What follows belongs to an exercise in optimizing a design on an open flow for small area; a production flow would make more cautious choices.
RTL that was checked went through simulation tests only; none was proved equivalent to the original.
Not every run is shown, and edits may drop behaviour that the tests do not exercise.
The RTL of runs 2 and 3 was laid out without a check of its function.

==> design/flow/design.v <==
module screen(input wire clk, input wire rst, output [3:0] vgaRed, output [3:0] vgaGreen,
    output [3:0] vgaBlue, output hsync, output vsync,
    input [2:0] color, input [3:0] blockcommand, input isenter, input choosing,
    input [4:0] keyboardcommand, input ischanged, input auto, output [15:0] led, output isdone);
    reg [9:0] pixel_cnt, line_cnt;
    reg hsync_i, vsync_i;
    always @(posedge clk) begin
        if (rst) pixel_cnt <= 10'd0;
        else if (pixel_cnt < 10'd799) pixel_cnt <= pixel_cnt + 10'd1;
        else pixel_cnt <= 10'd0;
    end
    always @(posedge clk) begin
        if (rst) hsync_i <= 1'b1;
        else hsync_i <= !((pixel_cnt >= 10'd655) && (pixel_cnt < 10'd751));
    end
    always @(posedge clk) begin
        if (rst) line_cnt <= 10'd0;
        else if (pixel_cnt == 10'd799) begin
            if (line_cnt < 10'd524) line_cnt <= line_cnt + 10'd1;
            else line_cnt <= 10'd0;
        end
    end
    always @(posedge clk) begin
        if (rst) vsync_i <= 1'b1;
        else vsync_i <= !((line_cnt >= 10'd489) && (line_cnt < 10'd491));
    end
    assign hsync = hsync_i;
    assign vsync = vsync_i;
    wire vis_line = (line_cnt < 10'd480);
    wire valid = (pixel_cnt < 10'd640) && vis_line;
    reg [9:0] ga, ga2;
    reg [7:0] gr, gr2;
    always @(posedge clk) begin
        if (rst || !vis_line) begin ga <= 10'd0; gr <= 8'd0; ga2 <= 10'd0; gr2 <= 8'd0; end
        else if (pixel_cnt == 10'd799) begin
            if (gr >= 8'd67) begin gr <= gr - 8'd67; ga <= ga + 10'd2; end
            else begin gr <= gr + 8'd183; ga <= ga + 10'd1; end
            if (gr2 >= 8'd41) begin gr2 <= gr2 - 8'd41; ga2 <= ga2 + 10'd2; end
            else begin gr2 <= gr2 + 8'd193; ga2 <= ga2 + 10'd1; end
        end
    end
    wire [12:1] blk, fr;
    wire blank;
    geom geom_inst(.h(pixel_cnt), .a(ga), .r(gr), .a2(ga2), .r2(gr2), .blk(blk), .fr(fr), .blank(blank));
    reg [2:0] ccode;
    always @(*) begin
        case (color)
            3'd0: ccode = 3'b100;  3'd1: ccode = 3'b010;  3'd2: ccode = 3'b001;
            3'd3: ccode = 3'b101;  3'd4: ccode = 3'b110;  3'd5: ccode = 3'b111;
            default: ccode = 3'b000;
        endcase
    end
    reg [35:0] cN;       
    reg [35:0] csN;      
    reg st, fl, prech;
    reg [1:0] ec;
    wire [71:0] cube;
    wire [35:0] store;        
    wire cstate;              
    wire [12:1] csnz;
    genvar gi;
    generate for (gi = 1; gi <= 12; gi = gi + 1) begin : g_entry
        always @(posedge clk) begin
            if (rst) cN[3*gi-1:3*gi-3] <= 3'd0;
            else if (choosing) begin
                if (st) cN[3*gi-1:3*gi-3] <= 3'd0;
                else if (blockcommand == gi) cN[3*gi-1:3*gi-3] <= ccode;
            end
        end
        always @(posedge clk) begin
            if (rst) csN[3*gi-1:3*gi-3] <= 3'd0;
            else if (choosing) begin
                if (st || !prech) csN[3*gi-1:3*gi-3] <= 3'd0;
                else if (cN[3*gi-1:3*gi-3] != 3'd0) csN[3*gi-1:3*gi-3] <= cN[3*gi-1:3*gi-3];
            end
            else csN[3*gi-1:3*gi-3] <= cube[3*gi-1:3*gi-3];
        end
        assign csnz[gi] = (csN[3*gi-1:3*gi-3] != 3'd0);
    end endgenerate
    wire colorfull = &csnz;
    always @(posedge clk or posedge rst) begin
        if (rst) begin st <= 1'b0; fl <= 1'b0; prech <= 1'b0; ec <= 2'd0; end
        else begin
            prech <= choosing;
            if (choosing) begin
                if (st) begin st <= 1'b0; fl <= 1'b1; end
                else if (ec == 2'd1 && !fl) st <= 1'b1;
            end
            if (isenter) begin
                case (ec)
                    2'd0: if (colorfull) ec <= 2'd1;
                    2'd1: ec <= 2'd2;
                    2'd2: if (colorfull) ec <= 2'd3;
                    default: ;
                endcase
            end
        end
    end
    wire tmpenter = (ec == 2'd1) && !fl && choosing;
    wire tmpenter2 = (ec == 2'd2) && choosing;
    wire load_done = !choosing && ec[1];
    storecolor str1(.clk(clk), .rst(rst), .cube_on(cstate), .isenteronce(tmpenter), .isentertwice(tmpenter2),
                    .xfer(!cstate && load_done), .colors(csN), .half2(cube[71:36]), .store(store));
    wire [17:0] mv, mv0, mv1, mv2;
    cube_cntrl cub1(.clk(clk), .rst(rst), .mv(mv), .fcol(store), .csN(csN), .we2(tmpenter2),
                    .load_done(load_done), .state(cstate), .b(cube));
    wire ready0 = auto && !choosing && ec[1];
    wire dfd, tfd;
    reg [4:0] cnt;
    wire [4:0] cnt0, cnt1, cnt2;
    AIsolving sol0(.clk(clk), .rst(rst), .ready(ready0), .cube(cube), .cnt(cnt), .cnt_nxt(cnt0),
                   .mv(mv0), .downfacedone(dfd));
    solvetop sol1(.clk(clk), .rst(rst), .ready(dfd), .cube(cube), .cnt(cnt), .cnt_nxt(cnt1),
                  .mv(mv1), .topfacedone(tfd));
    solveside sol2(.clk(clk), .rst(rst), .ready(tfd), .cube(cube), .cnt(cnt), .cnt_nxt(cnt2),
                   .mv(mv2), .isdone(isdone));
    always @(posedge clk or posedge rst) begin
        if (rst) cnt <= 5'd0;
        else if (ready0) cnt <= !dfd ? cnt0 : !tfd ? cnt1 : cnt2;
    end
    wire [17:0] kmv = (!auto && ischanged && keyboardcommand < 5'd18) ? (18'd1 << keyboardcommand) : 18'd0;
    assign mv = kmv | mv0 | mv1 | mv2;
    assign led = isdone ? 16'hffff : tfd ? 16'h03ff : dfd ? 16'h001f : 16'h0000;
    reg frame;
    always @(*) begin
        case (blockcommand)
            4'd2: frame = fr[2];   4'd3: frame = fr[3];   4'd4: frame = fr[4];
            4'd5: frame = fr[5];   4'd6: frame = fr[6];   4'd7: frame = fr[7];
            4'd8: frame = fr[8];   4'd9: frame = fr[9];   4'd10: frame = fr[10];
            4'd11: frame = fr[11]; 4'd12: frame = fr[12]; default: frame = fr[1];
        endcase
    end
    wire m_col = choosing && !ec[0];
    reg [2:0] bcode;
    integer k;
    always @(*) begin
        bcode = 3'd0;
        for (k = 1; k <= 12; k = k + 1)
            if (blk[k])
                bcode = bcode | (!choosing ? cube[3*k-1 -: 3] :
                                 !ec[0] ? csN[3*k-1 -: 3] :
                                 (ec[1] && !cstate) ? cube[3*k+35 -: 3] : store[3*k-1 -: 3]);
    end
    reg [11:0] rgb;
    always @(*) begin
        if (!valid) rgb = 12'h000;
        else if (frame) rgb = m_col ? 12'h60c : 12'h000;
        else if (|blk) rgb = {{4{bcode[2]}}, {bcode[1] | (bcode[2] & bcode[0]), {2{(bcode[1] & !bcode[2]) | (bcode[2] & bcode[0])}},
                              bcode[1] | (bcode[2] & bcode[0])}, {4{bcode[0] & !bcode[1]}}};
        else if (blank) rgb = 12'hffc;
        else rgb = 12'h000;
    end
    assign {vgaRed, vgaGreen, vgaBlue} = rgb;
endmodule
module geom(input [9:0] h, input [9:0] a, input [7:0] r, input [9:0] a2, input [7:0] r2,
  output [12:1] blk, output [12:1] fr, output blank);
  wire [10:0] S = {1'b0,h} + {1'b0,a};
  wire [11:0] Du = {2'b0,h} + 12'd1024 - {2'b0,a};
  wire [11:0] D2u = {2'b0,h} + 12'd1024 - {2'b0,a2};
  wire tA0 = (D2u>=12'd577) | ((D2u==12'd576) & (r2<=8'd209));
  wire h_1 = tA0;
  wire tA1 = (D2u>=12'd759) | ((D2u==12'd758) & (r2<=8'd97));
  wire h_2 = tA1;
  wire tA2 = (D2u>=12'd942) | ((D2u==12'd941) & (r2<=8'd219));
  wire h_3 = tA2;
  wire tB3 = (Du>=12'd1063) | ((Du==12'd1062) & (r<=8'd200));
  wire h_4 = tB3;
  wire tB4 = (Du>=12'd1163) | ((Du==12'd1162) & (r<=8'd197));
  wire h_5 = tB4;
  wire tC5 = (S>11'd508) | ((S==11'd508) & (r>=8'd123));
  wire h_6 = ~tC5;
  wire tC6 = (S>11'd606) | ((S==11'd606) & (r>=8'd5));
  wire h_7 = ~tC6;
  wire tC7 = (S>11'd702) | ((S==11'd702) & (r>=8'd196));
  wire h_8 = ~tC7;
  wire tC8 = (S>11'd879) | ((S==11'd879) & (r>=8'd112));
  wire h_9 = ~tC8;
  wire tC9 = (S>11'd1052) | ((S==11'd1052) & (r>=8'd162));
  wire h_10 = ~tC9;
  wire tA10 = (D2u>=12'd573) | ((D2u==12'd572) & (r2<=8'd127));
  wire tA11 = (D2u>=12'd763) | ((D2u==12'd762) & (r2<=8'd180));
  wire b_1 = tA10 & ~tA11;
  wire tA12 = (D2u>=12'd755) | ((D2u==12'd754) & (r2<=8'd15));
  wire tA13 = (D2u>=12'd945) | ((D2u==12'd944) & (r2<=8'd68));
  wire b_2 = tA12 & ~tA13;
  wire tA14 = (D2u>=12'd938) | ((D2u==12'd937) & (r2<=8'd137));
  wire tB15 = (Du>=12'd1066) | ((Du==12'd1065) & (r<=8'd84));
  wire b_3 = tA14 & ~tB15;
  wire tB16 = (Du>=12'd1059) | ((Du==12'd1058) & (r<=8'd66));
  wire tB17 = (Du>=12'd1166) | ((Du==12'd1165) & (r<=8'd81));
  wire b_4 = tB16 & ~tB17;
  wire tC18 = (S>11'd872) | ((S==11'd872) & (r>=8'd130));
  wire b_5 = ~tC9 & tC18;
  wire tC19 = (S>11'd699) | ((S==11'd699) & (r>=8'd80));
  wire b_6 = ~tC8 & tC19;
  wire tC20 = (S>11'd706) | ((S==11'd706) & (r>=8'd62));
  wire tC21 = (S>11'd602) | ((S==11'd602) & (r>=8'd139));
  wire b_7 = ~tC20 & tC21;
  wire tC22 = (S>11'd609) | ((S==11'd609) & (r>=8'd121));
  wire tC23 = (S>11'd505) | ((S==11'd505) & (r>=8'd7));
  wire b_8 = ~tC22 & tC23;
  wire tA24 = (D2u>=12'd580) | ((D2u==12'd579) & (r2<=8'd58));
  wire bp1 = tA10 & ~tA24;
  wire bp2 = tA12 & ~tA11;
  wire bp3 = tA14 & ~tA13;
  wire tC25 = (S>11'd1045) | ((S==11'd1045) & (r>=8'd180));
  wire bp4 = ~tC9 & tC25;
  wire bp5 = ~tC8 & tC18;
  wire bp6 = ~tC20 & tC19;
  wire bp7 = tB16 & ~tB15;
  wire tB26 = (Du>=12'd1159) | ((Du==12'd1158) & (r<=8'd63));
  wire bp8 = tB26 & ~tB17;
  wire bp9 = ~tC22 & tC21;
  wire tC27 = (S>11'd511) | ((S==11'd511) & (r>=8'd239));
  wire bp10 = ~tC27 & tC23;
  wire v_1 = (h>10'd222)&(h<10'd268);
  wire v_2 = (h>10'd272)&(h<10'd318);
  wire v_3 = (h>10'd322)&(h<10'd368);
  wire v_4 = (h>10'd372)&(h<10'd418);
  assign blk[1] = v_1&b_1&~bp1&~bp2;
  assign blk[2] = v_1&b_2&~bp2&~bp3;
  assign blk[3] = v_2&b_1&~bp1&~bp2;
  assign blk[4] = v_2&b_2&~bp2&~bp3;
  assign blk[5] = v_3&b_5&~bp4&~bp5;
  assign blk[6] = v_3&b_6&~bp5&~bp6;
  assign blk[7] = v_4&b_5&~bp4&~bp5;
  assign blk[8] = v_4&b_6&~bp5&~bp6;
  assign blk[9] = b_3&b_8&~bp3&~bp7&~bp9&~bp10;
  assign blk[10] = b_3&b_7&~bp6&~bp3&~bp7&~bp9;
  assign blk[11] = b_4&b_7&~bp6&~bp7&~bp8&~bp9;
  assign blk[12] = b_4&b_8&~bp7&~bp8&~bp9&~bp10;
  wire tC28 = (S>11'd505) | ((S==11'd505) & (r>=8'd7));
  wire tB29 = (Du>=12'd1166) | ((Du==12'd1165) & (r<=8'd81));
  wire tC30 = (S>11'd1052) | ((S==11'd1052) & (r>=8'd162));
  assign blank = (h<10'd218) | (h>10'd422) | ~tC28 | ~tA10 | tB29 | tC30;
  assign fr[1] = (bp2&(h>10'd218)&(h<10'd272))|((h>10'd268)&(h<10'd272)&h_1&~h_2)|(bp1&(h>10'd218)&(h<10'd272))|((h<10'd222)&~blank&~h_2);
  assign fr[2] = (bp3&(h>10'd218)&(h<10'd272))|((h>10'd268)&(h<10'd272)&h_2&~h_3)|(bp2&(h>10'd218)&(h<10'd272))|((h<10'd222)&~blank&~h_3&h_2);
  assign fr[3] = ((h>10'd268)&(h<10'd272)&h_1&~h_2)|((h>10'd268)&(h<10'd322)&bp1)|((h>10'd318)&(h<10'd322)&h_1&~h_2)|((h>10'd268)&(h<10'd322)&bp2);
  assign fr[4] = ((h>10'd268)&(h<10'd272)&h_2&~h_3)|((h>10'd268)&(h<10'd322)&bp2)|((h>10'd318)&(h<10'd322)&h_2&~h_3)|((h>10'd268)&(h<10'd322)&bp3);
  assign fr[5] = ((h>10'd318)&(h<10'd322)&h_1&~h_2)|((h>10'd318)&(h<10'd372)&bp4)|((h>10'd368)&(h<10'd372)&h_10&~h_9)|((h>10'd318)&(h<10'd372)&bp5);
  assign fr[6] = ((h>10'd318)&(h<10'd322)&h_2&~h_3)|((h>10'd318)&(h<10'd372)&bp5)|((h>10'd368)&(h<10'd372)&h_9&~h_8)|((h>10'd318)&(h<10'd372)&bp6);
  assign fr[7] = ((h>10'd368)&(h<10'd372)&h_10&~h_9)|((h>10'd368)&(h<10'd422)&bp4)|((h>10'd418)&(h<10'd422)&h_10&~h_9)|((h>10'd368)&(h<10'd422)&bp5);
  assign fr[8] = ((h>10'd368)&(h<10'd372)&h_9&~h_8)|((h>10'd368)&(h<10'd422)&bp5)|((h>10'd418)&(h<10'd422)&h_9&~h_8)|((h>10'd368)&(h<10'd422)&bp6);
  assign fr[9] = ((h>10'd218)&(h<10'd272)&bp3)|(h_3&~h_4&bp9)|(h_7&~h_6&bp7)|(h_3&~h_4&bp10);
  assign fr[10] = ((h>10'd268)&(h<10'd322)&bp3)|(h_3&~h_4&bp6)|(h_8&~h_7&bp7)|(h_3&~h_4&bp9);
  assign fr[11] = (h_8&~h_7&bp7)|(h_4&~h_5&bp6)|(h_8&~h_7&bp8)|(h_4&~h_5&bp9);
  assign fr[12] = (h_7&~h_6&bp7)|(h_4&~h_5&bp9)|(h_7&~h_6&bp8)|(h_4&~h_5&bp10);
endmodule
module storecolor(input wire clk, input wire rst, input wire cube_on, input wire isenteronce,
    input wire isentertwice, input wire xfer, input wire [35:0] colors, input wire [35:0] half2,
    output reg [35:0] store);
    wire wr = isenteronce || (cube_on && isentertwice);
    always @(posedge clk) begin
        if (rst) store <= 36'd0;
        else if (wr) store <= colors;
        else if (xfer) store <= half2;
    end
endmodule
module cube_cntrl(input wire clk, input wire rst, input wire [17:0] mv,
  input wire [35:0] fcol, input wire [35:0] csN, input wire we2, input wire load_done,
  output reg state, output reg [71:0] b);
  always @(posedge clk or posedge rst) begin
    if (rst) state <= 1'b0;
    else if (!state) state <= load_done;
  end
  wire ld = !state && !rst;
  wire [17:0] m = mv & {18{state}};
  wire ld2 = ld && we2;
  wire hold2 = ld && !we2;
  wire [71:0] nb;
  assign nb[2:0] = ({3{ld}} & fcol[2:0])
      | ({3{state & ~(m[2] | m[3] | m[6] | m[7] | m[8] | m[9] | m[10] | m[11] | m[12] | m[13] | m[16] | m[17])}} & b[2:0])
      | ({3{m[3] | m[13]}} & b[5:3])
      | ({3{m[2] | m[12]}} & b[8:6])
      | ({3{m[10] | m[17]}} & b[14:12])
      | ({3{m[6] | m[9]}} & b[26:24])
      | ({3{m[11] | m[16]}} & b[47:45])
      | ({3{m[7] | m[8]}} & b[65:63]);
  assign nb[5:3] = ({3{ld}} & fcol[5:3])
      | ({3{state & ~(m[2] | m[3] | m[4] | m[5] | m[6] | m[7] | m[8] | m[9] | m[10] | m[11] | m[12] | m[13])}} & b[5:3])
      | ({3{m[2] | m[12]}} & b[2:0])
      | ({3{m[3] | m[13]}} & b[11:9])
      | ({3{m[4] | m[10]}} & b[17:15])
      | ({3{m[6] | m[9]}} & b[35:33])
      | ({3{m[5] | m[11]}} & b[44:42])
      | ({3{m[7] | m[8]}} & b[62:60]);
  assign nb[8:6] = ({3{ld}} & fcol[8:6])
      | ({3{state & ~(m[0] | m[1] | m[2] | m[3] | m[8] | m[9] | m[10] | m[11] | m[12] | m[13] | m[16] | m[17])}} & b[8:6])
      | ({3{m[3] | m[13]}} & b[2:0])
      | ({3{m[2] | m[12]}} & b[11:9])
      | ({3{m[10] | m[17]}} & b[20:18])
      | ({3{m[1] | m[9]}} & b[29:27])
      | ({3{m[11] | m[16]}} & b[41:39])
      | ({3{m[0] | m[8]}} & b[68:66]);
  assign nb[11:9] = ({3{ld}} & fcol[11:9])
      | ({3{state & ~(m[0] | m[1] | m[2] | m[3] | m[4] | m[5] | m[8] | m[9] | m[10] | m[11] | m[12] | m[13])}} & b[11:9])
      | ({3{m[2] | m[12]}} & b[5:3])
      | ({3{m[3] | m[13]}} & b[8:6])
      | ({3{m[4] | m[10]}} & b[23:21])
      | ({3{m[1] | m[9]}} & b[32:30])
      | ({3{m[5] | m[11]}} & b[38:36])
      | ({3{m[0] | m[8]}} & b[71:69]);
  assign nb[14:12] = ({3{ld}} & fcol[14:12])
      | ({3{state & ~(m[0] | m[1] | m[2] | m[3] | m[8] | m[9] | m[10] | m[11] | m[12] | m[13] | m[16] | m[17])}} & b[14:12])
      | ({3{m[11] | m[16]}} & b[2:0])
      | ({3{m[1] | m[9]}} & b[17:15])
      | ({3{m[0] | m[8]}} & b[20:18])
      | ({3{m[2] | m[12]}} & b[29:27])
      | ({3{m[10] | m[17]}} & b[59:57])
      | ({3{m[3] | m[13]}} & b[62:60]);
  assign nb[17:15] = ({3{ld}} & fcol[17:15])
      | ({3{state & ~(m[0] | m[1] | m[2] | m[3] | m[4] | m[5] | m[8] | m[9] | m[10] | m[11] | m[12] | m[13])}} & b[17:15])
      | ({3{m[5] | m[11]}} & b[5:3])
      | ({3{m[0] | m[8]}} & b[14:12])
      | ({3{m[1] | m[9]}} & b[23:21])
      | ({3{m[2] | m[12]}} & b[26:24])
      | ({3{m[4] | m[10]}} & b[56:54])
      | ({3{m[3] | m[13]}} & b[71:69]);
  assign nb[20:18] = ({3{ld}} & fcol[20:18])
      | ({3{state & ~(m[0] | m[1] | m[8] | m[9] | m[10] | m[11] | m[12] | m[13] | m[14] | m[15] | m[16] | m[17])}} & b[20:18])
      | ({3{m[11] | m[16]}} & b[8:6])
      | ({3{m[1] | m[9]}} & b[14:12])
      | ({3{m[0] | m[8]}} & b[23:21])
      | ({3{m[12] | m[15]}} & b[32:30])
      | ({3{m[10] | m[17]}} & b[53:51])
      | ({3{m[13] | m[14]}} & b[65:63]);
  assign nb[23:21] = ({3{ld}} & fcol[23:21])
      | ({3{state & ~(m[0] | m[1] | m[4] | m[5] | m[8] | m[9] | m[10] | m[11] | m[12] | m[13] | m[14] | m[15])}} & b[23:21])
      | ({3{m[5] | m[11]}} & b[11:9])
      | ({3{m[0] | m[8]}} & b[17:15])
      | ({3{m[1] | m[9]}} & b[20:18])
      | ({3{m[12] | m[15]}} & b[35:33])
      | ({3{m[4] | m[10]}} & b[50:48])
      | ({3{m[13] | m[14]}} & b[68:66]);
  assign nb[26:24] = ({3{ld}} & fcol[26:24])
      | ({3{state & ~(m[2] | m[3] | m[4] | m[5] | m[6] | m[7] | m[8] | m[9] | m[10] | m[11] | m[12] | m[13])}} & b[26:24])
      | ({3{m[7] | m[8]}} & b[2:0])
      | ({3{m[3] | m[13]}} & b[17:15])
      | ({3{m[4] | m[10]}} & b[29:27])
      | ({3{m[5] | m[11]}} & b[35:33])
      | ({3{m[2] | m[12]}} & b[41:39])
      | ({3{m[6] | m[9]}} & b[50:48]);
  assign nb[29:27] = ({3{ld}} & fcol[29:27])
      | ({3{state & ~(m[0] | m[1] | m[2] | m[3] | m[4] | m[5] | m[8] | m[9] | m[10] | m[11] | m[12] | m[13])}} & b[29:27])
      | ({3{m[0] | m[8]}} & b[8:6])
      | ({3{m[3] | m[13]}} & b[14:12])
      | ({3{m[5] | m[11]}} & b[26:24])
      | ({3{m[4] | m[10]}} & b[32:30])
      | ({3{m[2] | m[12]}} & b[38:36])
      | ({3{m[1] | m[9]}} & b[56:54]);
  assign nb[32:30] = ({3{ld}} & fcol[32:30])
      | ({3{state & ~(m[0] | m[1] | m[4] | m[5] | m[8] | m[9] | m[10] | m[11] | m[12] | m[13] | m[14] | m[15])}} & b[32:30])
      | ({3{m[0] | m[8]}} & b[11:9])
      | ({3{m[13] | m[14]}} & b[20:18])
      | ({3{m[5] | m[11]}} & b[29:27])
      | ({3{m[4] | m[10]}} & b[35:33])
      | ({3{m[12] | m[15]}} & b[44:42])
      | ({3{m[1] | m[9]}} & b[59:57]);
  assign nb[35:33] = ({3{ld}} & fcol[35:33])
      | ({3{state & ~(m[4] | m[5] | m[6] | m[7] | m[8] | m[9] | m[10] | m[11] | m[12] | m[13] | m[14] | m[15])}} & b[35:33])
      | ({3{m[7] | m[8]}} & b[5:3])
      | ({3{m[13] | m[14]}} & b[23:21])
      | ({3{m[4] | m[10]}} & b[26:24])
      | ({3{m[5] | m[11]}} & b[32:30])
      | ({3{m[12] | m[15]}} & b[47:45])
      | ({3{m[6] | m[9]}} & b[53:51]);
  assign nb[38:36] = ({3{ld2}} & csN[2:0])
      | ({3{hold2 | (state & ~(m[2] | m[3] | m[4] | m[5] | m[6] | m[7] | m[8] | m[9] | m[10] | m[11] | m[12] | m[13]))}} & b[38:36])
      | ({3{m[4] | m[10]}} & b[11:9])
      | ({3{m[3] | m[13]}} & b[29:27])
      | ({3{m[7] | m[8]}} & b[41:39])
      | ({3{m[6] | m[9]}} & b[44:42])
      | ({3{m[5] | m[11]}} & b[50:48])
      | ({3{m[2] | m[12]}} & b[62:60]);
  assign nb[41:39] = ({3{ld2}} & csN[5:3])
      | ({3{hold2 | (state & ~(m[2] | m[3] | m[6] | m[7] | m[8] | m[9] | m[10] | m[11] | m[12] | m[13] | m[16] | m[17]))}} & b[41:39])
      | ({3{m[10] | m[17]}} & b[8:6])
      | ({3{m[3] | m[13]}} & b[26:24])
      | ({3{m[6] | m[9]}} & b[38:36])
      | ({3{m[7] | m[8]}} & b[47:45])
      | ({3{m[11] | m[16]}} & b[53:51])
      | ({3{m[2] | m[12]}} & b[71:69]);
  assign nb[44:42] = ({3{ld2}} & csN[8:6])
      | ({3{hold2 | (state & ~(m[4] | m[5] | m[6] | m[7] | m[8] | m[9] | m[10] | m[11] | m[12] | m[13] | m[14] | m[15]))}} & b[44:42])
      | ({3{m[4] | m[10]}} & b[5:3])
      | ({3{m[13] | m[14]}} & b[32:30])
      | ({3{m[7] | m[8]}} & b[38:36])
      | ({3{m[6] | m[9]}} & b[47:45])
      | ({3{m[5] | m[11]}} & b[56:54])
      | ({3{m[12] | m[15]}} & b[65:63]);
  assign nb[47:45] = ({3{ld2}} & csN[11:9])
      | ({3{hold2 | (state & ~(m[6] | m[7] | m[8] | m[9] | m[10] | m[11] | m[12] | m[13] | m[14] | m[15] | m[16] | m[17]))}} & b[47:45])
      | ({3{m[10] | m[17]}} & b[2:0])
      | ({3{m[13] | m[14]}} & b[35:33])
      | ({3{m[6] | m[9]}} & b[41:39])
      | ({3{m[7] | m[8]}} & b[44:42])
      | ({3{m[11] | m[16]}} & b[59:57])
      | ({3{m[12] | m[15]}} & b[68:66]);
  assign nb[50:48] = ({3{ld2}} & csN[14:12])
      | ({3{hold2 | (state & ~(m[4] | m[5] | m[6] | m[7] | m[8] | m[9] | m[10] | m[11] | m[12] | m[13] | m[14] | m[15]))}} & b[50:48])
      | ({3{m[5] | m[11]}} & b[23:21])
      | ({3{m[7] | m[8]}} & b[26:24])
      | ({3{m[4] | m[10]}} & b[38:36])
      | ({3{m[12] | m[15]}} & b[53:51])
      | ({3{m[13] | m[14]}} & b[56:54])
      | ({3{m[6] | m[9]}} & b[65:63]);
  assign nb[53:51] = ({3{ld2}} & csN[17:15])
      | ({3{hold2 | (state & ~(m[6] | m[7] | m[8] | m[9] | m[10] | m[11] | m[12] | m[13] | m[14] | m[15] | m[16] | m[17]))}} & b[53:51])
      | ({3{m[11] | m[16]}} & b[20:18])
      | ({3{m[7] | m[8]}} & b[35:33])
      | ({3{m[10] | m[17]}} & b[41:39])
      | ({3{m[13] | m[14]}} & b[50:48])
      | ({3{m[12] | m[15]}} & b[59:57])
      | ({3{m[6] | m[9]}} & b[62:60]);
  assign nb[56:54] = ({3{ld2}} & csN[20:18])
      | ({3{hold2 | (state & ~(m[0] | m[1] | m[4] | m[5] | m[8] | m[9] | m[10] | m[11] | m[12] | m[13] | m[14] | m[15]))}} & b[56:54])
      | ({3{m[5] | m[11]}} & b[17:15])
      | ({3{m[0] | m[8]}} & b[29:27])
      | ({3{m[4] | m[10]}} & b[44:42])
      | ({3{m[12] | m[15]}} & b[50:48])
      | ({3{m[13] | m[14]}} & b[59:57])
      | ({3{m[1] | m[9]}} & b[68:66]);
  assign nb[59:57] = ({3{ld2}} & csN[23:21])
      | ({3{hold2 | (state & ~(m[0] | m[1] | m[8] | m[9] | m[10] | m[11] | m[12] | m[13] | m[14] | m[15] | m[16] | m[17]))}} & b[59:57])
      | ({3{m[11] | m[16]}} & b[14:12])
      | ({3{m[0] | m[8]}} & b[32:30])
      | ({3{m[10] | m[17]}} & b[47:45])
      | ({3{m[13] | m[14]}} & b[53:51])
      | ({3{m[12] | m[15]}} & b[56:54])
      | ({3{m[1] | m[9]}} & b[71:69]);
  assign nb[62:60] = ({3{ld2}} & csN[26:24])
      | ({3{hold2 | (state & ~(m[2] | m[3] | m[6] | m[7] | m[8] | m[9] | m[10] | m[11] | m[12] | m[13] | m[16] | m[17]))}} & b[62:60])
      | ({3{m[6] | m[9]}} & b[5:3])
      | ({3{m[2] | m[12]}} & b[14:12])
      | ({3{m[3] | m[13]}} & b[38:36])
      | ({3{m[7] | m[8]}} & b[53:51])
      | ({3{m[11] | m[16]}} & b[65:63])
      | ({3{m[10] | m[17]}} & b[71:69]);
  assign nb[65:63] = ({3{ld2}} & csN[29:27])
      | ({3{hold2 | (state & ~(m[6] | m[7] | m[8] | m[9] | m[10] | m[11] | m[12] | m[13] | m[14] | m[15] | m[16] | m[17]))}} & b[65:63])
      | ({3{m[6] | m[9]}} & b[2:0])
      | ({3{m[12] | m[15]}} & b[20:18])
      | ({3{m[13] | m[14]}} & b[44:42])
      | ({3{m[7] | m[8]}} & b[50:48])
      | ({3{m[10] | m[17]}} & b[62:60])
      | ({3{m[11] | m[16]}} & b[68:66]);
  assign nb[68:66] = ({3{ld2}} & csN[32:30])
      | ({3{hold2 | (state & ~(m[0] | m[1] | m[8] | m[9] | m[10] | m[11] | m[12] | m[13] | m[14] | m[15] | m[16] | m[17]))}} & b[68:66])
      | ({3{m[1] | m[9]}} & b[8:6])
      | ({3{m[12] | m[15]}} & b[23:21])
      | ({3{m[13] | m[14]}} & b[47:45])
      | ({3{m[0] | m[8]}} & b[56:54])
      | ({3{m[10] | m[17]}} & b[65:63])
      | ({3{m[11] | m[16]}} & b[71:69]);
  assign nb[71:69] = ({3{ld2}} & csN[35:33])
      | ({3{hold2 | (state & ~(m[0] | m[1] | m[2] | m[3] | m[8] | m[9] | m[10] | m[11] | m[12] | m[13] | m[16] | m[17]))}} & b[71:69])
      | ({3{m[1] | m[9]}} & b[11:9])
      | ({3{m[2] | m[12]}} & b[17:15])
      | ({3{m[3] | m[13]}} & b[41:39])
      | ({3{m[0] | m[8]}} & b[59:57])
      | ({3{m[11] | m[16]}} & b[62:60])
      | ({3{m[10] | m[17]}} & b[68:66]);
  always @(posedge clk) b <= nb;
endmodule
module AIsolving(input wire clk, input wire rst, input wire ready, input wire [71:0] cube,
    input wire [4:0] cnt, output reg [4:0] cnt_nxt, output wire [17:0] mv, output wire downfacedone);
    reg [4:0] AIcmd;
    reg ischanged;
    assign mv = (ischanged && AIcmd < 5'd18) ? (18'd1 << AIcmd) : 18'd0;
    localparam WHITE = 3'b101;
    localparam C_R = 5'd0, C_RP = 5'd1, C_F = 5'd2, C_FP = 5'd3, C_U = 5'd4, C_UP = 5'd5,
               C_X = 5'd8, C_XP = 5'd9, C_Z = 5'd12, C_ZP = 5'd13, C_D = 5'd16, C_DP = 5'd17,
               C_NO = 5'd31;
    localparam Initial = 7'd0, Scan = 7'd1, FindD = 7'd2, Turning = 7'd3, Turnagain = 7'd4,
               Findspace = 7'd5, TurningDown = 7'd6, DownTurnagain = 7'd7, findWhite = 7'd28,
               readyturnwhite = 7'd29, End = 7'd30, rest = 7'd34;
    reg [6:0] state, nstate;
    reg [8:0] x, nx;
    wire [24:1] wh;
    genvar gi;
    generate for (gi = 1; gi <= 24; gi = gi + 1) begin : g_wh
        assign wh[gi] = (cube[3*gi-1:3*gi-3] == WHITE);
    end endgenerate
    reg scanw, findw, spacew;
    always @(*) begin
        case (cnt)
            5'd1: scanw = wh[1];   5'd2: scanw = wh[2];   5'd3: scanw = wh[3];   5'd4: scanw = wh[4];
            5'd5: scanw = wh[5];   5'd6: scanw = wh[6];   5'd7: scanw = wh[7];   5'd8: scanw = wh[8];
            5'd9: scanw = wh[9];   5'd10: scanw = wh[10]; 5'd11: scanw = wh[11]; 5'd12: scanw = wh[12];
            5'd13: scanw = wh[13]; 5'd14: scanw = wh[14]; 5'd15: scanw = wh[15]; 5'd16: scanw = wh[16];
            5'd17: scanw = wh[17]; 5'd18: scanw = wh[18]; 5'd19: scanw = wh[19]; 5'd20: scanw = wh[20];
            5'd21: scanw = wh[21]; 5'd22: scanw = wh[22]; 5'd23: scanw = wh[23]; 5'd24: scanw = wh[24];
            default: scanw = 1'b0;
        endcase
        case (cnt)
            5'd1: findw = wh[4];   5'd2: findw = wh[6];   5'd3: findw = wh[10];  5'd4: findw = wh[8];
            5'd5: findw = wh[19];  5'd6: findw = wh[11];  5'd7: findw = wh[17];  5'd8: findw = wh[15];
            5'd9: findw = wh[12];  5'd10: findw = wh[13]; 5'd11: findw = wh[2];  5'd12: findw = wh[9];
            5'd13: findw = wh[3];  5'd14: findw = wh[5];  5'd15: findw = wh[7];  5'd16: findw = wh[20];
            5'd17: findw = wh[18]; 5'd18: findw = wh[16]; 5'd19: findw = wh[14]; 5'd20: findw = wh[1];
            default: findw = 1'b0;
        endcase
        case (cnt)
            5'd1: spacew = wh[24]; 5'd2: spacew = wh[23]; 5'd3: spacew = wh[22]; 5'd4: spacew = wh[21];
            default: spacew = 1'b1;
        endcase
    end
    wire act = (cnt[2:0] == 3'd7);
    wire [2:0] cur1 = x[2:0] + {2'b00, scanw};
    wire faceend = (cnt == 5'd4) | (cnt == 5'd8) | (cnt == 5'd12) | (cnt == 5'd16) |
                   (cnt == 5'd20) | (cnt == 5'd24);
    reg [2:0] faceidx;
    always @(*) begin
        case (cnt)
            5'd4: faceidx = 3'd0;  5'd8: faceidx = 3'd1;  5'd12: faceidx = 3'd2;
            5'd16: faceidx = 3'd3; 5'd20: faceidx = 3'd4; default: faceidx = 3'd5;
        endcase
    end
    task step(input [4:0] c, input [6:0] n);
        begin
            if (!act) cnt_nxt = cnt + 5'd1;
            else begin cnt_nxt = 5'd0; ischanged = 1'b1; AIcmd = c; nstate = n; end
        end
    endtask
    always @(*) begin
        nstate = state;
        nx = x;
        cnt_nxt = cnt;
        AIcmd = C_NO;
        ischanged = 1'b0;
        if (ready) begin
            case (state)
                Initial: begin cnt_nxt = 5'd0; nstate = Scan; end
                Scan: begin
                    cnt_nxt = cnt + 5'd1;
                    nx[2:0] = cur1;
                    if (faceend) begin
                        nx[2:0] = 3'd0;
                        if (cur1 > x[5:3]) begin nx[5:3] = cur1; nx[8:6] = faceidx; end
                    end
                    if (cnt == 5'd24) begin nstate = FindD; cnt_nxt = 5'd0; end
                end
                FindD: begin
                    cnt_nxt = cnt + 5'd1;
                    if (cnt == 5'd6) begin nstate = Turning; cnt_nxt = 5'd0; end
                end
                Turning: begin
                    if (!act) cnt_nxt = cnt + 5'd1;
                    else begin
                        cnt_nxt = 5'd0; ischanged = 1'b1; nstate = Findspace; nx[2:0] = 3'd4;
                        case (x[8:6])
                            3'd0: AIcmd = C_XP;
                            3'd1: AIcmd = C_Z;
                            3'd2: begin AIcmd = C_Z; nstate = Turnagain; end
                            3'd3: AIcmd = C_ZP;
                            3'd4: AIcmd = C_X;
                            default: AIcmd = C_NO;
                        endcase
                    end
                end
                Turnagain: begin step(C_Z, Findspace); if (act) nx[2:0] = 3'd4; end
                Findspace: begin
                    cnt_nxt = cnt + 5'd1;
                    if (!spacew) nx[2:0] = cnt[2:0] - 3'd1;
                    if (cnt == 5'd4) begin cnt_nxt = 5'd0; nstate = TurningDown; end
                end
                TurningDown: begin
                    if (!act) cnt_nxt = cnt + 5'd1;
                    else begin
                        cnt_nxt = 5'd0; ischanged = 1'b1; nstate = findWhite; nx[8:4] = 5'd21;
                        case (x[2:0])
                            3'd0: AIcmd = C_NO;
                            3'd1: AIcmd = C_DP;
                            3'd2: begin AIcmd = C_DP; nstate = DownTurnagain; end
                            3'd3: AIcmd = C_D;
                            3'd4: begin AIcmd = C_NO; nstate = End; end
                            default: AIcmd = C_NO;
                        endcase
                    end
                end
                DownTurnagain: begin step(C_DP, findWhite); if (act) nx[8:4] = 5'd21; end
                findWhite: begin
                    cnt_nxt = cnt + 5'd1;
                    if (findw) nx[8:4] = cnt;
                    if (cnt == 5'd20) begin cnt_nxt = 5'd0; nstate = readyturnwhite; end
                end
                readyturnwhite: begin
                    if (x[8:4] == 5'd21) nstate = End;
                    else if (x[8:4] >= 5'd1 && x[8:4] <= 5'd20) nstate = {2'b00, x[8:4]} + 7'd7;
                end
                7'd8:  step(C_U, 7'd31);
                7'd31: step(C_R, 7'd32);
                7'd32: step(C_UP, 7'd33);
                7'd33: step(C_RP, rest);
                7'd9:  step(C_UP, 7'd35);
                7'd35: step(C_FP, 7'd36);
                7'd36: step(C_U, 7'd37);
                7'd37: step(C_F, rest);
                7'd10: step(C_FP, 7'd38);
                7'd38: step(C_U, 7'd39);
                7'd39: step(C_U, 7'd40);
                7'd40: step(C_F, 7'd41);
                7'd41: step(C_U, 7'd42);
                7'd42: step(C_NO, 7'd8);
                7'd11: step(C_U, 7'd43);
                7'd43: step(C_NO, 7'd8);
                7'd12: step(C_U, 7'd44);
                7'd44: step(C_NO, 7'd9);
                7'd13: step(C_U, 7'd45);
                7'd45: step(C_NO, 7'd10);
                7'd14: step(C_U, 7'd46);
                7'd46: step(C_U, 7'd47);
                7'd47: step(C_NO, 7'd8);
                7'd15: step(C_U, 7'd48);
                7'd48: step(C_U, 7'd49);
                7'd49: step(C_NO, 7'd9);
                7'd16: step(C_U, 7'd50);
                7'd50: step(C_U, 7'd51);
                7'd51: step(C_NO, 7'd10);
                7'd17: step(C_UP, 7'd52);
                7'd52: step(C_NO, 7'd8);
                7'd18: step(C_UP, 7'd53);
                7'd53: step(C_NO, 7'd9);
                7'd19: step(C_UP, 7'd54);
                7'd54: step(C_NO, 7'd10);
                7'd20: step(C_R, 7'd55);
                7'd55: step(C_UP, 7'd56);
                7'd56: step(C_RP, 7'd57);
                7'd57: step(C_NO, 7'd8);
                7'd21: step(C_FP, 7'd58);
                7'd58: step(C_U, 7'd59);
                7'd59: step(C_F, 7'd60);
                7'd60: step(C_NO, 7'd9);
                7'd22: step(C_DP, 7'd61);
                7'd61: step(C_NO, 7'd20);
                7'd23: step(C_DP, 7'd62);
                7'd62: step(C_NO, 7'd21);
                7'd24: step(C_DP, 7'd63);
                7'd63: step(C_DP, 7'd64);
                7'd64: step(C_NO, 7'd20);
                7'd25: step(C_DP, 7'd56);
                7'd26: step(C_D, 7'd58);
                7'd27: step(C_D, 7'd59);
                rest: begin step(C_NO, Findspace); if (act) nx[2:0] = 3'd4; end
                default: ;
            endcase
        end
    end
    assign downfacedone = ready & (state == End);
    always @(posedge clk or posedge rst) begin
        if (rst) begin state <= Initial; x <= 9'd0; end
        else begin state <= nstate; x <= nx; end
    end
endmodule
module solvetop(input wire clk, input wire rst, input wire ready, input wire [71:0] cube,
    input wire [4:0] cnt, output reg [4:0] cnt_nxt, output wire [17:0] mv, output wire topfacedone);
    reg [4:0] AIcmd;
    reg ischanged;
    assign mv = (ischanged && AIcmd < 5'd18) ? (18'd1 << AIcmd) : 18'd0;
    localparam YELLOW = 3'b111;
    localparam C_R = 5'd0, C_RP = 5'd1, C_F = 5'd2, C_FP = 5'd3, C_U = 5'd4, C_UP = 5'd5,
               C_Y = 5'd10, C_NO = 5'd31;
    reg [1:0] state;           
    reg [2:0] pattern;
    reg [3:0] ostate;
    reg [1:0] nstate;
    reg [2:0] npattern;
    reg [3:0] nostate;
    wire y2  = cube[5:3]   == YELLOW;
    wire y4  = cube[11:9]  == YELLOW;
    wire y6  = cube[17:15] == YELLOW;
    wire y8  = cube[23:21] == YELLOW;
    wire y9  = cube[26:24] == YELLOW;
    wire y10 = cube[29:27] == YELLOW;
    wire y11 = cube[32:30] == YELLOW;
    wire y12 = cube[35:33] == YELLOW;
    wire y13 = cube[38:36] == YELLOW;
    wire y15 = cube[44:42] == YELLOW;
    wire y17 = cube[50:48] == YELLOW;
    wire y19 = cube[56:54] == YELLOW;
    wire act = (cnt[2:0] == 3'd7);
    reg [4:0] pcmd;
    reg plast;
    always @(*) begin
        pcmd = C_NO;
        plast = 1'b0;
        case (pattern)
            3'd1: case (ostate)
                4'd0: pcmd = C_RP; 4'd1: pcmd = C_UP; 4'd2: pcmd = C_R;  4'd3: pcmd = C_UP;
                4'd4: pcmd = C_RP; 4'd5: pcmd = C_U;  4'd6: pcmd = C_U;
                4'd7: begin pcmd = C_R; plast = 1'b1; end
                default: ;
            endcase
            3'd2: case (ostate)
                4'd0: pcmd = C_R;  4'd1: pcmd = C_U;  4'd2: pcmd = C_RP; 4'd3: pcmd = C_U;
                4'd4: pcmd = C_R;  4'd5: pcmd = C_UP; 4'd6: pcmd = C_UP;
                4'd7: begin pcmd = C_RP; plast = 1'b1; end
                default: ;
            endcase
            3'd3: case (ostate)
                4'd0: pcmd = C_F;  4'd1: pcmd = C_RP; 4'd2: pcmd = C_FP; 4'd3: pcmd = C_R;
                4'd4: pcmd = C_U;  4'd5: pcmd = C_R;  4'd6: pcmd = C_UP;
                4'd7: begin pcmd = C_RP; plast = 1'b1; end
                default: ;
            endcase
            3'd4: case (ostate)
                4'd0: pcmd = C_R;  4'd1: pcmd = C_U;  4'd2: pcmd = C_RP; 4'd3: pcmd = C_UP;
                4'd4: pcmd = C_RP; 4'd5: pcmd = C_F;  4'd6: pcmd = C_R;
                4'd7: begin pcmd = C_FP; plast = 1'b1; end
                default: ;
            endcase
            3'd5: case (ostate)
                4'd0: pcmd = C_F;  4'd1: pcmd = C_R;  4'd2: pcmd = C_U;  4'd3: pcmd = C_RP;
                4'd4: pcmd = C_UP;
                4'd5: begin pcmd = C_FP; plast = 1'b1; end
                default: ;
            endcase
            3'd6: case (ostate)
                4'd0: pcmd = C_R;  4'd1: pcmd = C_R;  4'd2: pcmd = C_U;  4'd3: pcmd = C_U;
                4'd4: pcmd = C_RP; 4'd5: pcmd = C_U;  4'd6: pcmd = C_U;  4'd7: pcmd = C_RP;
                4'd8: begin pcmd = C_RP; plast = 1'b1; end
                default: ;
            endcase
            3'd7: case (ostate)
                4'd0: pcmd = C_F;  4'd1: pcmd = C_R;  4'd2: pcmd = C_U;  4'd3: pcmd = C_RP;
                4'd4: pcmd = C_UP; 4'd5: pcmd = C_R;  4'd6: pcmd = C_U;  4'd7: pcmd = C_RP;
                4'd8: pcmd = C_UP;
                4'd9: begin pcmd = C_FP; plast = 1'b1; end
                default: ;
            endcase
            default: ;
        endcase
    end
    wire pvalid = (pattern == 3'd5) ? (ostate <= 4'd5) :
                  (pattern == 3'd6) ? (ostate <= 4'd8) :
                  (pattern == 3'd7) ? (ostate <= 4'd9) : (ostate <= 4'd7);
    always @(*) begin
        nstate = state;
        npattern = pattern;
        nostate = ostate;
        cnt_nxt = cnt;
        AIcmd = C_NO;
        ischanged = 1'b0;
        if (ready) begin
            case (state)
                2'd1: begin
                    if (y12 & y2 & y6 & y19)        begin nstate = 2'd2; npattern = 3'd1; end
                    else if (y9 & y4 & y8 & y17)    begin nstate = 2'd2; npattern = 3'd2; end
                    else if (y12 & y10 & y2 & y8)   begin nstate = 2'd2; npattern = 3'd3; end
                    else if (y2 & y10 & y11 & y17)  begin nstate = 2'd2; npattern = 3'd4; end
                    else if (y10 & y11 & y13 & y15) begin nstate = 2'd2; npattern = 3'd5; end
                    else if (y2 & y4 & y17 & y19)   begin nstate = 2'd2; npattern = 3'd6; end
                    else if (y4 & y13 & y15 & y19)  begin nstate = 2'd2; npattern = 3'd7; end
                    else if (y9 & y10 & y11 & y12)  begin nstate = 2'd3; cnt_nxt = 5'd0; end
                    else if (!act) cnt_nxt = cnt + 5'd1;
                    else begin cnt_nxt = 5'd0; AIcmd = C_Y; ischanged = 1'b1; end
                end
                2'd2: begin
                    if (pattern == 3'd0) begin nstate = 2'd3; cnt_nxt = 5'd0; end
                    else if (pvalid) begin
                        if (!act) cnt_nxt = cnt + 5'd1;
                        else begin
                            cnt_nxt = 5'd0; AIcmd = pcmd; ischanged = 1'b1;
                            if (plast) nstate = 2'd3;
                            else nostate = ostate + 4'd1;
                        end
                    end
                end
                2'd3: begin AIcmd = C_NO; ischanged = 1'b1; end
                default: ;
            endcase
        end
    end
    assign topfacedone = ready & (state == 2'd3);
    always @(posedge clk or posedge rst) begin
        if (rst) begin state <= 2'd1; pattern <= 3'd0; ostate <= 4'd0; end
        else begin state <= nstate; pattern <= npattern; ostate <= nostate; end
    end
endmodule
module solveside(input wire clk, input wire rst, input wire ready, input wire [71:0] cube,
    input wire [4:0] cnt, output reg [4:0] cnt_nxt, output wire [17:0] mv, output reg isdone);
    reg [4:0] AIcmd;
    reg ischanged;
    assign mv = (ischanged && AIcmd < 5'd18) ? (18'd1 << AIcmd) : 18'd0;
    localparam C_R = 5'd0, C_RP = 5'd1, C_F = 5'd2, C_FP = 5'd3, C_U = 5'd4, C_UP = 5'd5,
               C_L = 5'd6, C_Y = 5'd10, C_Z = 5'd12, C_D = 5'd16, C_NO = 5'd31;
    wire [2:0] f1 = cube[2:0],   f2 = cube[5:3],   f3 = cube[8:6],   f4 = cube[11:9];
    wire [2:0] f5 = cube[14:12], f6 = cube[17:15], f7 = cube[20:18], f8 = cube[23:21];
    wire [2:0] b1 = cube[38:36], b2 = cube[41:39], b3 = cube[44:42], b4 = cube[47:45];
    wire [2:0] b5 = cube[50:48], b6 = cube[53:51], b7 = cube[56:54], b8 = cube[59:57];
    reg [2:0] state, nstate;
    reg [3:0] countpair, ncountpair;
    reg [4:0] ostate, nostate;
    wire act = (cnt[2:0] == 3'd7);
    wire e13 = (f1 == f3), e24 = (f2 == f4), e12 = (f1 == f2), e68 = (f6 == f8);
    wire [3:0] pairs = {3'd0, e13} + {3'd0, e24} + {3'd0, f5 == f7} + {3'd0, e68} +
                       {3'd0, b1 == b3} + {3'd0, b2 == b4} + {3'd0, b5 == b7} + {3'd0, b6 == b8};
    reg [4:0] scmd;
    reg slast, sknown;
    always @(*) begin
        scmd = C_NO; slast = 1'b0; sknown = 1'b1;
        if (state == 3'd1) begin    
            case (ostate)
                5'd0: scmd = C_RP; 5'd1: scmd = C_RP; 5'd2: scmd = C_F; 5'd3: scmd = C_F;
                5'd4: scmd = C_R;  5'd5: begin scmd = C_R; slast = 1'b1; end
                default: sknown = 1'b0;
            endcase
        end else case (countpair)
            4'd1: case (ostate)
                5'd1: scmd = C_RP; 5'd2: scmd = C_F; 5'd3: scmd = C_RP; 5'd4: scmd = C_F;
                5'd5: scmd = C_F;  5'd6: scmd = C_L; 5'd7: scmd = C_FP;
                5'd8: begin scmd = C_L; slast = 1'b1; end
                default: sknown = 1'b0;
            endcase
            4'd2: case (ostate)
                5'd0: scmd = C_RP; 5'd1: scmd = C_RP; 5'd2: scmd = C_U;  5'd3: scmd = C_RP;
                5'd4: scmd = C_RP; 5'd5: scmd = C_U;  5'd6: scmd = C_D;  5'd7: scmd = C_RP;
                5'd8: scmd = C_RP; 5'd9: scmd = C_U;  5'd10: scmd = C_RP;
                5'd11: begin scmd = C_RP; slast = 1'b1; end
                default: sknown = 1'b0;
            endcase
            4'd4: case (ostate)
                5'd0: scmd = C_F;   5'd1: scmd = C_R;   5'd2: scmd = C_UP;  5'd3: scmd = C_RP;
                5'd4: scmd = C_UP;  5'd5: scmd = C_R;   5'd6: scmd = C_U;   5'd7: scmd = C_RP;
                5'd8: scmd = C_FP;  5'd9: scmd = C_R;   5'd10: scmd = C_U;  5'd11: scmd = C_RP;
                5'd12: scmd = C_UP; 5'd13: scmd = C_RP; 5'd14: scmd = C_F;  5'd15: scmd = C_R;
                5'd16: scmd = C_FP;
                default: sknown = 1'b0;
            endcase
            4'd5: case (ostate)
                5'd1: scmd = C_R;   5'd2: scmd = C_U;   5'd3: scmd = C_RP;  5'd4: scmd = C_UP;
                5'd5: scmd = C_RP;  5'd6: scmd = C_F;   5'd7: scmd = C_R;   5'd8: scmd = C_R;
                5'd9: scmd = C_UP;  5'd10: scmd = C_RP; 5'd11: scmd = C_UP; 5'd12: scmd = C_R;
                5'd13: scmd = C_U;  5'd14: scmd = C_RP;
                5'd15: begin scmd = C_FP; slast = 1'b1; end
                default: sknown = 1'b0;
            endcase
            default: sknown = 1'b0;
        endcase
    end
    task seqstep;
        begin
            if (!act) cnt_nxt = cnt + 5'd1;
            else begin
                AIcmd = scmd; ischanged = 1'b1;
                if (slast) nstate = 3'd3;
                else begin cnt_nxt = 5'd0; nostate = ostate + 5'd1; end
            end
        end
    endtask
    task wait_move(input [4:0] c);
        begin
            if (!act) cnt_nxt = cnt + 5'd1;
            else begin cnt_nxt = 5'd0; AIcmd = c; ischanged = 1'b1; end
        end
    endtask
    always @(*) begin
        nstate = state;
        ncountpair = countpair;
        nostate = ostate;
        cnt_nxt = cnt;
        AIcmd = C_NO;
        ischanged = 1'b0;
        isdone = 1'b0;
        if (ready) begin
            case (state)
                3'd0: begin ncountpair = pairs; nstate = 3'd1; end
                3'd1: case (countpair)
                    4'd0: if (sknown) seqstep;
                    4'd1: if (e24) nstate = 3'd2;
                          else if (e13) nstate = 3'd5;
                          else wait_move(C_Y);
                    4'd2: if (e13 & e24) nstate = 3'd2;
                          else if (!e13 & !e24) wait_move(C_Y);
                          else wait_move(C_D);
                    4'd4: nstate = e24 ? 3'd5 : 3'd2;
                    4'd5: nstate = (e24 & e68) ? 3'd5 : 3'd2;
                    default: nstate = 3'd3;
                endcase
                3'd2: case (countpair)
                    4'd1: if (ostate == 5'd0) begin
                              if (e12) nostate = 5'd1;
                              else wait_move(C_D);
                          end else if (sknown) seqstep;
                    4'd2: if (sknown) seqstep;
                    4'd4: if (ostate == 5'd17) begin
                              if (e12) nstate = 3'd3;
                              else wait_move(C_U);
                          end else if (sknown) seqstep;
                    4'd5: if (ostate == 5'd0) begin
                              if (b1 == b3) nostate = 5'd1;
                              else wait_move(C_U);
                          end else if (sknown) seqstep;
                    default: nstate = 3'd3;
                endcase
                3'd3: if (f1 != f2 && b1 != b2) nstate = 3'd7;
                      else isdone = 1'b1;
                3'd5: case (ostate)
                    5'd0: begin wait_move(C_Z); if (act) nostate = 5'd1; end
                    5'd1: begin wait_move(C_Z); if (act) begin nostate = 5'd0; nstate = 3'd1; end end
                    default: ;
                endcase
                3'd6: if (!act) cnt_nxt = cnt + 5'd1;
                      else begin cnt_nxt = 5'd0; nstate = 3'd0; end
                3'd7: begin wait_move(C_U); if (act) nstate = 3'd3; end
                default: nstate = 3'd3;
            endcase
        end
    end
    always @(posedge clk or posedge rst) begin
        if (rst) begin state <= 3'd6; countpair <= 4'd0; ostate <= 5'd0; end
        else begin state <= nstate; countpair <= ncountpair; ostate <= nostate; end
    end
endmodule
==> design/flow/flow/run.sh <==
#!/bin/bash
# Own layout flow: the standard synthesis, then an area re-mapping of the
# combinational logic (flip-flops untouched), then the standard flow from
# floorplan to finish with a lighter clock tree and port buffers.
set -euo pipefail
W=$(pwd)
F=$W/flow
YOSYS=${FLOW_HOME}/../tools/install/yosys/bin/yosys
[[ -x $YOSYS ]] || YOSYS=yosys
PLAT=${FLOW_PLATFORM:-sky130hd}
LIB=${FLOW_HOME}/platforms/$PLAT/lib/sky130_fd_sc_hd__tt_025C_1v80.lib
R=$W/orfs/results/$PLAT/screen/base

# 1. standard synthesis
bash standard.sh synth > $W/log_1_synth.txt 2>&1

# 2. area re-mapping of the logic between the flip-flops
cp $R/1_2_yosys.v $W/std_1_2_yosys.v
DU=$(sed -n '/DONT_USE_CELLS/,/^$/p' ${FLOW_HOME}/platforms/$PLAT/config.mk | grep -o 'sky130_fd_sc_hd__[A-Za-z0-9_]*' | sed 's/^/-dont_use /' | tr '\n' ' ')
sed -e "s|@LIB@|$LIB|g" -e "s|@IN@|$W/std_1_2_yosys.v|" -e "s|@TOP@|${FLOW_TOP:-screen}|" \
    -e "s|@ABC@|$F/area.abc|" -e "s|@OUT@|$W/reopt_1_2_yosys.v|g" -e "s|@DONTUSE@|$DU|" $F/reopt.ys > $W/reopt.ys
$YOSYS -s $W/reopt.ys > $W/log_2_reopt.txt 2>&1
cp $W/reopt_1_2_yosys.v $R/1_2_yosys.v
touch $R/1_2_yosys.v

# 3. the standard flow from the re-mapped netlist
bash standard.sh \
  "CTS_ARGS=-sink_clustering_enable -repair_clock_nets -buf_list sky130_fd_sc_hd__clkbuf_4 -dont_use_dummy_load" \
  "BUFFER_PORTS_ARGS=-buffer_cell sky130_fd_sc_hd__buf_1" \
  finish > $W/log_3_finish.txt 2>&1
==> design/flow/flow/area.abc <==
strash
dch
map -a
mfs2
strash
dch
map -a
mfs2
strash
dch
map -a
mfs2
strash
dch
map -a
mfs2
strash
dch
map -a
mfs2
strash
dch
map -a
mfs2
strash
dch
map -a
mfs2
strash
dch
map -a
mfs2
strash
dch
map -a
topo
==> design/flow/flow/reopt.ys <==
# Re-map the standard synthesis's logic for area. The flip-flop cells are kept as
# they are (blackboxes: same instances, names and cell types); only the
# combinational cells between them are rebuilt by ABC.
read_liberty -ignore_miss_func @LIB@
blackbox sky130_fd_sc_hd__df* sky130_fd_sc_hd__edf* sky130_fd_sc_hd__sdf* sky130_fd_sc_hd__sedf* sky130_fd_sc_hd__dl*
read_verilog @IN@
hierarchy -top @TOP@
flatten
opt -purge
abc -liberty @LIB@ @DONTUSE@ -script @ABC@
read_liberty -lib -overwrite -ignore_miss_func @LIB@
opt_clean -purge
setundef -zero
hilomap -singleton -hicell sky130_fd_sc_hd__conb_1 HI -locell sky130_fd_sc_hd__conb_1 LO
splitnets
opt_clean -purge
insbuf -buf sky130_fd_sc_hd__buf_4 A X
check -assert -mapped
tee -o @OUT@.stat stat -liberty @LIB@
write_verilog -noattr -nohex -nodec @OUT@
==> design/flow/standard.sh <==
#!/bin/bash
# synth_recipe.tcl (not shown) runs the flow's synth.tcl, then flattens the netlist and writes it again
# the make line also repeats each setting of config.mk as NAME=value (left out here)
make -C /OpenROAD-flow-scripts/flow DESIGN_CONFIG=/design/flow/config.mk WORK_HOME=/design/flow/orfs CLKGATE_MAP_FILE= SYNTH_SCRIPT=/design/flow/synth_recipe.tcl "${@:-finish}"
==> design/flow/config.mk <==
export PLATFORM = sky130hd
export DESIGN_NAME = screen
export DESIGN_NICKNAME = screen
export VERILOG_FILES = /design/flow/design.v
export SDC_FILE = /design/flow/constraint.sdc
export NUM_CORES = 8
export LEC_CHECK = 0
export CAP_MARGIN = 0
export CORE_MARGIN = 2
export CORE_UTILIZATION = 45
export CTS_BUF_LIST = sky130_fd_sc_hd__clkbuf_4
export PLACE_DENSITY = 0.6
export SLEW_MARGIN = 0
==> design/flow/constraint.sdc <==
create_clock -name core_clock -period 16.0 [get_ports {clk}]
set_input_delay 3.2000 -clock core_clock [delete_from_list [all_inputs] [get_ports {clk}]]
set_output_delay 3.2000 -clock core_clock [all_outputs]
set_load 0.01 [all_outputs]
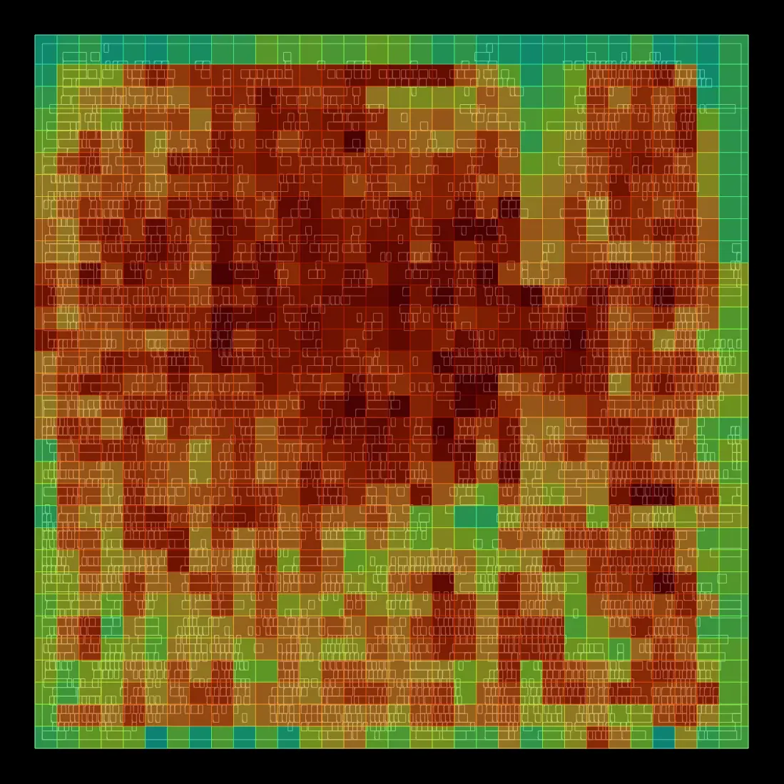
run_1/congestion.png
met3 Use GR: 0.232
WL/cell: 28.9 µm
total track usage: 0.479

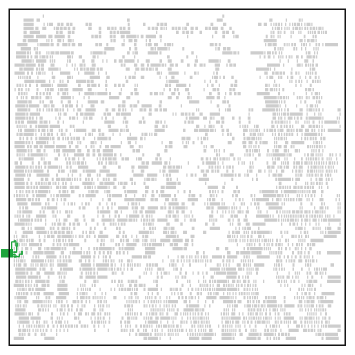
run_1/io_fan.png
Drawn at 1.5 px/µm.
[green] vgaBlue | direction: output | end cells: 2 | buffers: 4 | wire: 39.5 µm
port bufs: 48
I/O pin count: 49

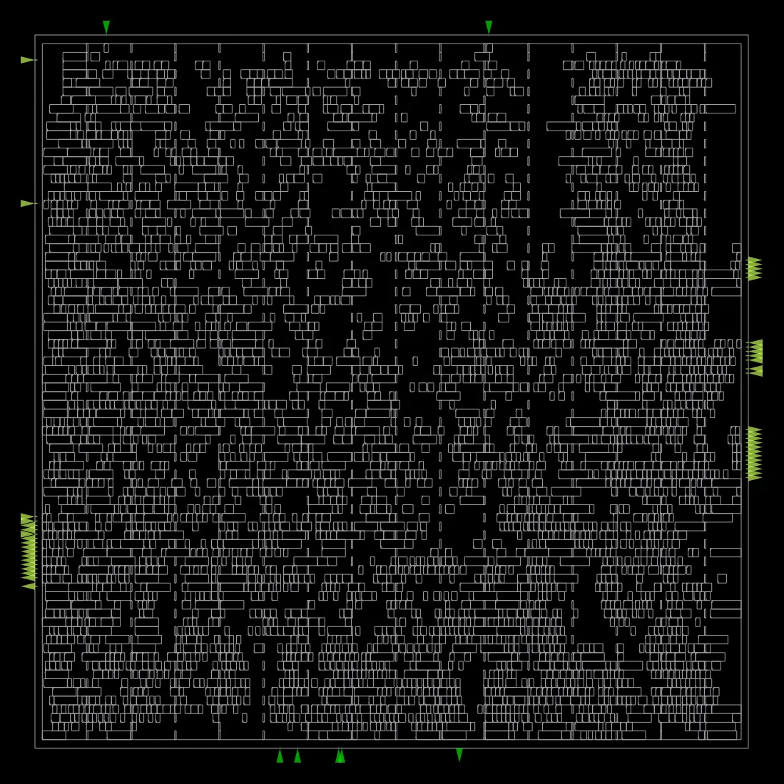
run_1/placement.png
Rows: 80
fill cell count: 4,919
fin cells: 4,232

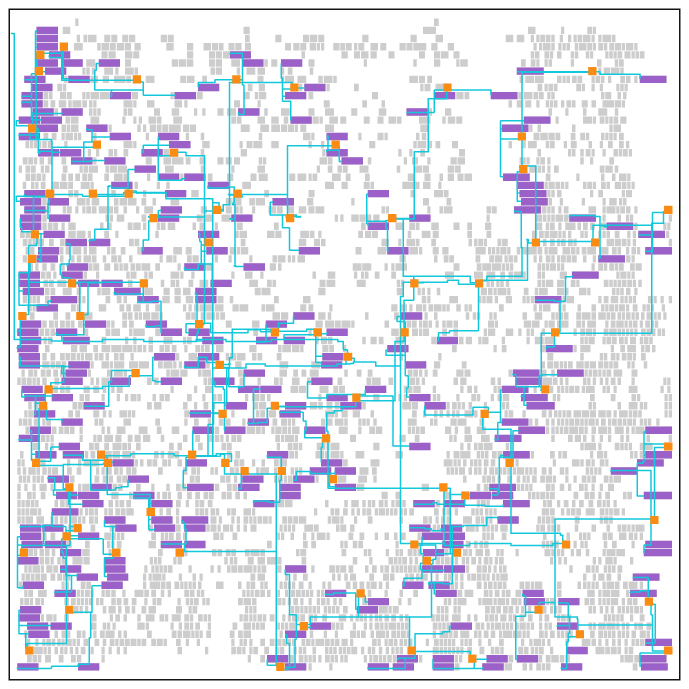
run_1/clk_routes.png
Drawn at 3 px/µm.
[cyan] clock wires | length: 5,140 µm
[purple] flip-flops | count: 286
[orange] clock drivers | count: 85
flops lie: spread over the die
routed clock nets: 86
final setup skew: 104 ps
worst skew pair latency: 900 ps

==> summary.md, run 1 <==
| Metric | Value |
|---|---|
| Root Buffer | clkbuf_4 |
| Relative slew slack | 0.146 |
| Endpoint type of the worst setup path | output pin |
| Max cap viols | 0 |
| Period utilization | 0.648 |
| CP peak stage delay | 540 ps |
| Post-Syn Area | 21,600 µm² |
| Core Area | 47,500 µm² |
| NumNets Final | 3,636 |
| Setup Buffers After CTS | 0 |
| Clk sinks | 286 |
| Syn Inst Count | 3,460 |
| CTS clock-pin slew for the worst setup and hold paths | 60 ps |
| DRT iter0 DRCs | 5,034 |
| Clock Tree Buf Depth | 3 |
| Data arrival, critical path | 7180 ps |
| Initial antenna violation count | 6 |
| Fin crit period | 10,380 ps |
| Critical path class | flop to output pin |
| Post-CTS sizing | 0 |
| Design area | 23,400 µm² |
| Required time of the critical path | 12,800 ps |
| Overflow after GRT | 0 |
| CTS tree | built |
| Fmax | 96.4 MHz |
| Hold depth | 2 |
| Cell family with most CP delay | simple AND/OR/NAND/NOR gates |
| Slew Limit Fails | 0 |
| RSZ-0062 raised after global routing | false |
| Area delta synth->final | 8.35% |
| Hold Crit Class | flop to flop |
| Number of global-route vias before repair | 27.2k |
| Cts hold-fix bufs | 0 |
| DRT Pass-1 Iters | 11 |
| Initial Util | 0.454 |
| First-pass GRT wire length | 178,000 µm |
| DRC viols | 0 |
| CP Buf/Inv Count | 6 |
| Die area | 49,700 µm² |
| Final GP Congestion | 1.20 |
| Via/cell ratio | 7.04 |
| Most frequent CP cell | nor2_1 |
| Startpoint types | flop |
| YS warnings | 6 |
| Placed Area | 22,700 µm² |
| FF-to-FF path depth | 22 |
| Slowest CP cell | dfxtp_1 |
| Largest net degree at the start of global routing | 68 |
| DP Cell Count | 4,144 |
| CTS Buf Count | 85 |
| Routed WL | 122,000 µm |
| Measured slew at the worst slew-check pin | 1270 ps |
| Mean Syn Cell Area | 6.24 µm² |
| Layout cells sized above 1 | 0.0487 |
| TNS Setup | 0 ps |
| Chip Height | 223 µm |
| Via count | 29.8k |
| Die X | 223 µm |
| Syn Nets | 3,478 |
| Crit path max fanout | 8 |
| Final hold violation count | 0 |
| Post-DRT Antenna Nets | 0 |
| Stages on worst setup path | 35 |
| Final setup vio count | 0 |
| Post-DP HPWL | 90,000 µm |
| H-tree levels | 3 |
| Status | finished clean |
==> run 1: flip-flops by register name (all words and copies together), names as in the netlist, 4 cells and up <==
signal and flops:
pixel_cnt 10, sol1.ostate 4, ga 10, gr 8
cub1.b 72, cnt 5, csN 36, sol0.x 9
cN 36, sol2.countpair 4, sol2.ostate 5, gr2 8
str1.store 36, sol0.state 7, ga2 10, line_cnt 10
==> run 1: routing by layer <==
| metal | vias to the layer above | wire (µm) | track usage |
|---|---|---|---|
| li1 | 12700 | - | - |
| met1 | 13700 | 44600 | 0.584 |
| met2 | 2718 | 47100 | 0.655 |
| met3 | 731 | 19900 | 0.232 |
| met4 | 4 | 10600 | 0.333 |
| met5 | - | 26 | 0.00391 |
==> run 1: stage by stage <==
step	setup WS, ps	utilization	hold WS [ps]
floorplan	6380	-	439
global placement	6230	0.478	453
detailed placement	6230	0.478	461
CTS	5870	0.491	470
global route	5010	0.492	492
finish	5620	0.492	472
==> run 1: layout by cell type (no fill, tap or decap), types with 4 or more instances in the layout <==
cell type	n
a31oi_1	41
buf_1	47
o41ai_1	5
buf_4	51
dfxtp_1	238
o21ai_0	335
a32o_1	6
a22oi_1	56
o32ai_1	4
a32oi_1	7
o31ai_1	32
o2111ai_1	14
and3_2	4
dfrtp_1	45
nor3_1	158
xor2_1	20
xnor2_1	10
or2_2	10
a21oi_1	297
o22ai_1	186
o211ai_1	31
nand3_1	107
nor3b_1	7
nand2_1	424
nor2_1	593
nand4_1	32
a41oi_1	4
o311ai_0	9
a311oi_1	5
clkinv_1	550
a2111oi_0	9
a221oi_1	49
clkbuf_4	85
a211oi_1	21
nor4_1	22
o21a_1	8
o221ai_1	58
==> run 1: final timing paths <==
kind / from / endpoint / slack, ps
max: pixel_cnt[0] / vgaGreen[1] / 5620
min: gr[0] / gr[0] / 470
max reg2reg: sol0.state[6] / cub1.b[16] / 8240
min reg2reg: gr[0] / gr[0] / 470
max in group asynchronous: rst / sol0.state[1] / 11890
min in group asynchronous: rst / prech / 2720
==> run 1: tightest hold or removal path: stages (launching register included) <==
cell and delay, ps:
dfxtp_1 310, clkinv_1 60, a21oi_1 50
==> run 1: area by class of cell <==
cell class | count | area (µm²) | area share
tap | 615 | 769 | 0.0329
sequential | 286 | 5970 | 0.255
multi-input combinational | 2595 | 13400 | 0.572
clock buffer | 85 | 638 | 0.0273
inverter | 551 | 2070 | 0.0885
timing repair buffer | 99 | 564 | 0.0241
antenna | 1 | 2.50 | 0.000107
run_1/flops_by_reg.png
Drawn at 2 px/µm. Other sequential cells in the stronger grey, the rest of the logic in the fainter grey.
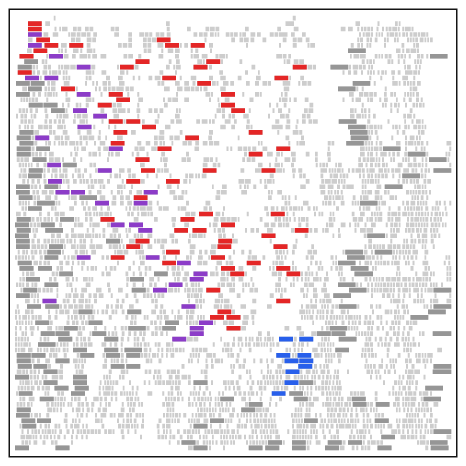

--- run 2 (diff from run 1) ---
--- a/design/flow/design.v
+++ b/design/flow/design.v
@@ -56,6 +56,5 @@
     reg [1:0] ec;
     wire [71:0] cube;
-    wire [35:0] store;        
-    wire cstate;              
+    wire [35:0] f_colors, b_colors;
     wire [12:1] csnz;
     genvar gi;
@@ -99,10 +98,9 @@
     wire tmpenter = (ec == 2'd1) && !fl && choosing;
     wire tmpenter2 = (ec == 2'd2) && choosing;
-    wire load_done = !choosing && ec[1];
-    storecolor str1(.clk(clk), .rst(rst), .cube_on(cstate), .isenteronce(tmpenter), .isentertwice(tmpenter2),
-                    .xfer(!cstate && load_done), .colors(csN), .half2(cube[71:36]), .store(store));
+    storecolor str1(.clk(clk), .rst(rst), .isenteronce(tmpenter), .isentertwice(tmpenter2),
+                    .colors(csN), .f_colors(f_colors), .b_colors(b_colors));
     wire [17:0] mv, mv0, mv1, mv2;
-    cube_cntrl cub1(.clk(clk), .rst(rst), .mv(mv), .fcol(store), .csN(csN), .we2(tmpenter2),
-                    .load_done(load_done), .state(cstate), .b(cube));
+    cube_cntrl cub1(.clk(clk), .rst(rst), .mv(mv),
+                    .fcol(f_colors), .bcol(b_colors), .load_done(!choosing && ec[1]), .b(cube));
     wire ready0 = auto && !choosing && ec[1];
     wire dfd, tfd;
@@ -140,5 +138,5 @@
                 bcode = bcode | (!choosing ? cube[3*k-1 -: 3] :
                                  !ec[0] ? csN[3*k-1 -: 3] :
-                                 (ec[1] && !cstate) ? cube[3*k+35 -: 3] : store[3*k-1 -: 3]);
+                                 ec[1] ? b_colors[3*k-1 -: 3] : f_colors[3*k-1 -: 3]);
     end
     reg [11:0] rgb;
@@ -247,17 +245,17 @@
   assign fr[12] = (h_7&~h_6&bp7)|(h_4&~h_5&bp9)|(h_7&~h_6&bp8)|(h_4&~h_5&bp10);
 endmodule
-module storecolor(input wire clk, input wire rst, input wire cube_on, input wire isenteronce,
-    input wire isentertwice, input wire xfer, input wire [35:0] colors, input wire [35:0] half2,
-    output reg [35:0] store);
-    wire wr = isenteronce || (cube_on && isentertwice);
+module storecolor(input wire clk, input wire rst, input wire isenteronce, input wire isentertwice,
+    input wire [35:0] colors, output reg [35:0] f_colors, output reg [35:0] b_colors);
     always @(posedge clk) begin
-        if (rst) store <= 36'd0;
-        else if (wr) store <= colors;
-        else if (xfer) store <= half2;
+        if (rst) begin f_colors <= 36'd0; b_colors <= 36'd0; end
+        else begin
+            if (isenteronce) f_colors <= colors;
+            if (isentertwice) b_colors <= colors;
+        end
     end
 endmodule
 module cube_cntrl(input wire clk, input wire rst, input wire [17:0] mv,
-  input wire [35:0] fcol, input wire [35:0] csN, input wire we2, input wire load_done,
-  output reg state, output reg [71:0] b);
+  input wire [35:0] fcol, input wire [35:0] bcol, input wire load_done, output reg [71:0] b);
+  reg state;
   always @(posedge clk or posedge rst) begin
     if (rst) state <= 1'b0;
@@ -266,8 +264,7 @@
   wire ld = !state && !rst;
   wire [17:0] m = mv & {18{state}};
-  wire ld2 = ld && we2;
-  wire hold2 = ld && !we2;
+  wire [71:0] src = {bcol, fcol};
   wire [71:0] nb;
-  assign nb[2:0] = ({3{ld}} & fcol[2:0])
+  assign nb[2:0] = ({3{ld}} & src[2:0])
       | ({3{state & ~(m[2] | m[3] | m[6] | m[7] | m[8] | m[9] | m[10] | m[11] | m[12] | m[13] | m[16] | m[17])}} & b[2:0])
       | ({3{m[3] | m[13]}} & b[5:3])
@@ -277,5 +274,5 @@
       | ({3{m[11] | m[16]}} & b[47:45])
       | ({3{m[7] | m[8]}} & b[65:63]);
-  assign nb[5:3] = ({3{ld}} & fcol[5:3])
+  assign nb[5:3] = ({3{ld}} & src[5:3])
       | ({3{state & ~(m[2] | m[3] | m[4] | m[5] | m[6] | m[7] | m[8] | m[9] | m[10] | m[11] | m[12] | m[13])}} & b[5:3])
       | ({3{m[2] | m[12]}} & b[2:0])
@@ -285,5 +282,5 @@
       | ({3{m[5] | m[11]}} & b[44:42])
       | ({3{m[7] | m[8]}} & b[62:60]);
-  assign nb[8:6] = ({3{ld}} & fcol[8:6])
+  assign nb[8:6] = ({3{ld}} & src[8:6])
       | ({3{state & ~(m[0] | m[1] | m[2] | m[3] | m[8] | m[9] | m[10] | m[11] | m[12] | m[13] | m[16] | m[17])}} & b[8:6])
       | ({3{m[3] | m[13]}} & b[2:0])
@@ -293,5 +290,5 @@
       | ({3{m[11] | m[16]}} & b[41:39])
       | ({3{m[0] | m[8]}} & b[68:66]);
-  assign nb[11:9] = ({3{ld}} & fcol[11:9])
+  assign nb[11:9] = ({3{ld}} & src[11:9])
       | ({3{state & ~(m[0] | m[1] | m[2] | m[3] | m[4] | m[5] | m[8] | m[9] | m[10] | m[11] | m[12] | m[13])}} & b[11:9])
       | ({3{m[2] | m[12]}} & b[5:3])
@@ -301,5 +298,5 @@
       | ({3{m[5] | m[11]}} & b[38:36])
       | ({3{m[0] | m[8]}} & b[71:69]);
-  assign nb[14:12] = ({3{ld}} & fcol[14:12])
+  assign nb[14:12] = ({3{ld}} & src[14:12])
       | ({3{state & ~(m[0] | m[1] | m[2] | m[3] | m[8] | m[9] | m[10] | m[11] | m[12] | m[13] | m[16] | m[17])}} & b[14:12])
       | ({3{m[11] | m[16]}} & b[2:0])
@@ -309,5 +306,5 @@
       | ({3{m[10] | m[17]}} & b[59:57])
       | ({3{m[3] | m[13]}} & b[62:60]);
-  assign nb[17:15] = ({3{ld}} & fcol[17:15])
+  assign nb[17:15] = ({3{ld}} & src[17:15])
       | ({3{state & ~(m[0] | m[1] | m[2] | m[3] | m[4] | m[5] | m[8] | m[9] | m[10] | m[11] | m[12] | m[13])}} & b[17:15])
       | ({3{m[5] | m[11]}} & b[5:3])
@@ -317,5 +314,5 @@
       | ({3{m[4] | m[10]}} & b[56:54])
       | ({3{m[3] | m[13]}} & b[71:69]);
-  assign nb[20:18] = ({3{ld}} & fcol[20:18])
+  assign nb[20:18] = ({3{ld}} & src[20:18])
       | ({3{state & ~(m[0] | m[1] | m[8] | m[9] | m[10] | m[11] | m[12] | m[13] | m[14] | m[15] | m[16] | m[17])}} & b[20:18])
       | ({3{m[11] | m[16]}} & b[8:6])
@@ -325,5 +322,5 @@
       | ({3{m[10] | m[17]}} & b[53:51])
       | ({3{m[13] | m[14]}} & b[65:63]);
-  assign nb[23:21] = ({3{ld}} & fcol[23:21])
+  assign nb[23:21] = ({3{ld}} & src[23:21])
       | ({3{state & ~(m[0] | m[1] | m[4] | m[5] | m[8] | m[9] | m[10] | m[11] | m[12] | m[13] | m[14] | m[15])}} & b[23:21])
       | ({3{m[5] | m[11]}} & b[11:9])
@@ -333,5 +330,5 @@
       | ({3{m[4] | m[10]}} & b[50:48])
       | ({3{m[13] | m[14]}} & b[68:66]);
-  assign nb[26:24] = ({3{ld}} & fcol[26:24])
+  assign nb[26:24] = ({3{ld}} & src[26:24])
       | ({3{state & ~(m[2] | m[3] | m[4] | m[5] | m[6] | m[7] | m[8] | m[9] | m[10] | m[11] | m[12] | m[13])}} & b[26:24])
       | ({3{m[7] | m[8]}} & b[2:0])
@@ -341,5 +338,5 @@
       | ({3{m[2] | m[12]}} & b[41:39])
       | ({3{m[6] | m[9]}} & b[50:48]);
-  assign nb[29:27] = ({3{ld}} & fcol[29:27])
+  assign nb[29:27] = ({3{ld}} & src[29:27])
       | ({3{state & ~(m[0] | m[1] | m[2] | m[3] | m[4] | m[5] | m[8] | m[9] | m[10] | m[11] | m[12] | m[13])}} & b[29:27])
       | ({3{m[0] | m[8]}} & b[8:6])
@@ -349,5 +346,5 @@
       | ({3{m[2] | m[12]}} & b[38:36])
       | ({3{m[1] | m[9]}} & b[56:54]);
-  assign nb[32:30] = ({3{ld}} & fcol[32:30])
+  assign nb[32:30] = ({3{ld}} & src[32:30])
       | ({3{state & ~(m[0] | m[1] | m[4] | m[5] | m[8] | m[9] | m[10] | m[11] | m[12] | m[13] | m[14] | m[15])}} & b[32:30])
       | ({3{m[0] | m[8]}} & b[11:9])
@@ -357,5 +354,5 @@
       | ({3{m[12] | m[15]}} & b[44:42])
       | ({3{m[1] | m[9]}} & b[59:57]);
-  assign nb[35:33] = ({3{ld}} & fcol[35:33])
+  assign nb[35:33] = ({3{ld}} & src[35:33])
       | ({3{state & ~(m[4] | m[5] | m[6] | m[7] | m[8] | m[9] | m[10] | m[11] | m[12] | m[13] | m[14] | m[15])}} & b[35:33])
       | ({3{m[7] | m[8]}} & b[5:3])
@@ -365,6 +362,6 @@
       | ({3{m[12] | m[15]}} & b[47:45])
       | ({3{m[6] | m[9]}} & b[53:51]);
-  assign nb[38:36] = ({3{ld2}} & csN[2:0])
-      | ({3{hold2 | (state & ~(m[2] | m[3] | m[4] | m[5] | m[6] | m[7] | m[8] | m[9] | m[10] | m[11] | m[12] | m[13]))}} & b[38:36])
+  assign nb[38:36] = ({3{ld}} & src[38:36])
+      | ({3{state & ~(m[2] | m[3] | m[4] | m[5] | m[6] | m[7] | m[8] | m[9] | m[10] | m[11] | m[12] | m[13])}} & b[38:36])
       | ({3{m[4] | m[10]}} & b[11:9])
       | ({3{m[3] | m[13]}} & b[29:27])
@@ -373,6 +370,6 @@
       | ({3{m[5] | m[11]}} & b[50:48])
       | ({3{m[2] | m[12]}} & b[62:60]);
-  assign nb[41:39] = ({3{ld2}} & csN[5:3])
-      | ({3{hold2 | (state & ~(m[2] | m[3] | m[6] | m[7] | m[8] | m[9] | m[10] | m[11] | m[12] | m[13] | m[16] | m[17]))}} & b[41:39])
+  assign nb[41:39] = ({3{ld}} & src[41:39])
+      | ({3{state & ~(m[2] | m[3] | m[6] | m[7] | m[8] | m[9] | m[10] | m[11] | m[12] | m[13] | m[16] | m[17])}} & b[41:39])
       | ({3{m[10] | m[17]}} & b[8:6])
       | ({3{m[3] | m[13]}} & b[26:24])
@@ -381,6 +378,6 @@
       | ({3{m[11] | m[16]}} & b[53:51])
       | ({3{m[2] | m[12]}} & b[71:69]);
-  assign nb[44:42] = ({3{ld2}} & csN[8:6])
-      | ({3{hold2 | (state & ~(m[4] | m[5] | m[6] | m[7] | m[8] | m[9] | m[10] | m[11] | m[12] | m[13] | m[14] | m[15]))}} & b[44:42])
+  assign nb[44:42] = ({3{ld}} & src[44:42])
+      | ({3{state & ~(m[4] | m[5] | m[6] | m[7] | m[8] | m[9] | m[10] | m[11] | m[12] | m[13] | m[14] | m[15])}} & b[44:42])
       | ({3{m[4] | m[10]}} & b[5:3])
       | ({3{m[13] | m[14]}} & b[32:30])
@@ -389,6 +386,6 @@
       | ({3{m[5] | m[11]}} & b[56:54])
       | ({3{m[12] | m[15]}} & b[65:63]);
-  assign nb[47:45] = ({3{ld2}} & csN[11:9])
-      | ({3{hold2 | (state & ~(m[6] | m[7] | m[8] | m[9] | m[10] | m[11] | m[12] | m[13] | m[14] | m[15] | m[16] | m[17]))}} & b[47:45])
+  assign nb[47:45] = ({3{ld}} & src[47:45])
+      | ({3{state & ~(m[6] | m[7] | m[8] | m[9] | m[10] | m[11] | m[12] | m[13] | m[14] | m[15] | m[16] | m[17])}} & b[47:45])
       | ({3{m[10] | m[17]}} & b[2:0])
       | ({3{m[13] | m[14]}} & b[35:33])
@@ -397,6 +394,6 @@
       | ({3{m[11] | m[16]}} & b[59:57])
       | ({3{m[12] | m[15]}} & b[68:66]);
-  assign nb[50:48] = ({3{ld2}} & csN[14:12])
-      | ({3{hold2 | (state & ~(m[4] | m[5] | m[6] | m[7] | m[8] | m[9] | m[10] | m[11] | m[12] | m[13] | m[14] | m[15]))}} & b[50:48])
+  assign nb[50:48] = ({3{ld}} & src[50:48])
+      | ({3{state & ~(m[4] | m[5] | m[6] | m[7] | m[8] | m[9] | m[10] | m[11] | m[12] | m[13] | m[14] | m[15])}} & b[50:48])
       | ({3{m[5] | m[11]}} & b[23:21])
       | ({3{m[7] | m[8]}} & b[26:24])
@@ -405,6 +402,6 @@
       | ({3{m[13] | m[14]}} & b[56:54])
       | ({3{m[6] | m[9]}} & b[65:63]);
-  assign nb[53:51] = ({3{ld2}} & csN[17:15])
-      | ({3{hold2 | (state & ~(m[6] | m[7] | m[8] | m[9] | m[10] | m[11] | m[12] | m[13] | m[14] | m[15] | m[16] | m[17]))}} & b[53:51])
+  assign nb[53:51] = ({3{ld}} & src[53:51])
+      | ({3{state & ~(m[6] | m[7] | m[8] | m[9] | m[10] | m[11] | m[12] | m[13] | m[14] | m[15] | m[16] | m[17])}} & b[53:51])
       | ({3{m[11] | m[16]}} & b[20:18])
       | ({3{m[7] | m[8]}} & b[35:33])
@@ -413,6 +410,6 @@
       | ({3{m[12] | m[15]}} & b[59:57])
       | ({3{m[6] | m[9]}} & b[62:60]);
-  assign nb[56:54] = ({3{ld2}} & csN[20:18])
-      | ({3{hold2 | (state & ~(m[0] | m[1] | m[4] | m[5] | m[8] | m[9] | m[10] | m[11] | m[12] | m[13] | m[14] | m[15]))}} & b[56:54])
+  assign nb[56:54] = ({3{ld}} & src[56:54])
+      | ({3{state & ~(m[0] | m[1] | m[4] | m[5] | m[8] | m[9] | m[10] | m[11] | m[12] | m[13] | m[14] | m[15])}} & b[56:54])
       | ({3{m[5] | m[11]}} & b[17:15])
       | ({3{m[0] | m[8]}} & b[29:27])
@@ -421,6 +418,6 @@
       | ({3{m[13] | m[14]}} & b[59:57])
       | ({3{m[1] | m[9]}} & b[68:66]);
-  assign nb[59:57] = ({3{ld2}} & csN[23:21])
-      | ({3{hold2 | (state & ~(m[0] | m[1] | m[8] | m[9] | m[10] | m[11] | m[12] | m[13] | m[14] | m[15] | m[16] | m[17]))}} & b[59:57])
+  assign nb[59:57] = ({3{ld}} & src[59:57])
+      | ({3{state & ~(m[0] | m[1] | m[8] | m[9] | m[10] | m[11] | m[12] | m[13] | m[14] | m[15] | m[16] | m[17])}} & b[59:57])
       | ({3{m[11] | m[16]}} & b[14:12])
       | ({3{m[0] | m[8]}} & b[32:30])
@@ -429,6 +426,6 @@
       | ({3{m[12] | m[15]}} & b[56:54])
       | ({3{m[1] | m[9]}} & b[71:69]);
-  assign nb[62:60] = ({3{ld2}} & csN[26:24])
-      | ({3{hold2 | (state & ~(m[2] | m[3] | m[6] | m[7] | m[8] | m[9] | m[10] | m[11] | m[12] | m[13] | m[16] | m[17]))}} & b[62:60])
+  assign nb[62:60] = ({3{ld}} & src[62:60])
+      | ({3{state & ~(m[2] | m[3] | m[6] | m[7] | m[8] | m[9] | m[10] | m[11] | m[12] | m[13] | m[16] | m[17])}} & b[62:60])
       | ({3{m[6] | m[9]}} & b[5:3])
       | ({3{m[2] | m[12]}} & b[14:12])
@@ -437,6 +434,6 @@
       | ({3{m[11] | m[16]}} & b[65:63])
       | ({3{m[10] | m[17]}} & b[71:69]);
-  assign nb[65:63] = ({3{ld2}} & csN[29:27])
-      | ({3{hold2 | (state & ~(m[6] | m[7] | m[8] | m[9] | m[10] | m[11] | m[12] | m[13] | m[14] | m[15] | m[16] | m[17]))}} & b[65:63])
+  assign nb[65:63] = ({3{ld}} & src[65:63])
+      | ({3{state & ~(m[6] | m[7] | m[8] | m[9] | m[10] | m[11] | m[12] | m[13] | m[14] | m[15] | m[16] | m[17])}} & b[65:63])
       | ({3{m[6] | m[9]}} & b[2:0])
       | ({3{m[12] | m[15]}} & b[20:18])
@@ -445,6 +442,6 @@
       | ({3{m[10] | m[17]}} & b[62:60])
       | ({3{m[11] | m[16]}} & b[68:66]);
-  assign nb[68:66] = ({3{ld2}} & csN[32:30])
-      | ({3{hold2 | (state & ~(m[0] | m[1] | m[8] | m[9] | m[10] | m[11] | m[12] | m[13] | m[14] | m[15] | m[16] | m[17]))}} & b[68:66])
+  assign nb[68:66] = ({3{ld}} & src[68:66])
+      | ({3{state & ~(m[0] | m[1] | m[8] | m[9] | m[10] | m[11] | m[12] | m[13] | m[14] | m[15] | m[16] | m[17])}} & b[68:66])
       | ({3{m[1] | m[9]}} & b[8:6])
       | ({3{m[12] | m[15]}} & b[23:21])
@@ -453,6 +450,6 @@
       | ({3{m[10] | m[17]}} & b[65:63])
       | ({3{m[11] | m[16]}} & b[71:69]);
-  assign nb[71:69] = ({3{ld2}} & csN[35:33])
-      | ({3{hold2 | (state & ~(m[0] | m[1] | m[2] | m[3] | m[8] | m[9] | m[10] | m[11] | m[12] | m[13] | m[16] | m[17]))}} & b[71:69])
+  assign nb[71:69] = ({3{ld}} & src[71:69])
+      | ({3{state & ~(m[0] | m[1] | m[2] | m[3] | m[8] | m[9] | m[10] | m[11] | m[12] | m[13] | m[16] | m[17])}} & b[71:69])
       | ({3{m[1] | m[9]}} & b[11:9])
       | ({3{m[2] | m[12]}} & b[17:15])
==> design/flow/run.sh (new file) <==
#!/bin/bash
# synth_recipe.tcl (not shown) runs the flow's synth.tcl, then flattens the netlist and writes it again
# the make line also repeats each setting of config.mk as NAME=value (left out here)
make -C /OpenROAD-flow-scripts/flow DESIGN_CONFIG=/design/flow/config.mk WORK_HOME=/design/flow/orfs CLKGATE_MAP_FILE= SYNTH_SCRIPT=/design/flow/synth_recipe.tcl finish
removed: design/flow/flow/run.sh
removed: design/flow/flow/area.abc
removed: design/flow/flow/reopt.ys
removed: design/flow/standard.sh
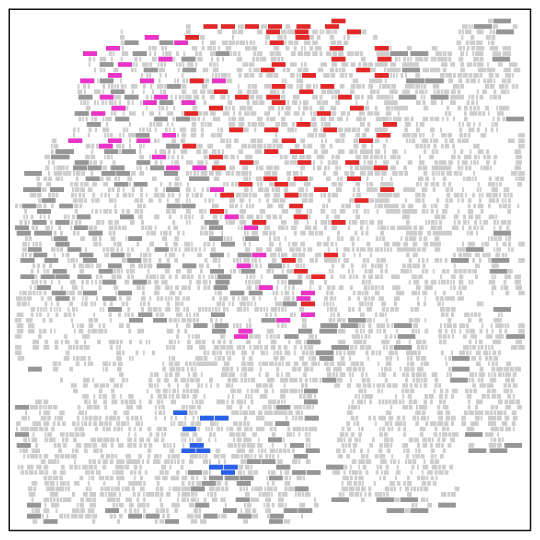
run_2/flops_by_reg.png
Drawn at 2 px/µm. Other sequential cells in the stronger grey, the rest of the logic in the fainter grey.
[magenta] str1.f_colors | placed flops: 36
[red] cub1.b | placed flops: 72 | where: top centre
[blue] pixel_cnt | placed flops: 10
storage element area: 6700 µm²
Seq area share: 0.214
fin util: 0.485

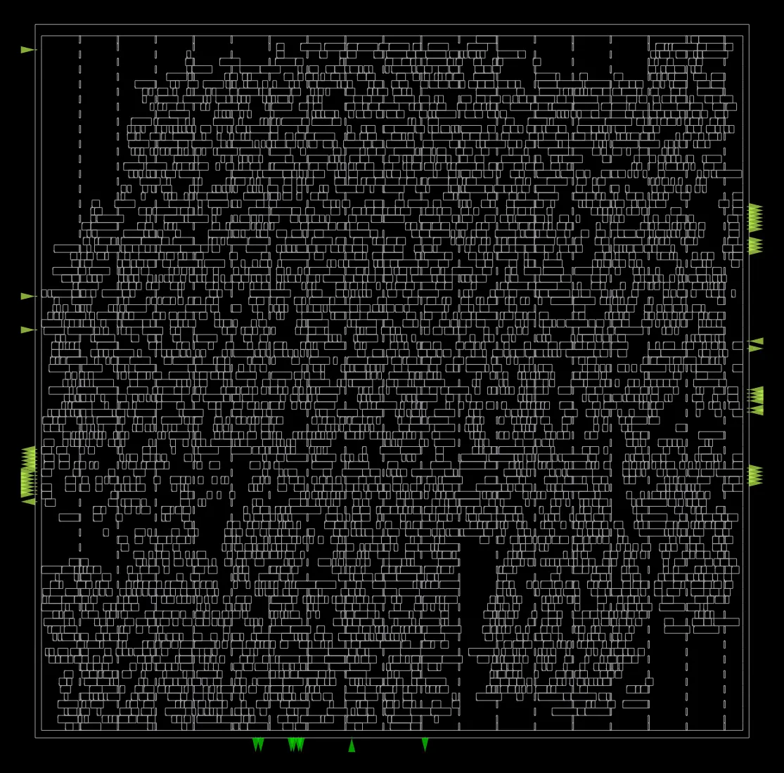
run_2/placement.png
final sequential cell count: 322
Core Area: 64,600 µm²
Tap Count: 855
fin cells: 4,930

==> run 2 against run 1 <==
  * Still clean on timing, DRC and antenna
  * Via count up 12%
  * Clock-buffer cell count is 55 higher
  * Fmax down 0.90%
  * Critical path type unchanged
==> summary.md, run 2 <==
| Metric | Value |
|---|---|
| Period utilization | 0.654 (+0.00586) |
| Stages on worst setup path | 14 (-60%) |
| Commonest non-fill, non-tap cell in the layout | nand2_1 |
| Die area | 67,500 µm² (+36%) |
| WL/cell | 24.5 µm (-15%) |
| R2R setup slack | 9700 ps (+1460 ps) |
| Measured slew at the worst slew-check pin | 1290 ps (+21.9 ps) |
| Post-synth ARST share | 0.149 |
| Syn Nets | 4,265 (+23%) |
| Worst skew pair latency | 960 ps (+60 ps) |
| #FFs+latches synth | 322 |
| Via count | 33.3k (+12%) |
| Die X | 260 µm (+16%) |
| Count leader, synth | nand2_1 |
| Final setup skew | 93.4 ps (-10.9 ps) |
| Most frequent cells in the layout | nand2_1, a21oi_1, nor2_1 |
| Largest register by flop count | cub1.b |
| I/O pin count | 49 (unchanged) |
| CTS clock-pin slew for the worst setup and hold paths | 70 ps (about the same) |
| NumNets Final | 4,103 (+13%) |
| Via/cell ratio | 6.76 (-4.0%) |
| Rows | 93 (+16%) |
| DRT iter0 DRCs | 4,712 (-6.4%) |
| CTS tree | built |
| Port bufs | 48 (unchanged) |
| CP peak stage delay | 840 ps (+300 ps) |
| CTS Buf Count | 98 (+15%) |
| Post-CTS sizing | 0 (unchanged) |
| Worst R2R Start | cub1.b[4] |
| Critical path class | flop to output pin |
| Cell family with most CP delay | compound AO/OA/AOI/OAI gates |
| Hold Crit Class | flop to flop |
| Required time of the critical path | 12,800 ps (about the same) |
| Post-Syn Area | 29,500 µm² (+36%) |
| Crit path max fanout | 20 (+12) |
| Max FFs per register | 72 (unchanged) |
| Slowest CP cell | dfxtp_1 |
| Relative slew slack | 0.136 (-0.0102) |
| RSZ-0062 raised after global routing | false |
| Final hold violation count | 0 (unchanged) |
| Post-DP HPWL | 84,400 µm (-6.2%) |
| DRT Pass-1 Iters | 9 (-2) |
| Layout cells sized above 1 | 0.0841 (+0.0354) |
| Routed WL | 121,000 µm (-1.2%) |
| Fmax | 95.5 MHz (-0.90%) |
| Crit path to | vgaRed[2] |
| Hold depth | 2 (unchanged) |
| Data arrival, critical path | 7270 ps (+90 ps) |
| Overflow after GRT | 0 (unchanged) |
| Multi-input gate area | 20,800 µm² (+56%) |
| Setup Buffers After CTS | 0 (unchanged) |
| Root Buffer | clkbuf_4 |
| Total track usage | 0.347 (-0.132) |
| Post-DRT Antenna Nets | 0 (unchanged) |
| Status | finished clean |
| Fin crit period | 10,470 ps (+93.8 ps) |
| Chip Height | 260 µm (+16%) |
| DRC viols | 0 (unchanged) |
| Initial antenna violation count | 6 (unchanged) |
| Critical path origin | pixel_cnt[2] |
| Area delta synth->final | 6.40% |
| Cts hold-fix bufs | 0 (unchanged) |
| Max cap viols | 0 (unchanged) |
| Startpoint types | flop |
| First-pass GRT wire length | 184,000 µm (+3.7%) |
| FF-to-FF path depth | 16 (-27%) |
| TNS Setup | 0 ps (unchanged) |
| CP Buf/Inv Count | 1 (-5) |
| Worst-path cell chain | ha_1, nor2b_1, a2111oi_0, o211ai_1, a21oi_1, nand4bb_1, nor2_1, nor3_1, o2111ai_1, o21ai_0, a2111oi_0, a21oi_1, o31ai_1, clkdlybuf4s50_1 |
| Slew Limit Fails | 0 (unchanged) |
| Reg2Reg Capture Point | cub1.b[62] |
| Final GP Congestion | 0.980 (-18%) |
| Final setup vio count | 0 (unchanged) |
| Number of global-route vias before repair | 30.5k (+12%) |
| Mean Syn Cell Area | 7.10 µm² (+14%) |
| Endpoint type of the worst setup path | output pin |
| Syn Inst Count | 4,151 (+20%) |
| Adder-cell share of the synthesized area | 0.0429 |
| Largest net degree at the start of global routing | 84 (+24%) |
| H-tree levels | 3 (unchanged) |
| Fill cell count | 6,668 (+36%) |
| YS warnings | 6 (unchanged) |
| Clock Tree Buf Depth | 3 (unchanged) |
| Clk sinks | 322 (+13%) |
| Initial Util | 0.456 (+0.00199) |
==> run 2: worst min path at each step <==
| stage | from | to | slack [ps] |
|---|---|---|---|
| 2_1_floorplan | str1.f_colors[33] | str1.f_colors[33] | 450 |
| 3_3_place_gp | str1.b_colors[35] | str1.b_colors[35] | 460 |
| 3_5_place_dp | str1.f_colors[32] | str1.f_colors[32] | 460 |
| 4_1_cts | str1.f_colors[32] | str1.f_colors[32] | 470 |
| 5_1_grt | str1.b_colors[4] | str1.b_colors[4] | 500 |
| 6_report | str1.f_colors[32] | str1.f_colors[32] | 470 |
==> run 2: through the flow <==
step / instances / utilization / worst slack, ps / hold slack, ps / area (µm²)
floorplan: 4151 / - / 7070 / 448 / 29500
global placement: 4744 / 0.465 / 5620 / 460 / 30100
detailed placement: 4744 / 0.465 / 5660 / 461 / 30100
CTS: 4923 / 0.485 / 5610 / 470 / 31300
global route: 4928 / 0.485 / 5040 / 497 / 31300
finish: 4930 / 0.485 / 5530 / 470 / 31300
==> run 2: layer usage <==
metal,vias to the layer above,wire length [µm],track usage
li1,15200,-,-
met3,418,13400,0.0792
met4,4,6680,0.177
met5,-,26,0
met1,15700,49600,0.467
met2,2043,51200,0.517
==> run 2: cell type report <==
| cell class | count | area share |
|---|---|---|
| multi-input combinational | 3330 | 0.665 |
| sequential | 322 | 0.214 |
| tap | 855 | 0.0341 |
| clock buffer | 140 | 0.0335 |
| timing repair buffer | 119 | 0.0321 |
| inverter | 118 | 0.0141 |
| clock inverter | 39 | 0.00671 |
| antenna | 7 | 0.000559 |
==> run 2: worst min-delay path: cells and delay by family, from the launching register on <==
kind,cells,cell delay [ps]
flip-flops,1,320
AO/OA/AOI/OAI,1,50
AND/OR/NAND/NOR,1,50
==> run 2: kinds of logic (layout without fill, tap and decap cells) <==
| group | Yosys count | after routing |
|---|---|---|
| AO/OA/AOI/OAI | 1374 | 1374 |
| XOR/XNOR | 104 | 104 |
| adder cells (fa/ha/maj) | 97 | 97 |
| buffers and inverters | 499 | 416 |
| flip-flops | 322 | 322 |
| multiplexers | 65 | 65 |
| other | 0 | 7 |
| AND/OR/NAND/NOR | 1690 | 1690 |
run_2/clk_routes.png
Drawn at 3 px/µm.
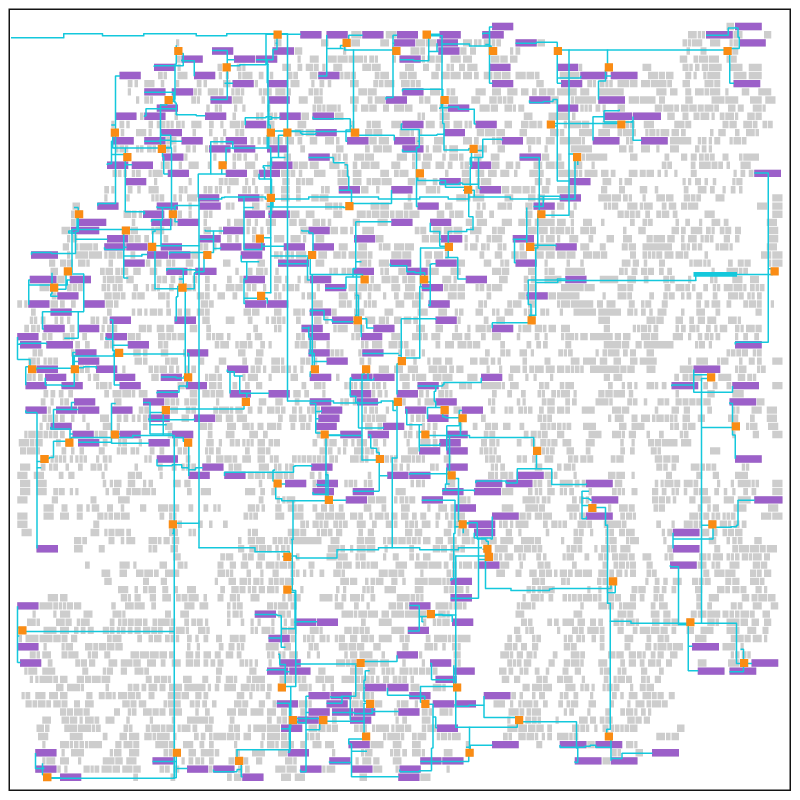

==> run 3: too many edits to list; what changed since run 2 <==
design/flow/design.v: 911 -> 826 lines; modules unchanged: 0
  screen: edited, 152 -> 154 lines
  geom: edited, 94 -> 97 lines
  storecolor: edited, 10 -> 10 lines
  cube_cntrl: edited, 205 -> 121 lines
  AIsolving: edited, 190 -> 188 lines
  solvetop: edited, 125 -> 123 lines
  solveside: edited, 135 -> 133 lines
==> module geom as of run 3 <==
module geom(input [9:0] h, input [9:0] a, input [9:0] r, input [9:0] a2, input [7:0] r2,
  output [12:1] blk, output [12:1] fr, output blank);
  wire [10:0] S = {1'b0,h} + {1'b0,a};
  wire [11:0] Du = {2'b0,h} + 12'd1024 - {2'b0,a};
  wire [11:0] D2u = {2'b0,h} + 12'd1024 - {2'b0,a2};
  wire tA0 = (D2u>=12'd577) | ((D2u==12'd576) & (r2<=8'd209));
  wire h_1 = tA0;
  wire tA1 = (D2u>=12'd759) | ((D2u==12'd758) & (r2<=8'd97));
  wire h_2 = tA1;
  wire tA2 = (D2u>=12'd942) | ((D2u==12'd941) & (r2<=8'd219));
  wire h_3 = tA2;
  wire tB3 = (Du>=12'd1063) | ((Du==12'd1062) & (r<=10'd802));
  wire h_4 = tB3;
  wire tB4 = (Du>=12'd1163) | ((Du==12'd1162) & (r<=10'd790));
  wire h_5 = tB4;
  wire tC5 = (S>11'd508) | ((S==11'd508) & (r>=10'd490));
  wire h_6 = ~tC5;
  wire tC6 = (S>11'd606) | ((S==11'd606) & (r>=10'd17));
  wire h_7 = ~tC6;
  wire tC7 = (S>11'd702) | ((S==11'd702) & (r>=10'd783));
  wire h_8 = ~tC7;
  wire tC8 = (S>11'd875) | ((S==11'd875) & (r>=10'd983));
  wire h_9 = ~tC8;
  wire tC9 = (S>11'd1049) | ((S==11'd1049) & (r>=10'd183));
  wire h_10 = ~tC9;
  wire tA10 = (D2u>=12'd573) | ((D2u==12'd572) & (r2<=8'd127));
  wire tA11 = (D2u>=12'd763) | ((D2u==12'd762) & (r2<=8'd180));
  wire b_1 = tA10 & ~tA11;
  wire tA12 = (D2u>=12'd755) | ((D2u==12'd754) & (r2<=8'd15));
  wire tA13 = (D2u>=12'd945) | ((D2u==12'd944) & (r2<=8'd68));
  wire b_2 = tA12 & ~tA13;
  wire tA14 = (D2u>=12'd938) | ((D2u==12'd937) & (r2<=8'd137));
  wire tB15 = (Du>=12'd1066) | ((Du==12'd1065) & (r<=10'd339));
  wire b_3 = tA14 & ~tB15;
  wire tB16 = (Du>=12'd1059) | ((Du==12'd1058) & (r<=10'd266));
  wire tB17 = (Du>=12'd1166) | ((Du==12'd1165) & (r<=10'd327));
  wire b_4 = tB16 & ~tB17;
  wire tC18 = (S>11'd1052) | ((S==11'd1052) & (r>=10'd647));
  wire tC19 = (S>11'd872) | ((S==11'd872) & (r>=10'd520));
  wire b_5 = ~tC18 & tC19;
  wire tC20 = (S>11'd879) | ((S==11'd879) & (r>=10'd447));
  wire tC21 = (S>11'd699) | ((S==11'd699) & (r>=10'd320));
  wire b_6 = ~tC20 & tC21;
  wire tC22 = (S>11'd706) | ((S==11'd706) & (r>=10'd247));
  wire tC23 = (S>11'd602) | ((S==11'd602) & (r>=10'd554));
  wire b_7 = ~tC22 & tC23;
  wire tC24 = (S>11'd609) | ((S==11'd609) & (r>=10'd481));
  wire tC25 = (S>11'd505) | ((S==11'd505) & (r>=10'd27));
  wire b_8 = ~tC24 & tC25;
  wire tA26 = (D2u>=12'd580) | ((D2u==12'd579) & (r2<=8'd58));
  wire bp1 = tA10 & ~tA26;
  wire bp2 = tA12 & ~tA11;
  wire bp3 = tA14 & ~tA13;
  wire tC27 = (S>11'd1045) | ((S==11'd1045) & (r>=10'd720));
  wire bp4 = ~tC18 & tC27;
  wire bp5 = ~tC20 & tC19;
  wire bp6 = ~tC22 & tC21;
  wire bp7 = tB16 & ~tB15;
  wire tB28 = (Du>=12'd1159) | ((Du==12'd1158) & (r<=10'd254));
  wire bp8 = tB28 & ~tB17;
  wire bp9 = ~tC24 & tC23;
  wire tC29 = (S>11'd511) | ((S==11'd511) & (r>=10'd954));
  wire bp10 = ~tC29 & tC25;
  wire v_1 = (h>10'd222)&(h<10'd268);
  wire v_2 = (h>10'd272)&(h<10'd318);
  wire v_3 = (h>10'd322)&(h<10'd368);
  wire v_4 = (h>10'd372)&(h<10'd418);
  assign blk[1] = v_1&b_1&~bp1&~bp2;
  assign blk[2] = v_1&b_2&~bp2&~bp3;
  assign blk[3] = v_2&b_1&~bp1&~bp2;
  assign blk[4] = v_2&b_2&~bp2&~bp3;
  assign blk[5] = v_3&b_5&~bp4&~bp5;
  assign blk[6] = v_3&b_6&~bp5&~bp6;
  assign blk[7] = v_4&b_5&~bp4&~bp5;
  assign blk[8] = v_4&b_6&~bp5&~bp6;
  assign blk[9] = b_3&b_8&~bp3&~bp7&~bp9&~bp10;
  assign blk[10] = b_3&b_7&~bp6&~bp3&~bp7&~bp9;
  assign blk[11] = b_4&b_7&~bp6&~bp7&~bp8&~bp9;
  assign blk[12] = b_4&b_8&~bp7&~bp8&~bp9&~bp10;
  wire tC30 = (S>11'd505) | ((S==11'd505) & (r>=10'd26));
  wire tA31 = (D2u>=12'd573) | ((D2u==12'd572) & (r2<=8'd128));
  wire tB32 = (Du>=12'd1166) | ((Du==12'd1165) & (r<=10'd326));
  wire tC33 = (S>11'd1052) | ((S==11'd1052) & (r>=10'd648));
  assign blank = (h<10'd218) | (h>10'd422) | ~tC30 | ~tA31 | tB32 | tC33;
  assign fr[1] = (bp2&(h>10'd218)&(h<10'd272))|((h>10'd268)&(h<10'd272)&h_1&~h_2)|(bp1&(h>10'd218)&(h<10'd272))|((h<10'd222)&~blank&~h_2);
  assign fr[2] = (bp3&(h>10'd218)&(h<10'd272))|((h>10'd268)&(h<10'd272)&h_2&~h_3)|(bp2&(h>10'd218)&(h<10'd272))|((h<10'd222)&~blank&~h_3&h_2);
  assign fr[3] = ((h>10'd268)&(h<10'd272)&h_1&~h_2)|((h>10'd268)&(h<10'd322)&bp1)|((h>10'd318)&(h<10'd322)&h_1&~h_2)|((h>10'd268)&(h<10'd322)&bp2);
  assign fr[4] = ((h>10'd268)&(h<10'd272)&h_2&~h_3)|((h>10'd268)&(h<10'd322)&bp2)|((h>10'd318)&(h<10'd322)&h_2&~h_3)|((h>10'd268)&(h<10'd322)&bp3);
  assign fr[5] = ((h>10'd318)&(h<10'd322)&h_1&~h_2)|((h>10'd318)&(h<10'd372)&bp4)|((h>10'd368)&(h<10'd372)&h_10&~h_9)|((h>10'd318)&(h<10'd372)&bp5);
  assign fr[6] = ((h>10'd318)&(h<10'd322)&h_2&~h_3)|((h>10'd318)&(h<10'd372)&bp5)|((h>10'd368)&(h<10'd372)&h_9&~h_8)|((h>10'd318)&(h<10'd372)&bp6);
  assign fr[7] = ((h>10'd368)&(h<10'd372)&h_10&~h_9)|((h>10'd368)&(h<10'd422)&bp4)|((h>10'd418)&(h<10'd422)&h_10&~h_9)|((h>10'd368)&(h<10'd422)&bp5);
  assign fr[8] = ((h>10'd368)&(h<10'd372)&h_9&~h_8)|((h>10'd368)&(h<10'd422)&bp5)|((h>10'd418)&(h<10'd422)&h_9&~h_8)|((h>10'd368)&(h<10'd422)&bp6);
  assign fr[9] = ((h>10'd218)&(h<10'd272)&bp3)|(h_3&~h_4&bp9)|(h_7&~h_6&bp7)|(h_3&~h_4&bp10);
  assign fr[10] = ((h>10'd268)&(h<10'd322)&bp3)|(h_3&~h_4&bp6)|(h_8&~h_7&bp7)|(h_3&~h_4&bp9);
  assign fr[11] = (h_8&~h_7&bp7)|(h_4&~h_5&bp6)|(h_8&~h_7&bp8)|(h_4&~h_5&bp9);
  assign fr[12] = (h_7&~h_6&bp7)|(h_4&~h_5&bp9)|(h_7&~h_6&bp8)|(h_4&~h_5&bp10);
endmodule
==> module storecolor as of run 3 <==
module storecolor(input wire clk, input wire rst, input wire isenteronce, input wire isentertwice,
    input wire [35:0] colors, output reg [35:0] f_colors, output reg [35:0] b_colors);
    always @(posedge clk or posedge rst) begin
        if (rst) begin f_colors <= 36'd0; b_colors <= 36'd0; end
        else begin
            if (isenteronce) f_colors <= colors;
            if (isentertwice) b_colors <= colors;
        end
    end
endmodule
==> design/flow/config.mk (replaced) <==
export PLATFORM = sky130hd
export DESIGN_NAME = screen
export DESIGN_NICKNAME = screen
export VERILOG_FILES = /design/flow/design.v
export SDC_FILE = /design/flow/constraint.sdc
export NUM_CORES = 8
export LEC_CHECK = 0
export CAP_MARGIN = 20
export CORE_MARGIN = 2
export CORE_UTILIZATION = 20
export PLACE_DENSITY = 0.3
export SLEW_MARGIN = 20
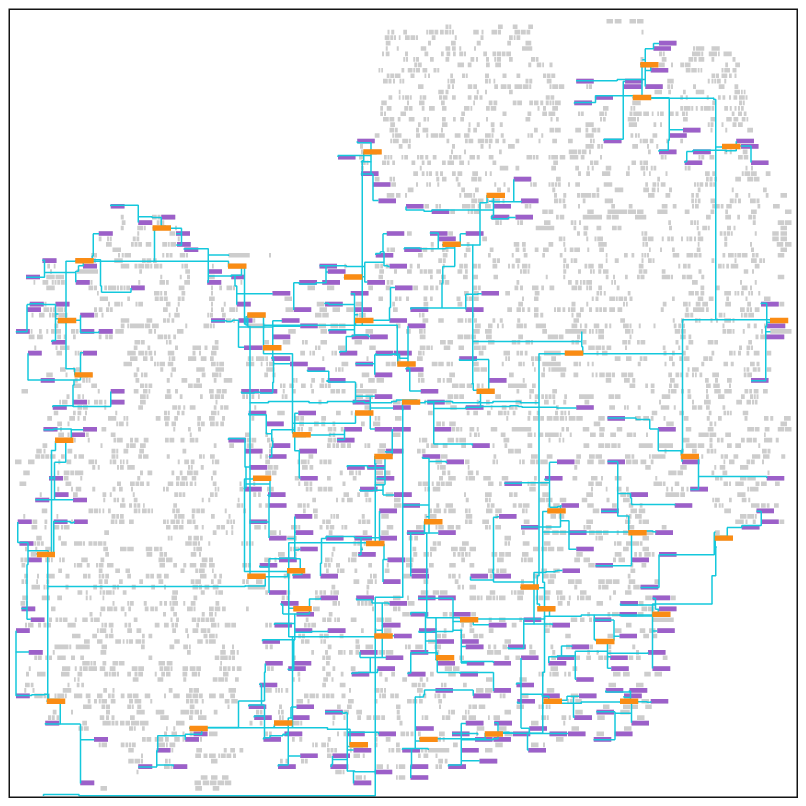
run_3/clk_routes.png
Drawn at 2 px/µm.
[cyan] clock wires | length: 7,660 µm
[orange] clock drivers | count: 50
[purple] flip-flops | count: 322
flops lie: spread over the die
routed clock nets: 51
worst skew pair latency: 660 ps
final setup skew: 29.3 ps

==> run 3 against run 2 <==
  * Still clean on timing, DRC and antenna
  * Worst hold slack lost 14 ps
  * Die area grew 130%
  * Sequential cell count is the same
  * Sequential share of layout area grew 1.1 points
  * First-iteration DRC count shrank 38%
==> summary.md, run 3 <==
| Metric | Value |
|---|---|
| Via/cell ratio | 5.41 (-20%) |
| Initial antenna violation count | 6 (unchanged) |
| Layout cells sized above 1 | 0.0968 (+0.0127) |
| Final hold violation count | 0 (unchanged) |
| Yosys top cell area share | 0.216 |
| Die area | 155,000 µm² (+130%) |
| Initial Util | 0.202 (-0.254) |
| CP Buf/Inv Count | 3 (+2) |
| Post-DRT Antenna Nets | 0 (unchanged) |
| Total track usage | 0.199 (-0.148) |
| DRC viols | 0 (unchanged) |
| Chip Height | 393 µm (+51%) |
| Post-Syn Area | 30,300 µm² (+2.9%) |
| R2R setup slack | 9790 ps (+90 ps) |
| Die X | 393 µm (+51%) |
| Relative slew slack | 0.255 (+0.119) |
| Max cap viols | 0 (unchanged) |
| CTS clock-pin slew for the worst setup and hold paths | 50 ps (-20 ps) |
| #FFs+latches synth | 322 (unchanged) |
| Final GP Congestion | 0.863 (-12%) |
| Fmax | 99.1 MHz (+3.8%) |
| CTS Buf Count | 50 (-49%) |
| FF-to-FF path depth | 14 (-2) |
| Largest register by flop count | cub1.b |
| Most frequent cells in the layout | nor2_1, nand2_1, a21oi_1 |
| DRT iter0 DRCs | 2,917 (-38%) |
| Root Buffer | clkbuf_16 |
| EDFF count, synth | 0 |
| TNS Setup | 0 ps (unchanged) |
| Ys flop type | dfrtp_1 |
| Count leader, synth | nor2_1 |
| Slowest CP cell | clkdlybuf4s50_1 |
| Measured slew at the worst slew-check pin | 1110 ps (-185 ps) |
| Crit path max fanout | 14 (-30%) |
| Required time of the critical path | 12,800 ps (about the same) |
| Via count | 31.8k (-4.6%) |
| Final setup vio count | 0 (unchanged) |
| Clock Tree Buf Depth | 3 (unchanged) |
| Netlist cell types | 115 |
| Seq/Total Area, Yosys | 0.256 |
| Cts hold-fix bufs | 0 (unchanged) |
| CTS tree | built |
| Max FFs per register | 72 (unchanged) |
| Rows | 142 (+53%) |
| Syn Inst Count | 3,932 (-5.3%) |
| Hold depth | 1 (-1) |
| NumNets Final | 3,925 (-4.3%) |
| Number of global-route vias before repair | 31.3k (+2.7%) |
| Largest cells by area after synthesis | dfrtp_1, a21oi_1, o21ai_0 |
| Critical hold path startpoint | fl |
| Commonest non-fill, non-tap cell in the layout | nor2_1 |
| First-pass GRT wire length | 230,000 µm (+25%) |
| Hold Crit Endpoint | fl |
| Worst-path cell chain | clkdlybuf4s50_1, nor2_1, inv_1, a31oi_1, o31ai_1, a211oi_1, nand4_1, nor3_1, nand4_1, a21boi_1, nor3b_1, clkdlybuf4s50_1 |
| Port bufs | 48 (unchanged) |
| Worst R2R Start | sol2.ostate[0] |
| Hold Crit Class | flop to flop |
| Critical path class | input pin to output pin |
| YS warnings | 6 (unchanged) |
| Routed WL | 158,000 µm (+30%) |
| Syn Nets | 4,044 (-5.2%) |
| Slew Limit Fails | 0 (unchanged) |
| Overflow after GRT | 0 (unchanged) |
| Data arrival, critical path | 6890 ps (-380 ps) |
| Mean Syn Cell Area | 7.71 µm² (+8.6%) |
| Post-CTS sizing | 0 (unchanged) |
| Post-synth ARST share | 0.820 (+0.671) |
| CP peak stage delay | 700 ps (-140 ps) |
| Post-DP HPWL | 114,000 µm (+36%) |
| Reg2Reg Capture Point | cub1.b[20] |
| DP Cell Count | 5,777 (+22%) |
| Fin crit period | 10,090 ps (-381 ps) |
| Status | finished clean |
| DRT Pass-1 Iters | 9 (unchanged) |
| Clk sinks | 322 (unchanged) |
| Most frequent cells after synthesis | nor2_1, nand2_1, a21oi_1, o21ai_0, dfrtp_1 |
| WL/cell | 26.8 µm (+9.5%) |
| Setup Buffers After CTS | 0 (unchanged) |
| Area delta synth->final | 14.0% |
| Period utilization | 0.631 (-0.0238) |
| I/O pin count | 49 (unchanged) |
| Cell family with most CP delay | buffers and inverters |
| RSZ-0062 raised after global routing | false |
| Largest net degree at the start of global routing | 91 (+8.3%) |
| Endpoint type of the worst setup path | output pin |
| H-tree levels | 2 (-1) |
| Synth area leader | dfrtp_1 |
| Startpoint types | input pin |
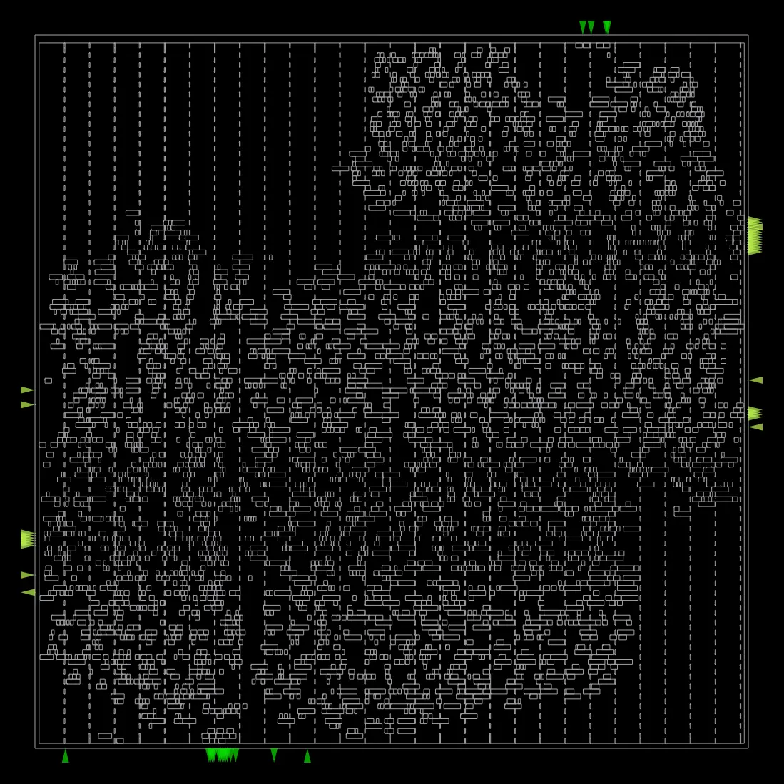
run_3/placement.png
fin util: 0.230
fill cell count: 16.7k
fin cells: 5,874
Core Area: 150,000 µm²

## run 3: cell type report
type	count	area, µm²	area share
clock buffer	69	1410	0.0407
antenna	4	10.0	0.000290
clock inverter	24	300	0.00869
multi-input combinational	3150	20700	0.598
tap	2016	2520	0.0730
timing repair buffer	173	1420	0.0410
inverter	116	443	0.0128
sequential	322	7770	0.225
## run 3: how the worst max path moves through the flow
stage / to / from / slack [ps] / depth (start not counted)
2_1_floorplan: line_cnt[1] / rst / 5420 / 3
3_3_place_gp: vgaBlue[0] / blockcommand[0] / 5730 / 12
3_5_place_dp: vgaBlue[0] / blockcommand[0] / 5860 / 12
4_1_cts: vgaBlue[0] / blockcommand[0] / 5850 / 12
5_1_grt: vgaBlue[1] / blockcommand[0] / 5630 / 12
6_report: vgaBlue[0] / blockcommand[0] / 5910 / 12
## run 3: cell families after synthesis
group,Yosys count,share of synthesized area
AO/OA/AOI/OAI,1367,0.309
XOR/XNOR,105,0.0310
adder cells (fa/ha/maj),94,0.0405
buffers and inverters,460,0.0628
flip-flops,322,0.256
multiplexers,201,0.0699
AND/OR/NAND/NOR,1383,0.231
## run 3: routing by layer
metal  track usage  share of wire  wire length, µm  up-vias
li1              -              -                -    14600
met1         0.267           0.45            71400    16000
met2         0.330           0.47            73900      943
met3        0.0207          0.041             6510      240
met4        0.0708          0.036             5600        6
met5             0        0.00027               43        -
## run 3: metrics by stage
| step | hold slack (ps) | cell area [µm²] | worst slack (ps) | util |
|---|---|---|---|---|
| after global placement | 442 | 32800 | 5730 | 0.219 |
| final | 456 | 34500 | 5910 | 0.230 |
| after detailed placement | 446 | 32800 | 5860 | 0.219 |
| after floorplan | 424 | 30300 | 5420 | - |
| after CTS | 459 | 34500 | 5850 | 0.230 |
| after global routing | 491 | 34500 | 5630 | 0.230 |
run_3/layer_met2.png
Drawn at 1 px/µm. Cells faint in the background.
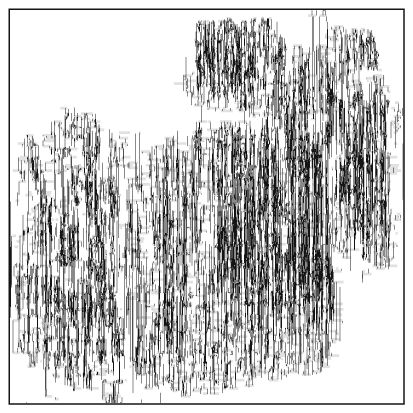

## Run 4: large edit since run 3, in outline
design/flow/design.v: 826 -> 800 lines; modules unchanged: 0
  screen: edited, 154 -> 143 lines
  geom: edited, 97 -> 94 lines
  storecolor: edited, 10 -> 10 lines
  cube_cntrl: edited, 121 -> 206 lines
  AIsolving: edited, 188 -> 347 lines
  removed: solvetop, solveside
==> module storecolor as of run 4 <==
module storecolor(input wire clk, input wire rst, input wire isenteronce, input wire isentertwice,
    input wire [35:0] colors, output reg [35:0] store, output reg second);
    always @(posedge clk) begin
        if (rst) begin store <= 36'd0; second <= 1'b0; end
        else begin
            if (isenteronce || isentertwice) store <= colors;
            if (isentertwice) second <= 1'b1;
        end
    end
endmodule
==> design/flow/flow/run.sh (new file) <==
#!/bin/bash
# Own layout flow: the standard synthesis, then an area re-mapping of the
# combinational logic (flip-flops untouched), then the standard flow from
# floorplan to finish with a lighter clock tree and port buffers.
set -euo pipefail
W=$(pwd)
F=$W/flow
YOSYS=${FLOW_HOME}/../tools/install/yosys/bin/yosys
[[ -x $YOSYS ]] || YOSYS=yosys
PLAT=${FLOW_PLATFORM:-sky130hd}
LIB=${FLOW_HOME}/platforms/$PLAT/lib/sky130_fd_sc_hd__tt_025C_1v80.lib
R=$W/orfs/results/$PLAT/screen/base

# 1. standard synthesis
bash standard.sh synth > $W/log_1_synth.txt 2>&1

# 2. area re-mapping of the logic between the flip-flops
cp $R/1_2_yosys.v $W/std_1_2_yosys.v
DU=$(sed -n '/DONT_USE_CELLS/,/^$/p' ${FLOW_HOME}/platforms/$PLAT/config.mk | grep -o 'sky130_fd_sc_hd__[A-Za-z0-9_]*' | sed 's/^/-dont_use /' | tr '\n' ' ')
sed -e "s|@LIB@|$LIB|g" -e "s|@IN@|$W/std_1_2_yosys.v|" -e "s|@TOP@|${FLOW_TOP:-screen}|" \
    -e "s|@ABC@|$F/area.abc|" -e "s|@OUT@|$W/reopt_1_2_yosys.v|g" -e "s|@DONTUSE@|$DU|" $F/reopt.ys > $W/reopt.ys
$YOSYS -s $W/reopt.ys > $W/log_2_reopt.txt 2>&1
cp $W/reopt_1_2_yosys.v $R/1_2_yosys.v
touch $R/1_2_yosys.v

# 3. the standard flow from the re-mapped netlist
bash standard.sh \
  "CTS_ARGS=-sink_clustering_enable -repair_clock_nets -buf_list sky130_fd_sc_hd__clkbuf_4 -dont_use_dummy_load -sink_clustering_size 6 -sink_clustering_max_diameter 60" \
  "BUFFER_PORTS_ARGS=-buffer_cell sky130_fd_sc_hd__buf_1" \
  finish > $W/log_3_finish.txt 2>&1
==> design/flow/flow/area.abc (new file) <==
&get -n
&deepsyn -T 120
&put
strash
dch
map -a
mfs2
strash
&get -n
&deepsyn -T 120
&put
strash
dch
map -a
mfs2
strash
&get -n
&deepsyn -T 120
&put
strash
dch
map -a
mfs2
strash
&get -n
&deepsyn -T 120
&put
strash
dch
map -a
mfs2
strash
dch
map -a
topo
==> design/flow/flow/reopt.ys (new file) <==
# Re-map the standard synthesis's logic for area. The flip-flop cells are kept as
# they are (blackboxes: same instances, names and cell types); only the
# combinational cells between them are rebuilt by ABC.
read_liberty -ignore_miss_func @LIB@
blackbox sky130_fd_sc_hd__df* sky130_fd_sc_hd__edf* sky130_fd_sc_hd__sdf* sky130_fd_sc_hd__sedf* sky130_fd_sc_hd__dl*
read_verilog @IN@
hierarchy -top @TOP@
flatten
opt -purge
abc -liberty @LIB@ @DONTUSE@ -script @ABC@
read_liberty -lib -overwrite -ignore_miss_func @LIB@
opt_clean -purge
setundef -zero
hilomap -singleton -hicell sky130_fd_sc_hd__conb_1 HI -locell sky130_fd_sc_hd__conb_1 LO
splitnets
opt_clean -purge
insbuf -buf sky130_fd_sc_hd__buf_4 A X
check -assert -mapped
tee -o @OUT@.stat stat -liberty @LIB@
write_verilog -noattr -nohex -nodec @OUT@
==> design/flow/standard.sh (new file) <==
#!/bin/bash
# synth_recipe.tcl (not shown) runs the flow's synth.tcl, then flattens the netlist and writes it again
# the make line also repeats each setting of config.mk as NAME=value (left out here)
make -C /OpenROAD-flow-scripts/flow DESIGN_CONFIG=/design/flow/config.mk WORK_HOME=/design/flow/orfs CLKGATE_MAP_FILE= SYNTH_SCRIPT=/design/flow/synth_recipe.tcl "${@:-finish}"
==> design/flow/config.mk (replaced) <==
export PLATFORM = sky130hd
export DESIGN_NAME = screen
export DESIGN_NICKNAME = screen
export VERILOG_FILES = /design/flow/design.v
export SDC_FILE = /design/flow/constraint.sdc
export NUM_CORES = 8
export LEC_CHECK = 0
export CAP_MARGIN = 0
export CORE_MARGIN = 2
export CORE_UTILIZATION = 45
export CTS_BUF_LIST = sky130_fd_sc_hd__clkbuf_4
export PLACE_DENSITY = 0.6
export SLEW_MARGIN = 0
removed: design/flow/run.sh
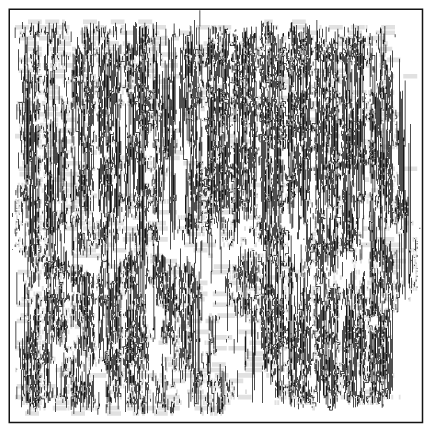
run_4/layer_met2.png
Drawn at 2 px/µm. Cells faint in the background.
nets with wire on the layer: 2,504
main direction: vertical
wire length on this layer: 36.8 mm
share of all routed wire: 39%
longest straight run: 94.9 µm
via count: 24.2k
Routed WL: 93,700 µm

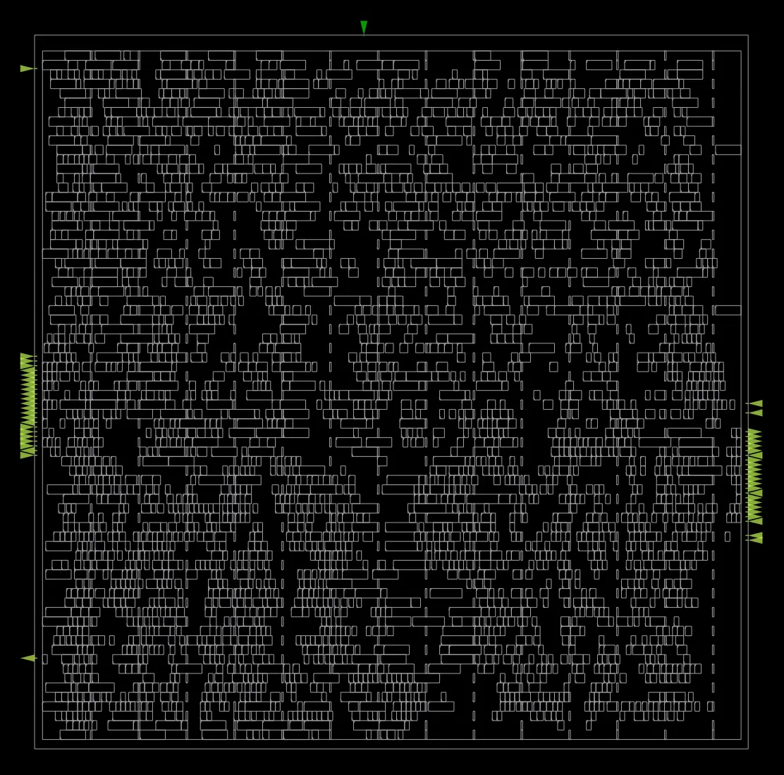
run_4/placement.png
fill cell count: 4,164
Seq area share: 0.274
Rows: 73
Core Area: 40,000 µm²

==> run 4 against run 3 <==
  * Still clean on timing, DRC and antenna
  * Setup slack worse by 490 ps
  * Worst hold slack worse by 44 ps
  * Core utilization up 26 points
  * Register-to-register slack worse by 2400 ps
  * Clock-buffer cell count down 19
  * Cell count down 41%
  * Highest routed layer unchanged
==> summary.md, run 4 <==
| Metric | Value |
|---|---|
| Status | finished clean |
| Final GP Congestion | 1.09 (+27%) |
| Clk sinks | 261 (-19%) |
| DRC viols | 0 (unchanged) |
| Critical path class | flop to output pin |
| Max cap viols | 0 (unchanged) |
| Layout cells sized above 1 | 0.0380 (-0.0588) |
| H-tree levels | 2 (unchanged) |
| Worst skew pair latency | 870 ps (+210 ps) |
| CTS tree | built |
| Data arrival, critical path | 7380 ps (+490 ps) |
| FF-to-FF path depth | 26 (+12) |
| Final hold violation count | 0 (unchanged) |
| Cts hold-fix bufs | 0 (unchanged) |
| Post-DP HPWL | 69,000 µm (-40%) |
| Port bufs | 48 (unchanged) |
| Initial Util | 0.458 (+0.256) |
| Die area | 42,400 µm² (-73%) |
| YS warnings | 4 (-2) |
| Slowest CP cell | or4_2 |
| RSZ-0062 raised after global routing | false |
| Root Buffer | clkbuf_4 |
| Syn Inst Count | 2,843 (-28%) |
| Syn Nets | 2,861 (-29%) |
| Final setup skew | 136 ps (+106 ps) |
| First-pass GRT wire length | 139,000 µm (-40%) |
| Final setup vio count | 0 (unchanged) |
| I/O pin count | 49 (unchanged) |
| Largest net degree at the start of global routing | 38 (-58%) |
| Relative slew slack | 0.134 (-0.121) |
| Overflow after GRT | 0 (unchanged) |
| DRT iter0 DRCs | 4,001 (+37%) |
| Largest register by flop count | cub1.b |
| Die X | 206 µm (-48%) |
| Measured slew at the worst slew-check pin | 1290 ps (+187 ps) |
| Fin crit period | 10,580 ps (+492 ps) |
| Clock Tree Buf Depth | 3 (unchanged) |
| Setup Buffers After CTS | 0 (unchanged) |
| Most frequent cells in the layout | clkinv_1, nor2_1, nand2_1 |
| Via/cell ratio | 6.96 (+29%) |
| Required time of the critical path | 12,800 ps (about the same) |
| Endpoint type of the worst setup path | output pin |
| Initial antenna violation count | 4 (-2) |
| Mean Syn Cell Area | 6.45 µm² (-16%) |
| Area delta synth->final | 6.93% |
| CP peak stage delay | 710 ps (about the same) |
| CTS clock-pin slew for the worst setup and hold paths | 80 ps (+30 ps) |
| CTS Buf Count | 50 (unchanged) |
| DRT Pass-1 Iters | 11 (+2) |
| Commonest non-fill, non-tap cell in the layout | clkinv_1 |
| Chip Height | 206 µm (-48%) |
| Post-DRT Antenna Nets | 0 (unchanged) |
| Number of global-route vias before repair | 22.1k (-29%) |
| Fmax | 94.5 MHz (-4.6%) |
| Total track usage | 0.436 (+0.237) |
| Hold Crit Class | flop to flop |
| Hold depth | 2 (+1) |
| Crit path max fanout | 5 (-9) |
| Max FFs per register | 72 (unchanged) |
| Most frequent CP cell | nor2_1 |
| Post-place setup slack | 5820 ps (-37.2 ps) |
| TNS Setup | 0 ps (unchanged) |
| Startpoint types | flop |
| Final WS setup | 5420 ps (-492 ps) |
| NumNets Final | 2,966 (-24%) |
| Post-CTS sizing | 0 (unchanged) |
| Post-Syn Area | 18,300 µm² (-40%) |
| Slew Limit Fails | 0 (unchanged) |
| WL/cell | 27.0 µm (+0.52%) |
| Period utilization | 0.661 (+0.0307) |
==> run 4: layout make-up <==
class	count	area, µm²
multi-input combinational	2050	10900
tap	525	657
inverter	504	1890
clock buffer	50	375
sequential	261	5370
timing repair buffer	81	428
fill	4164	20400
antenna	4	10.0
==> run 4: path summary, 6_finish.rpt <==
check	startpoint	end	slack (ps)
max reg2reg	sol.pc[4]	cub1.b[66]	7360
max	pixel_cnt[1]	vgaBlue[3]	5420
min	cN[31]	csN[31]	410
max in group asynchronous	rst	sol.cnt[3]	12890
min in group asynchronous	rst	ec[1]	2620
min reg2reg	cN[31]	csN[31]	410
==> run 4: worst max-delay path: cells and delay by family, from the launching register on <==
family | cells | cell delay [ps]
and+or+nand+nor | 19 | 3300
AOI/OAI and AO/OA | 9 | 2080
buffers and inverters | 5 | 550
DFF | 1 | 430
xor gates and xnor gates | 1 | 250
==> run 4: through the flow <==
step	hold WS, ps	std cells	util	instance area [µm²]
finish	413	3475	0.490	19600
global route	459	3472	0.490	19600
CTS	436	3471	0.490	19600
detailed placement	454	3421	0.480	19200
global placement	449	3421	0.480	19200
floorplan	433	2843	-	18300
==> run 4: metal layers <==
metal | up-vias | global-route usage | share of wire
met1 | 11100 | 0.567 | 0.39
met3 | 484 | 0.177 | 0.15
li1 | 10500 | - | -
met4 | 6 | 0.215 | 0.064
met2 | 2063 | 0.619 | 0.39
met5 | - | 0.0262 | 0.0013

[separate check: timing with driven ports]
How much do the figures lean on ideal ports? The routed layouts below were timed once more, with nothing changed but the port constraints. Step 1: set_driving_cell puts a clkbuf_16 on clk and a buf_2 on each other input, an assumption about the parent block. Step 2, shift: input delay + t, output delay - t, t = (earliest + latest rising clock arrival at the registers) / 2. This alone moves slack from input paths to output paths. Three values: no drivers, after step 1, after step 2; two values: the first two.
run	t (ns)	slack for setup (ns)	hold slack, ns	latest minus earliest clock arrival (ns)	pins driven straight from the clock port
run 1	0.912	5.624 / 5.563 / 5.798	0.472 / 0.472 / 0.472	0.104 / 0.104	1
run 2	0.978	5.531 / 5.470 / 5.548	0.470 / 0.470 / 0.470	0.095 / 0.095	1
run 3	0.712	5.911 / 5.851 / 5.851	0.456 / 0.456 / 0.456	0.032 / 0.033	1
run 4	0.855	5.420 / 5.368 / 5.620	0.413 / 0.413 / 0.413	0.135 / 0.135	1
After both steps every run listed still meets setup and hold. The setup slack of run 3, which loses most, moves by -0.060 ns with the drivers and by -0.060 ns with both steps.
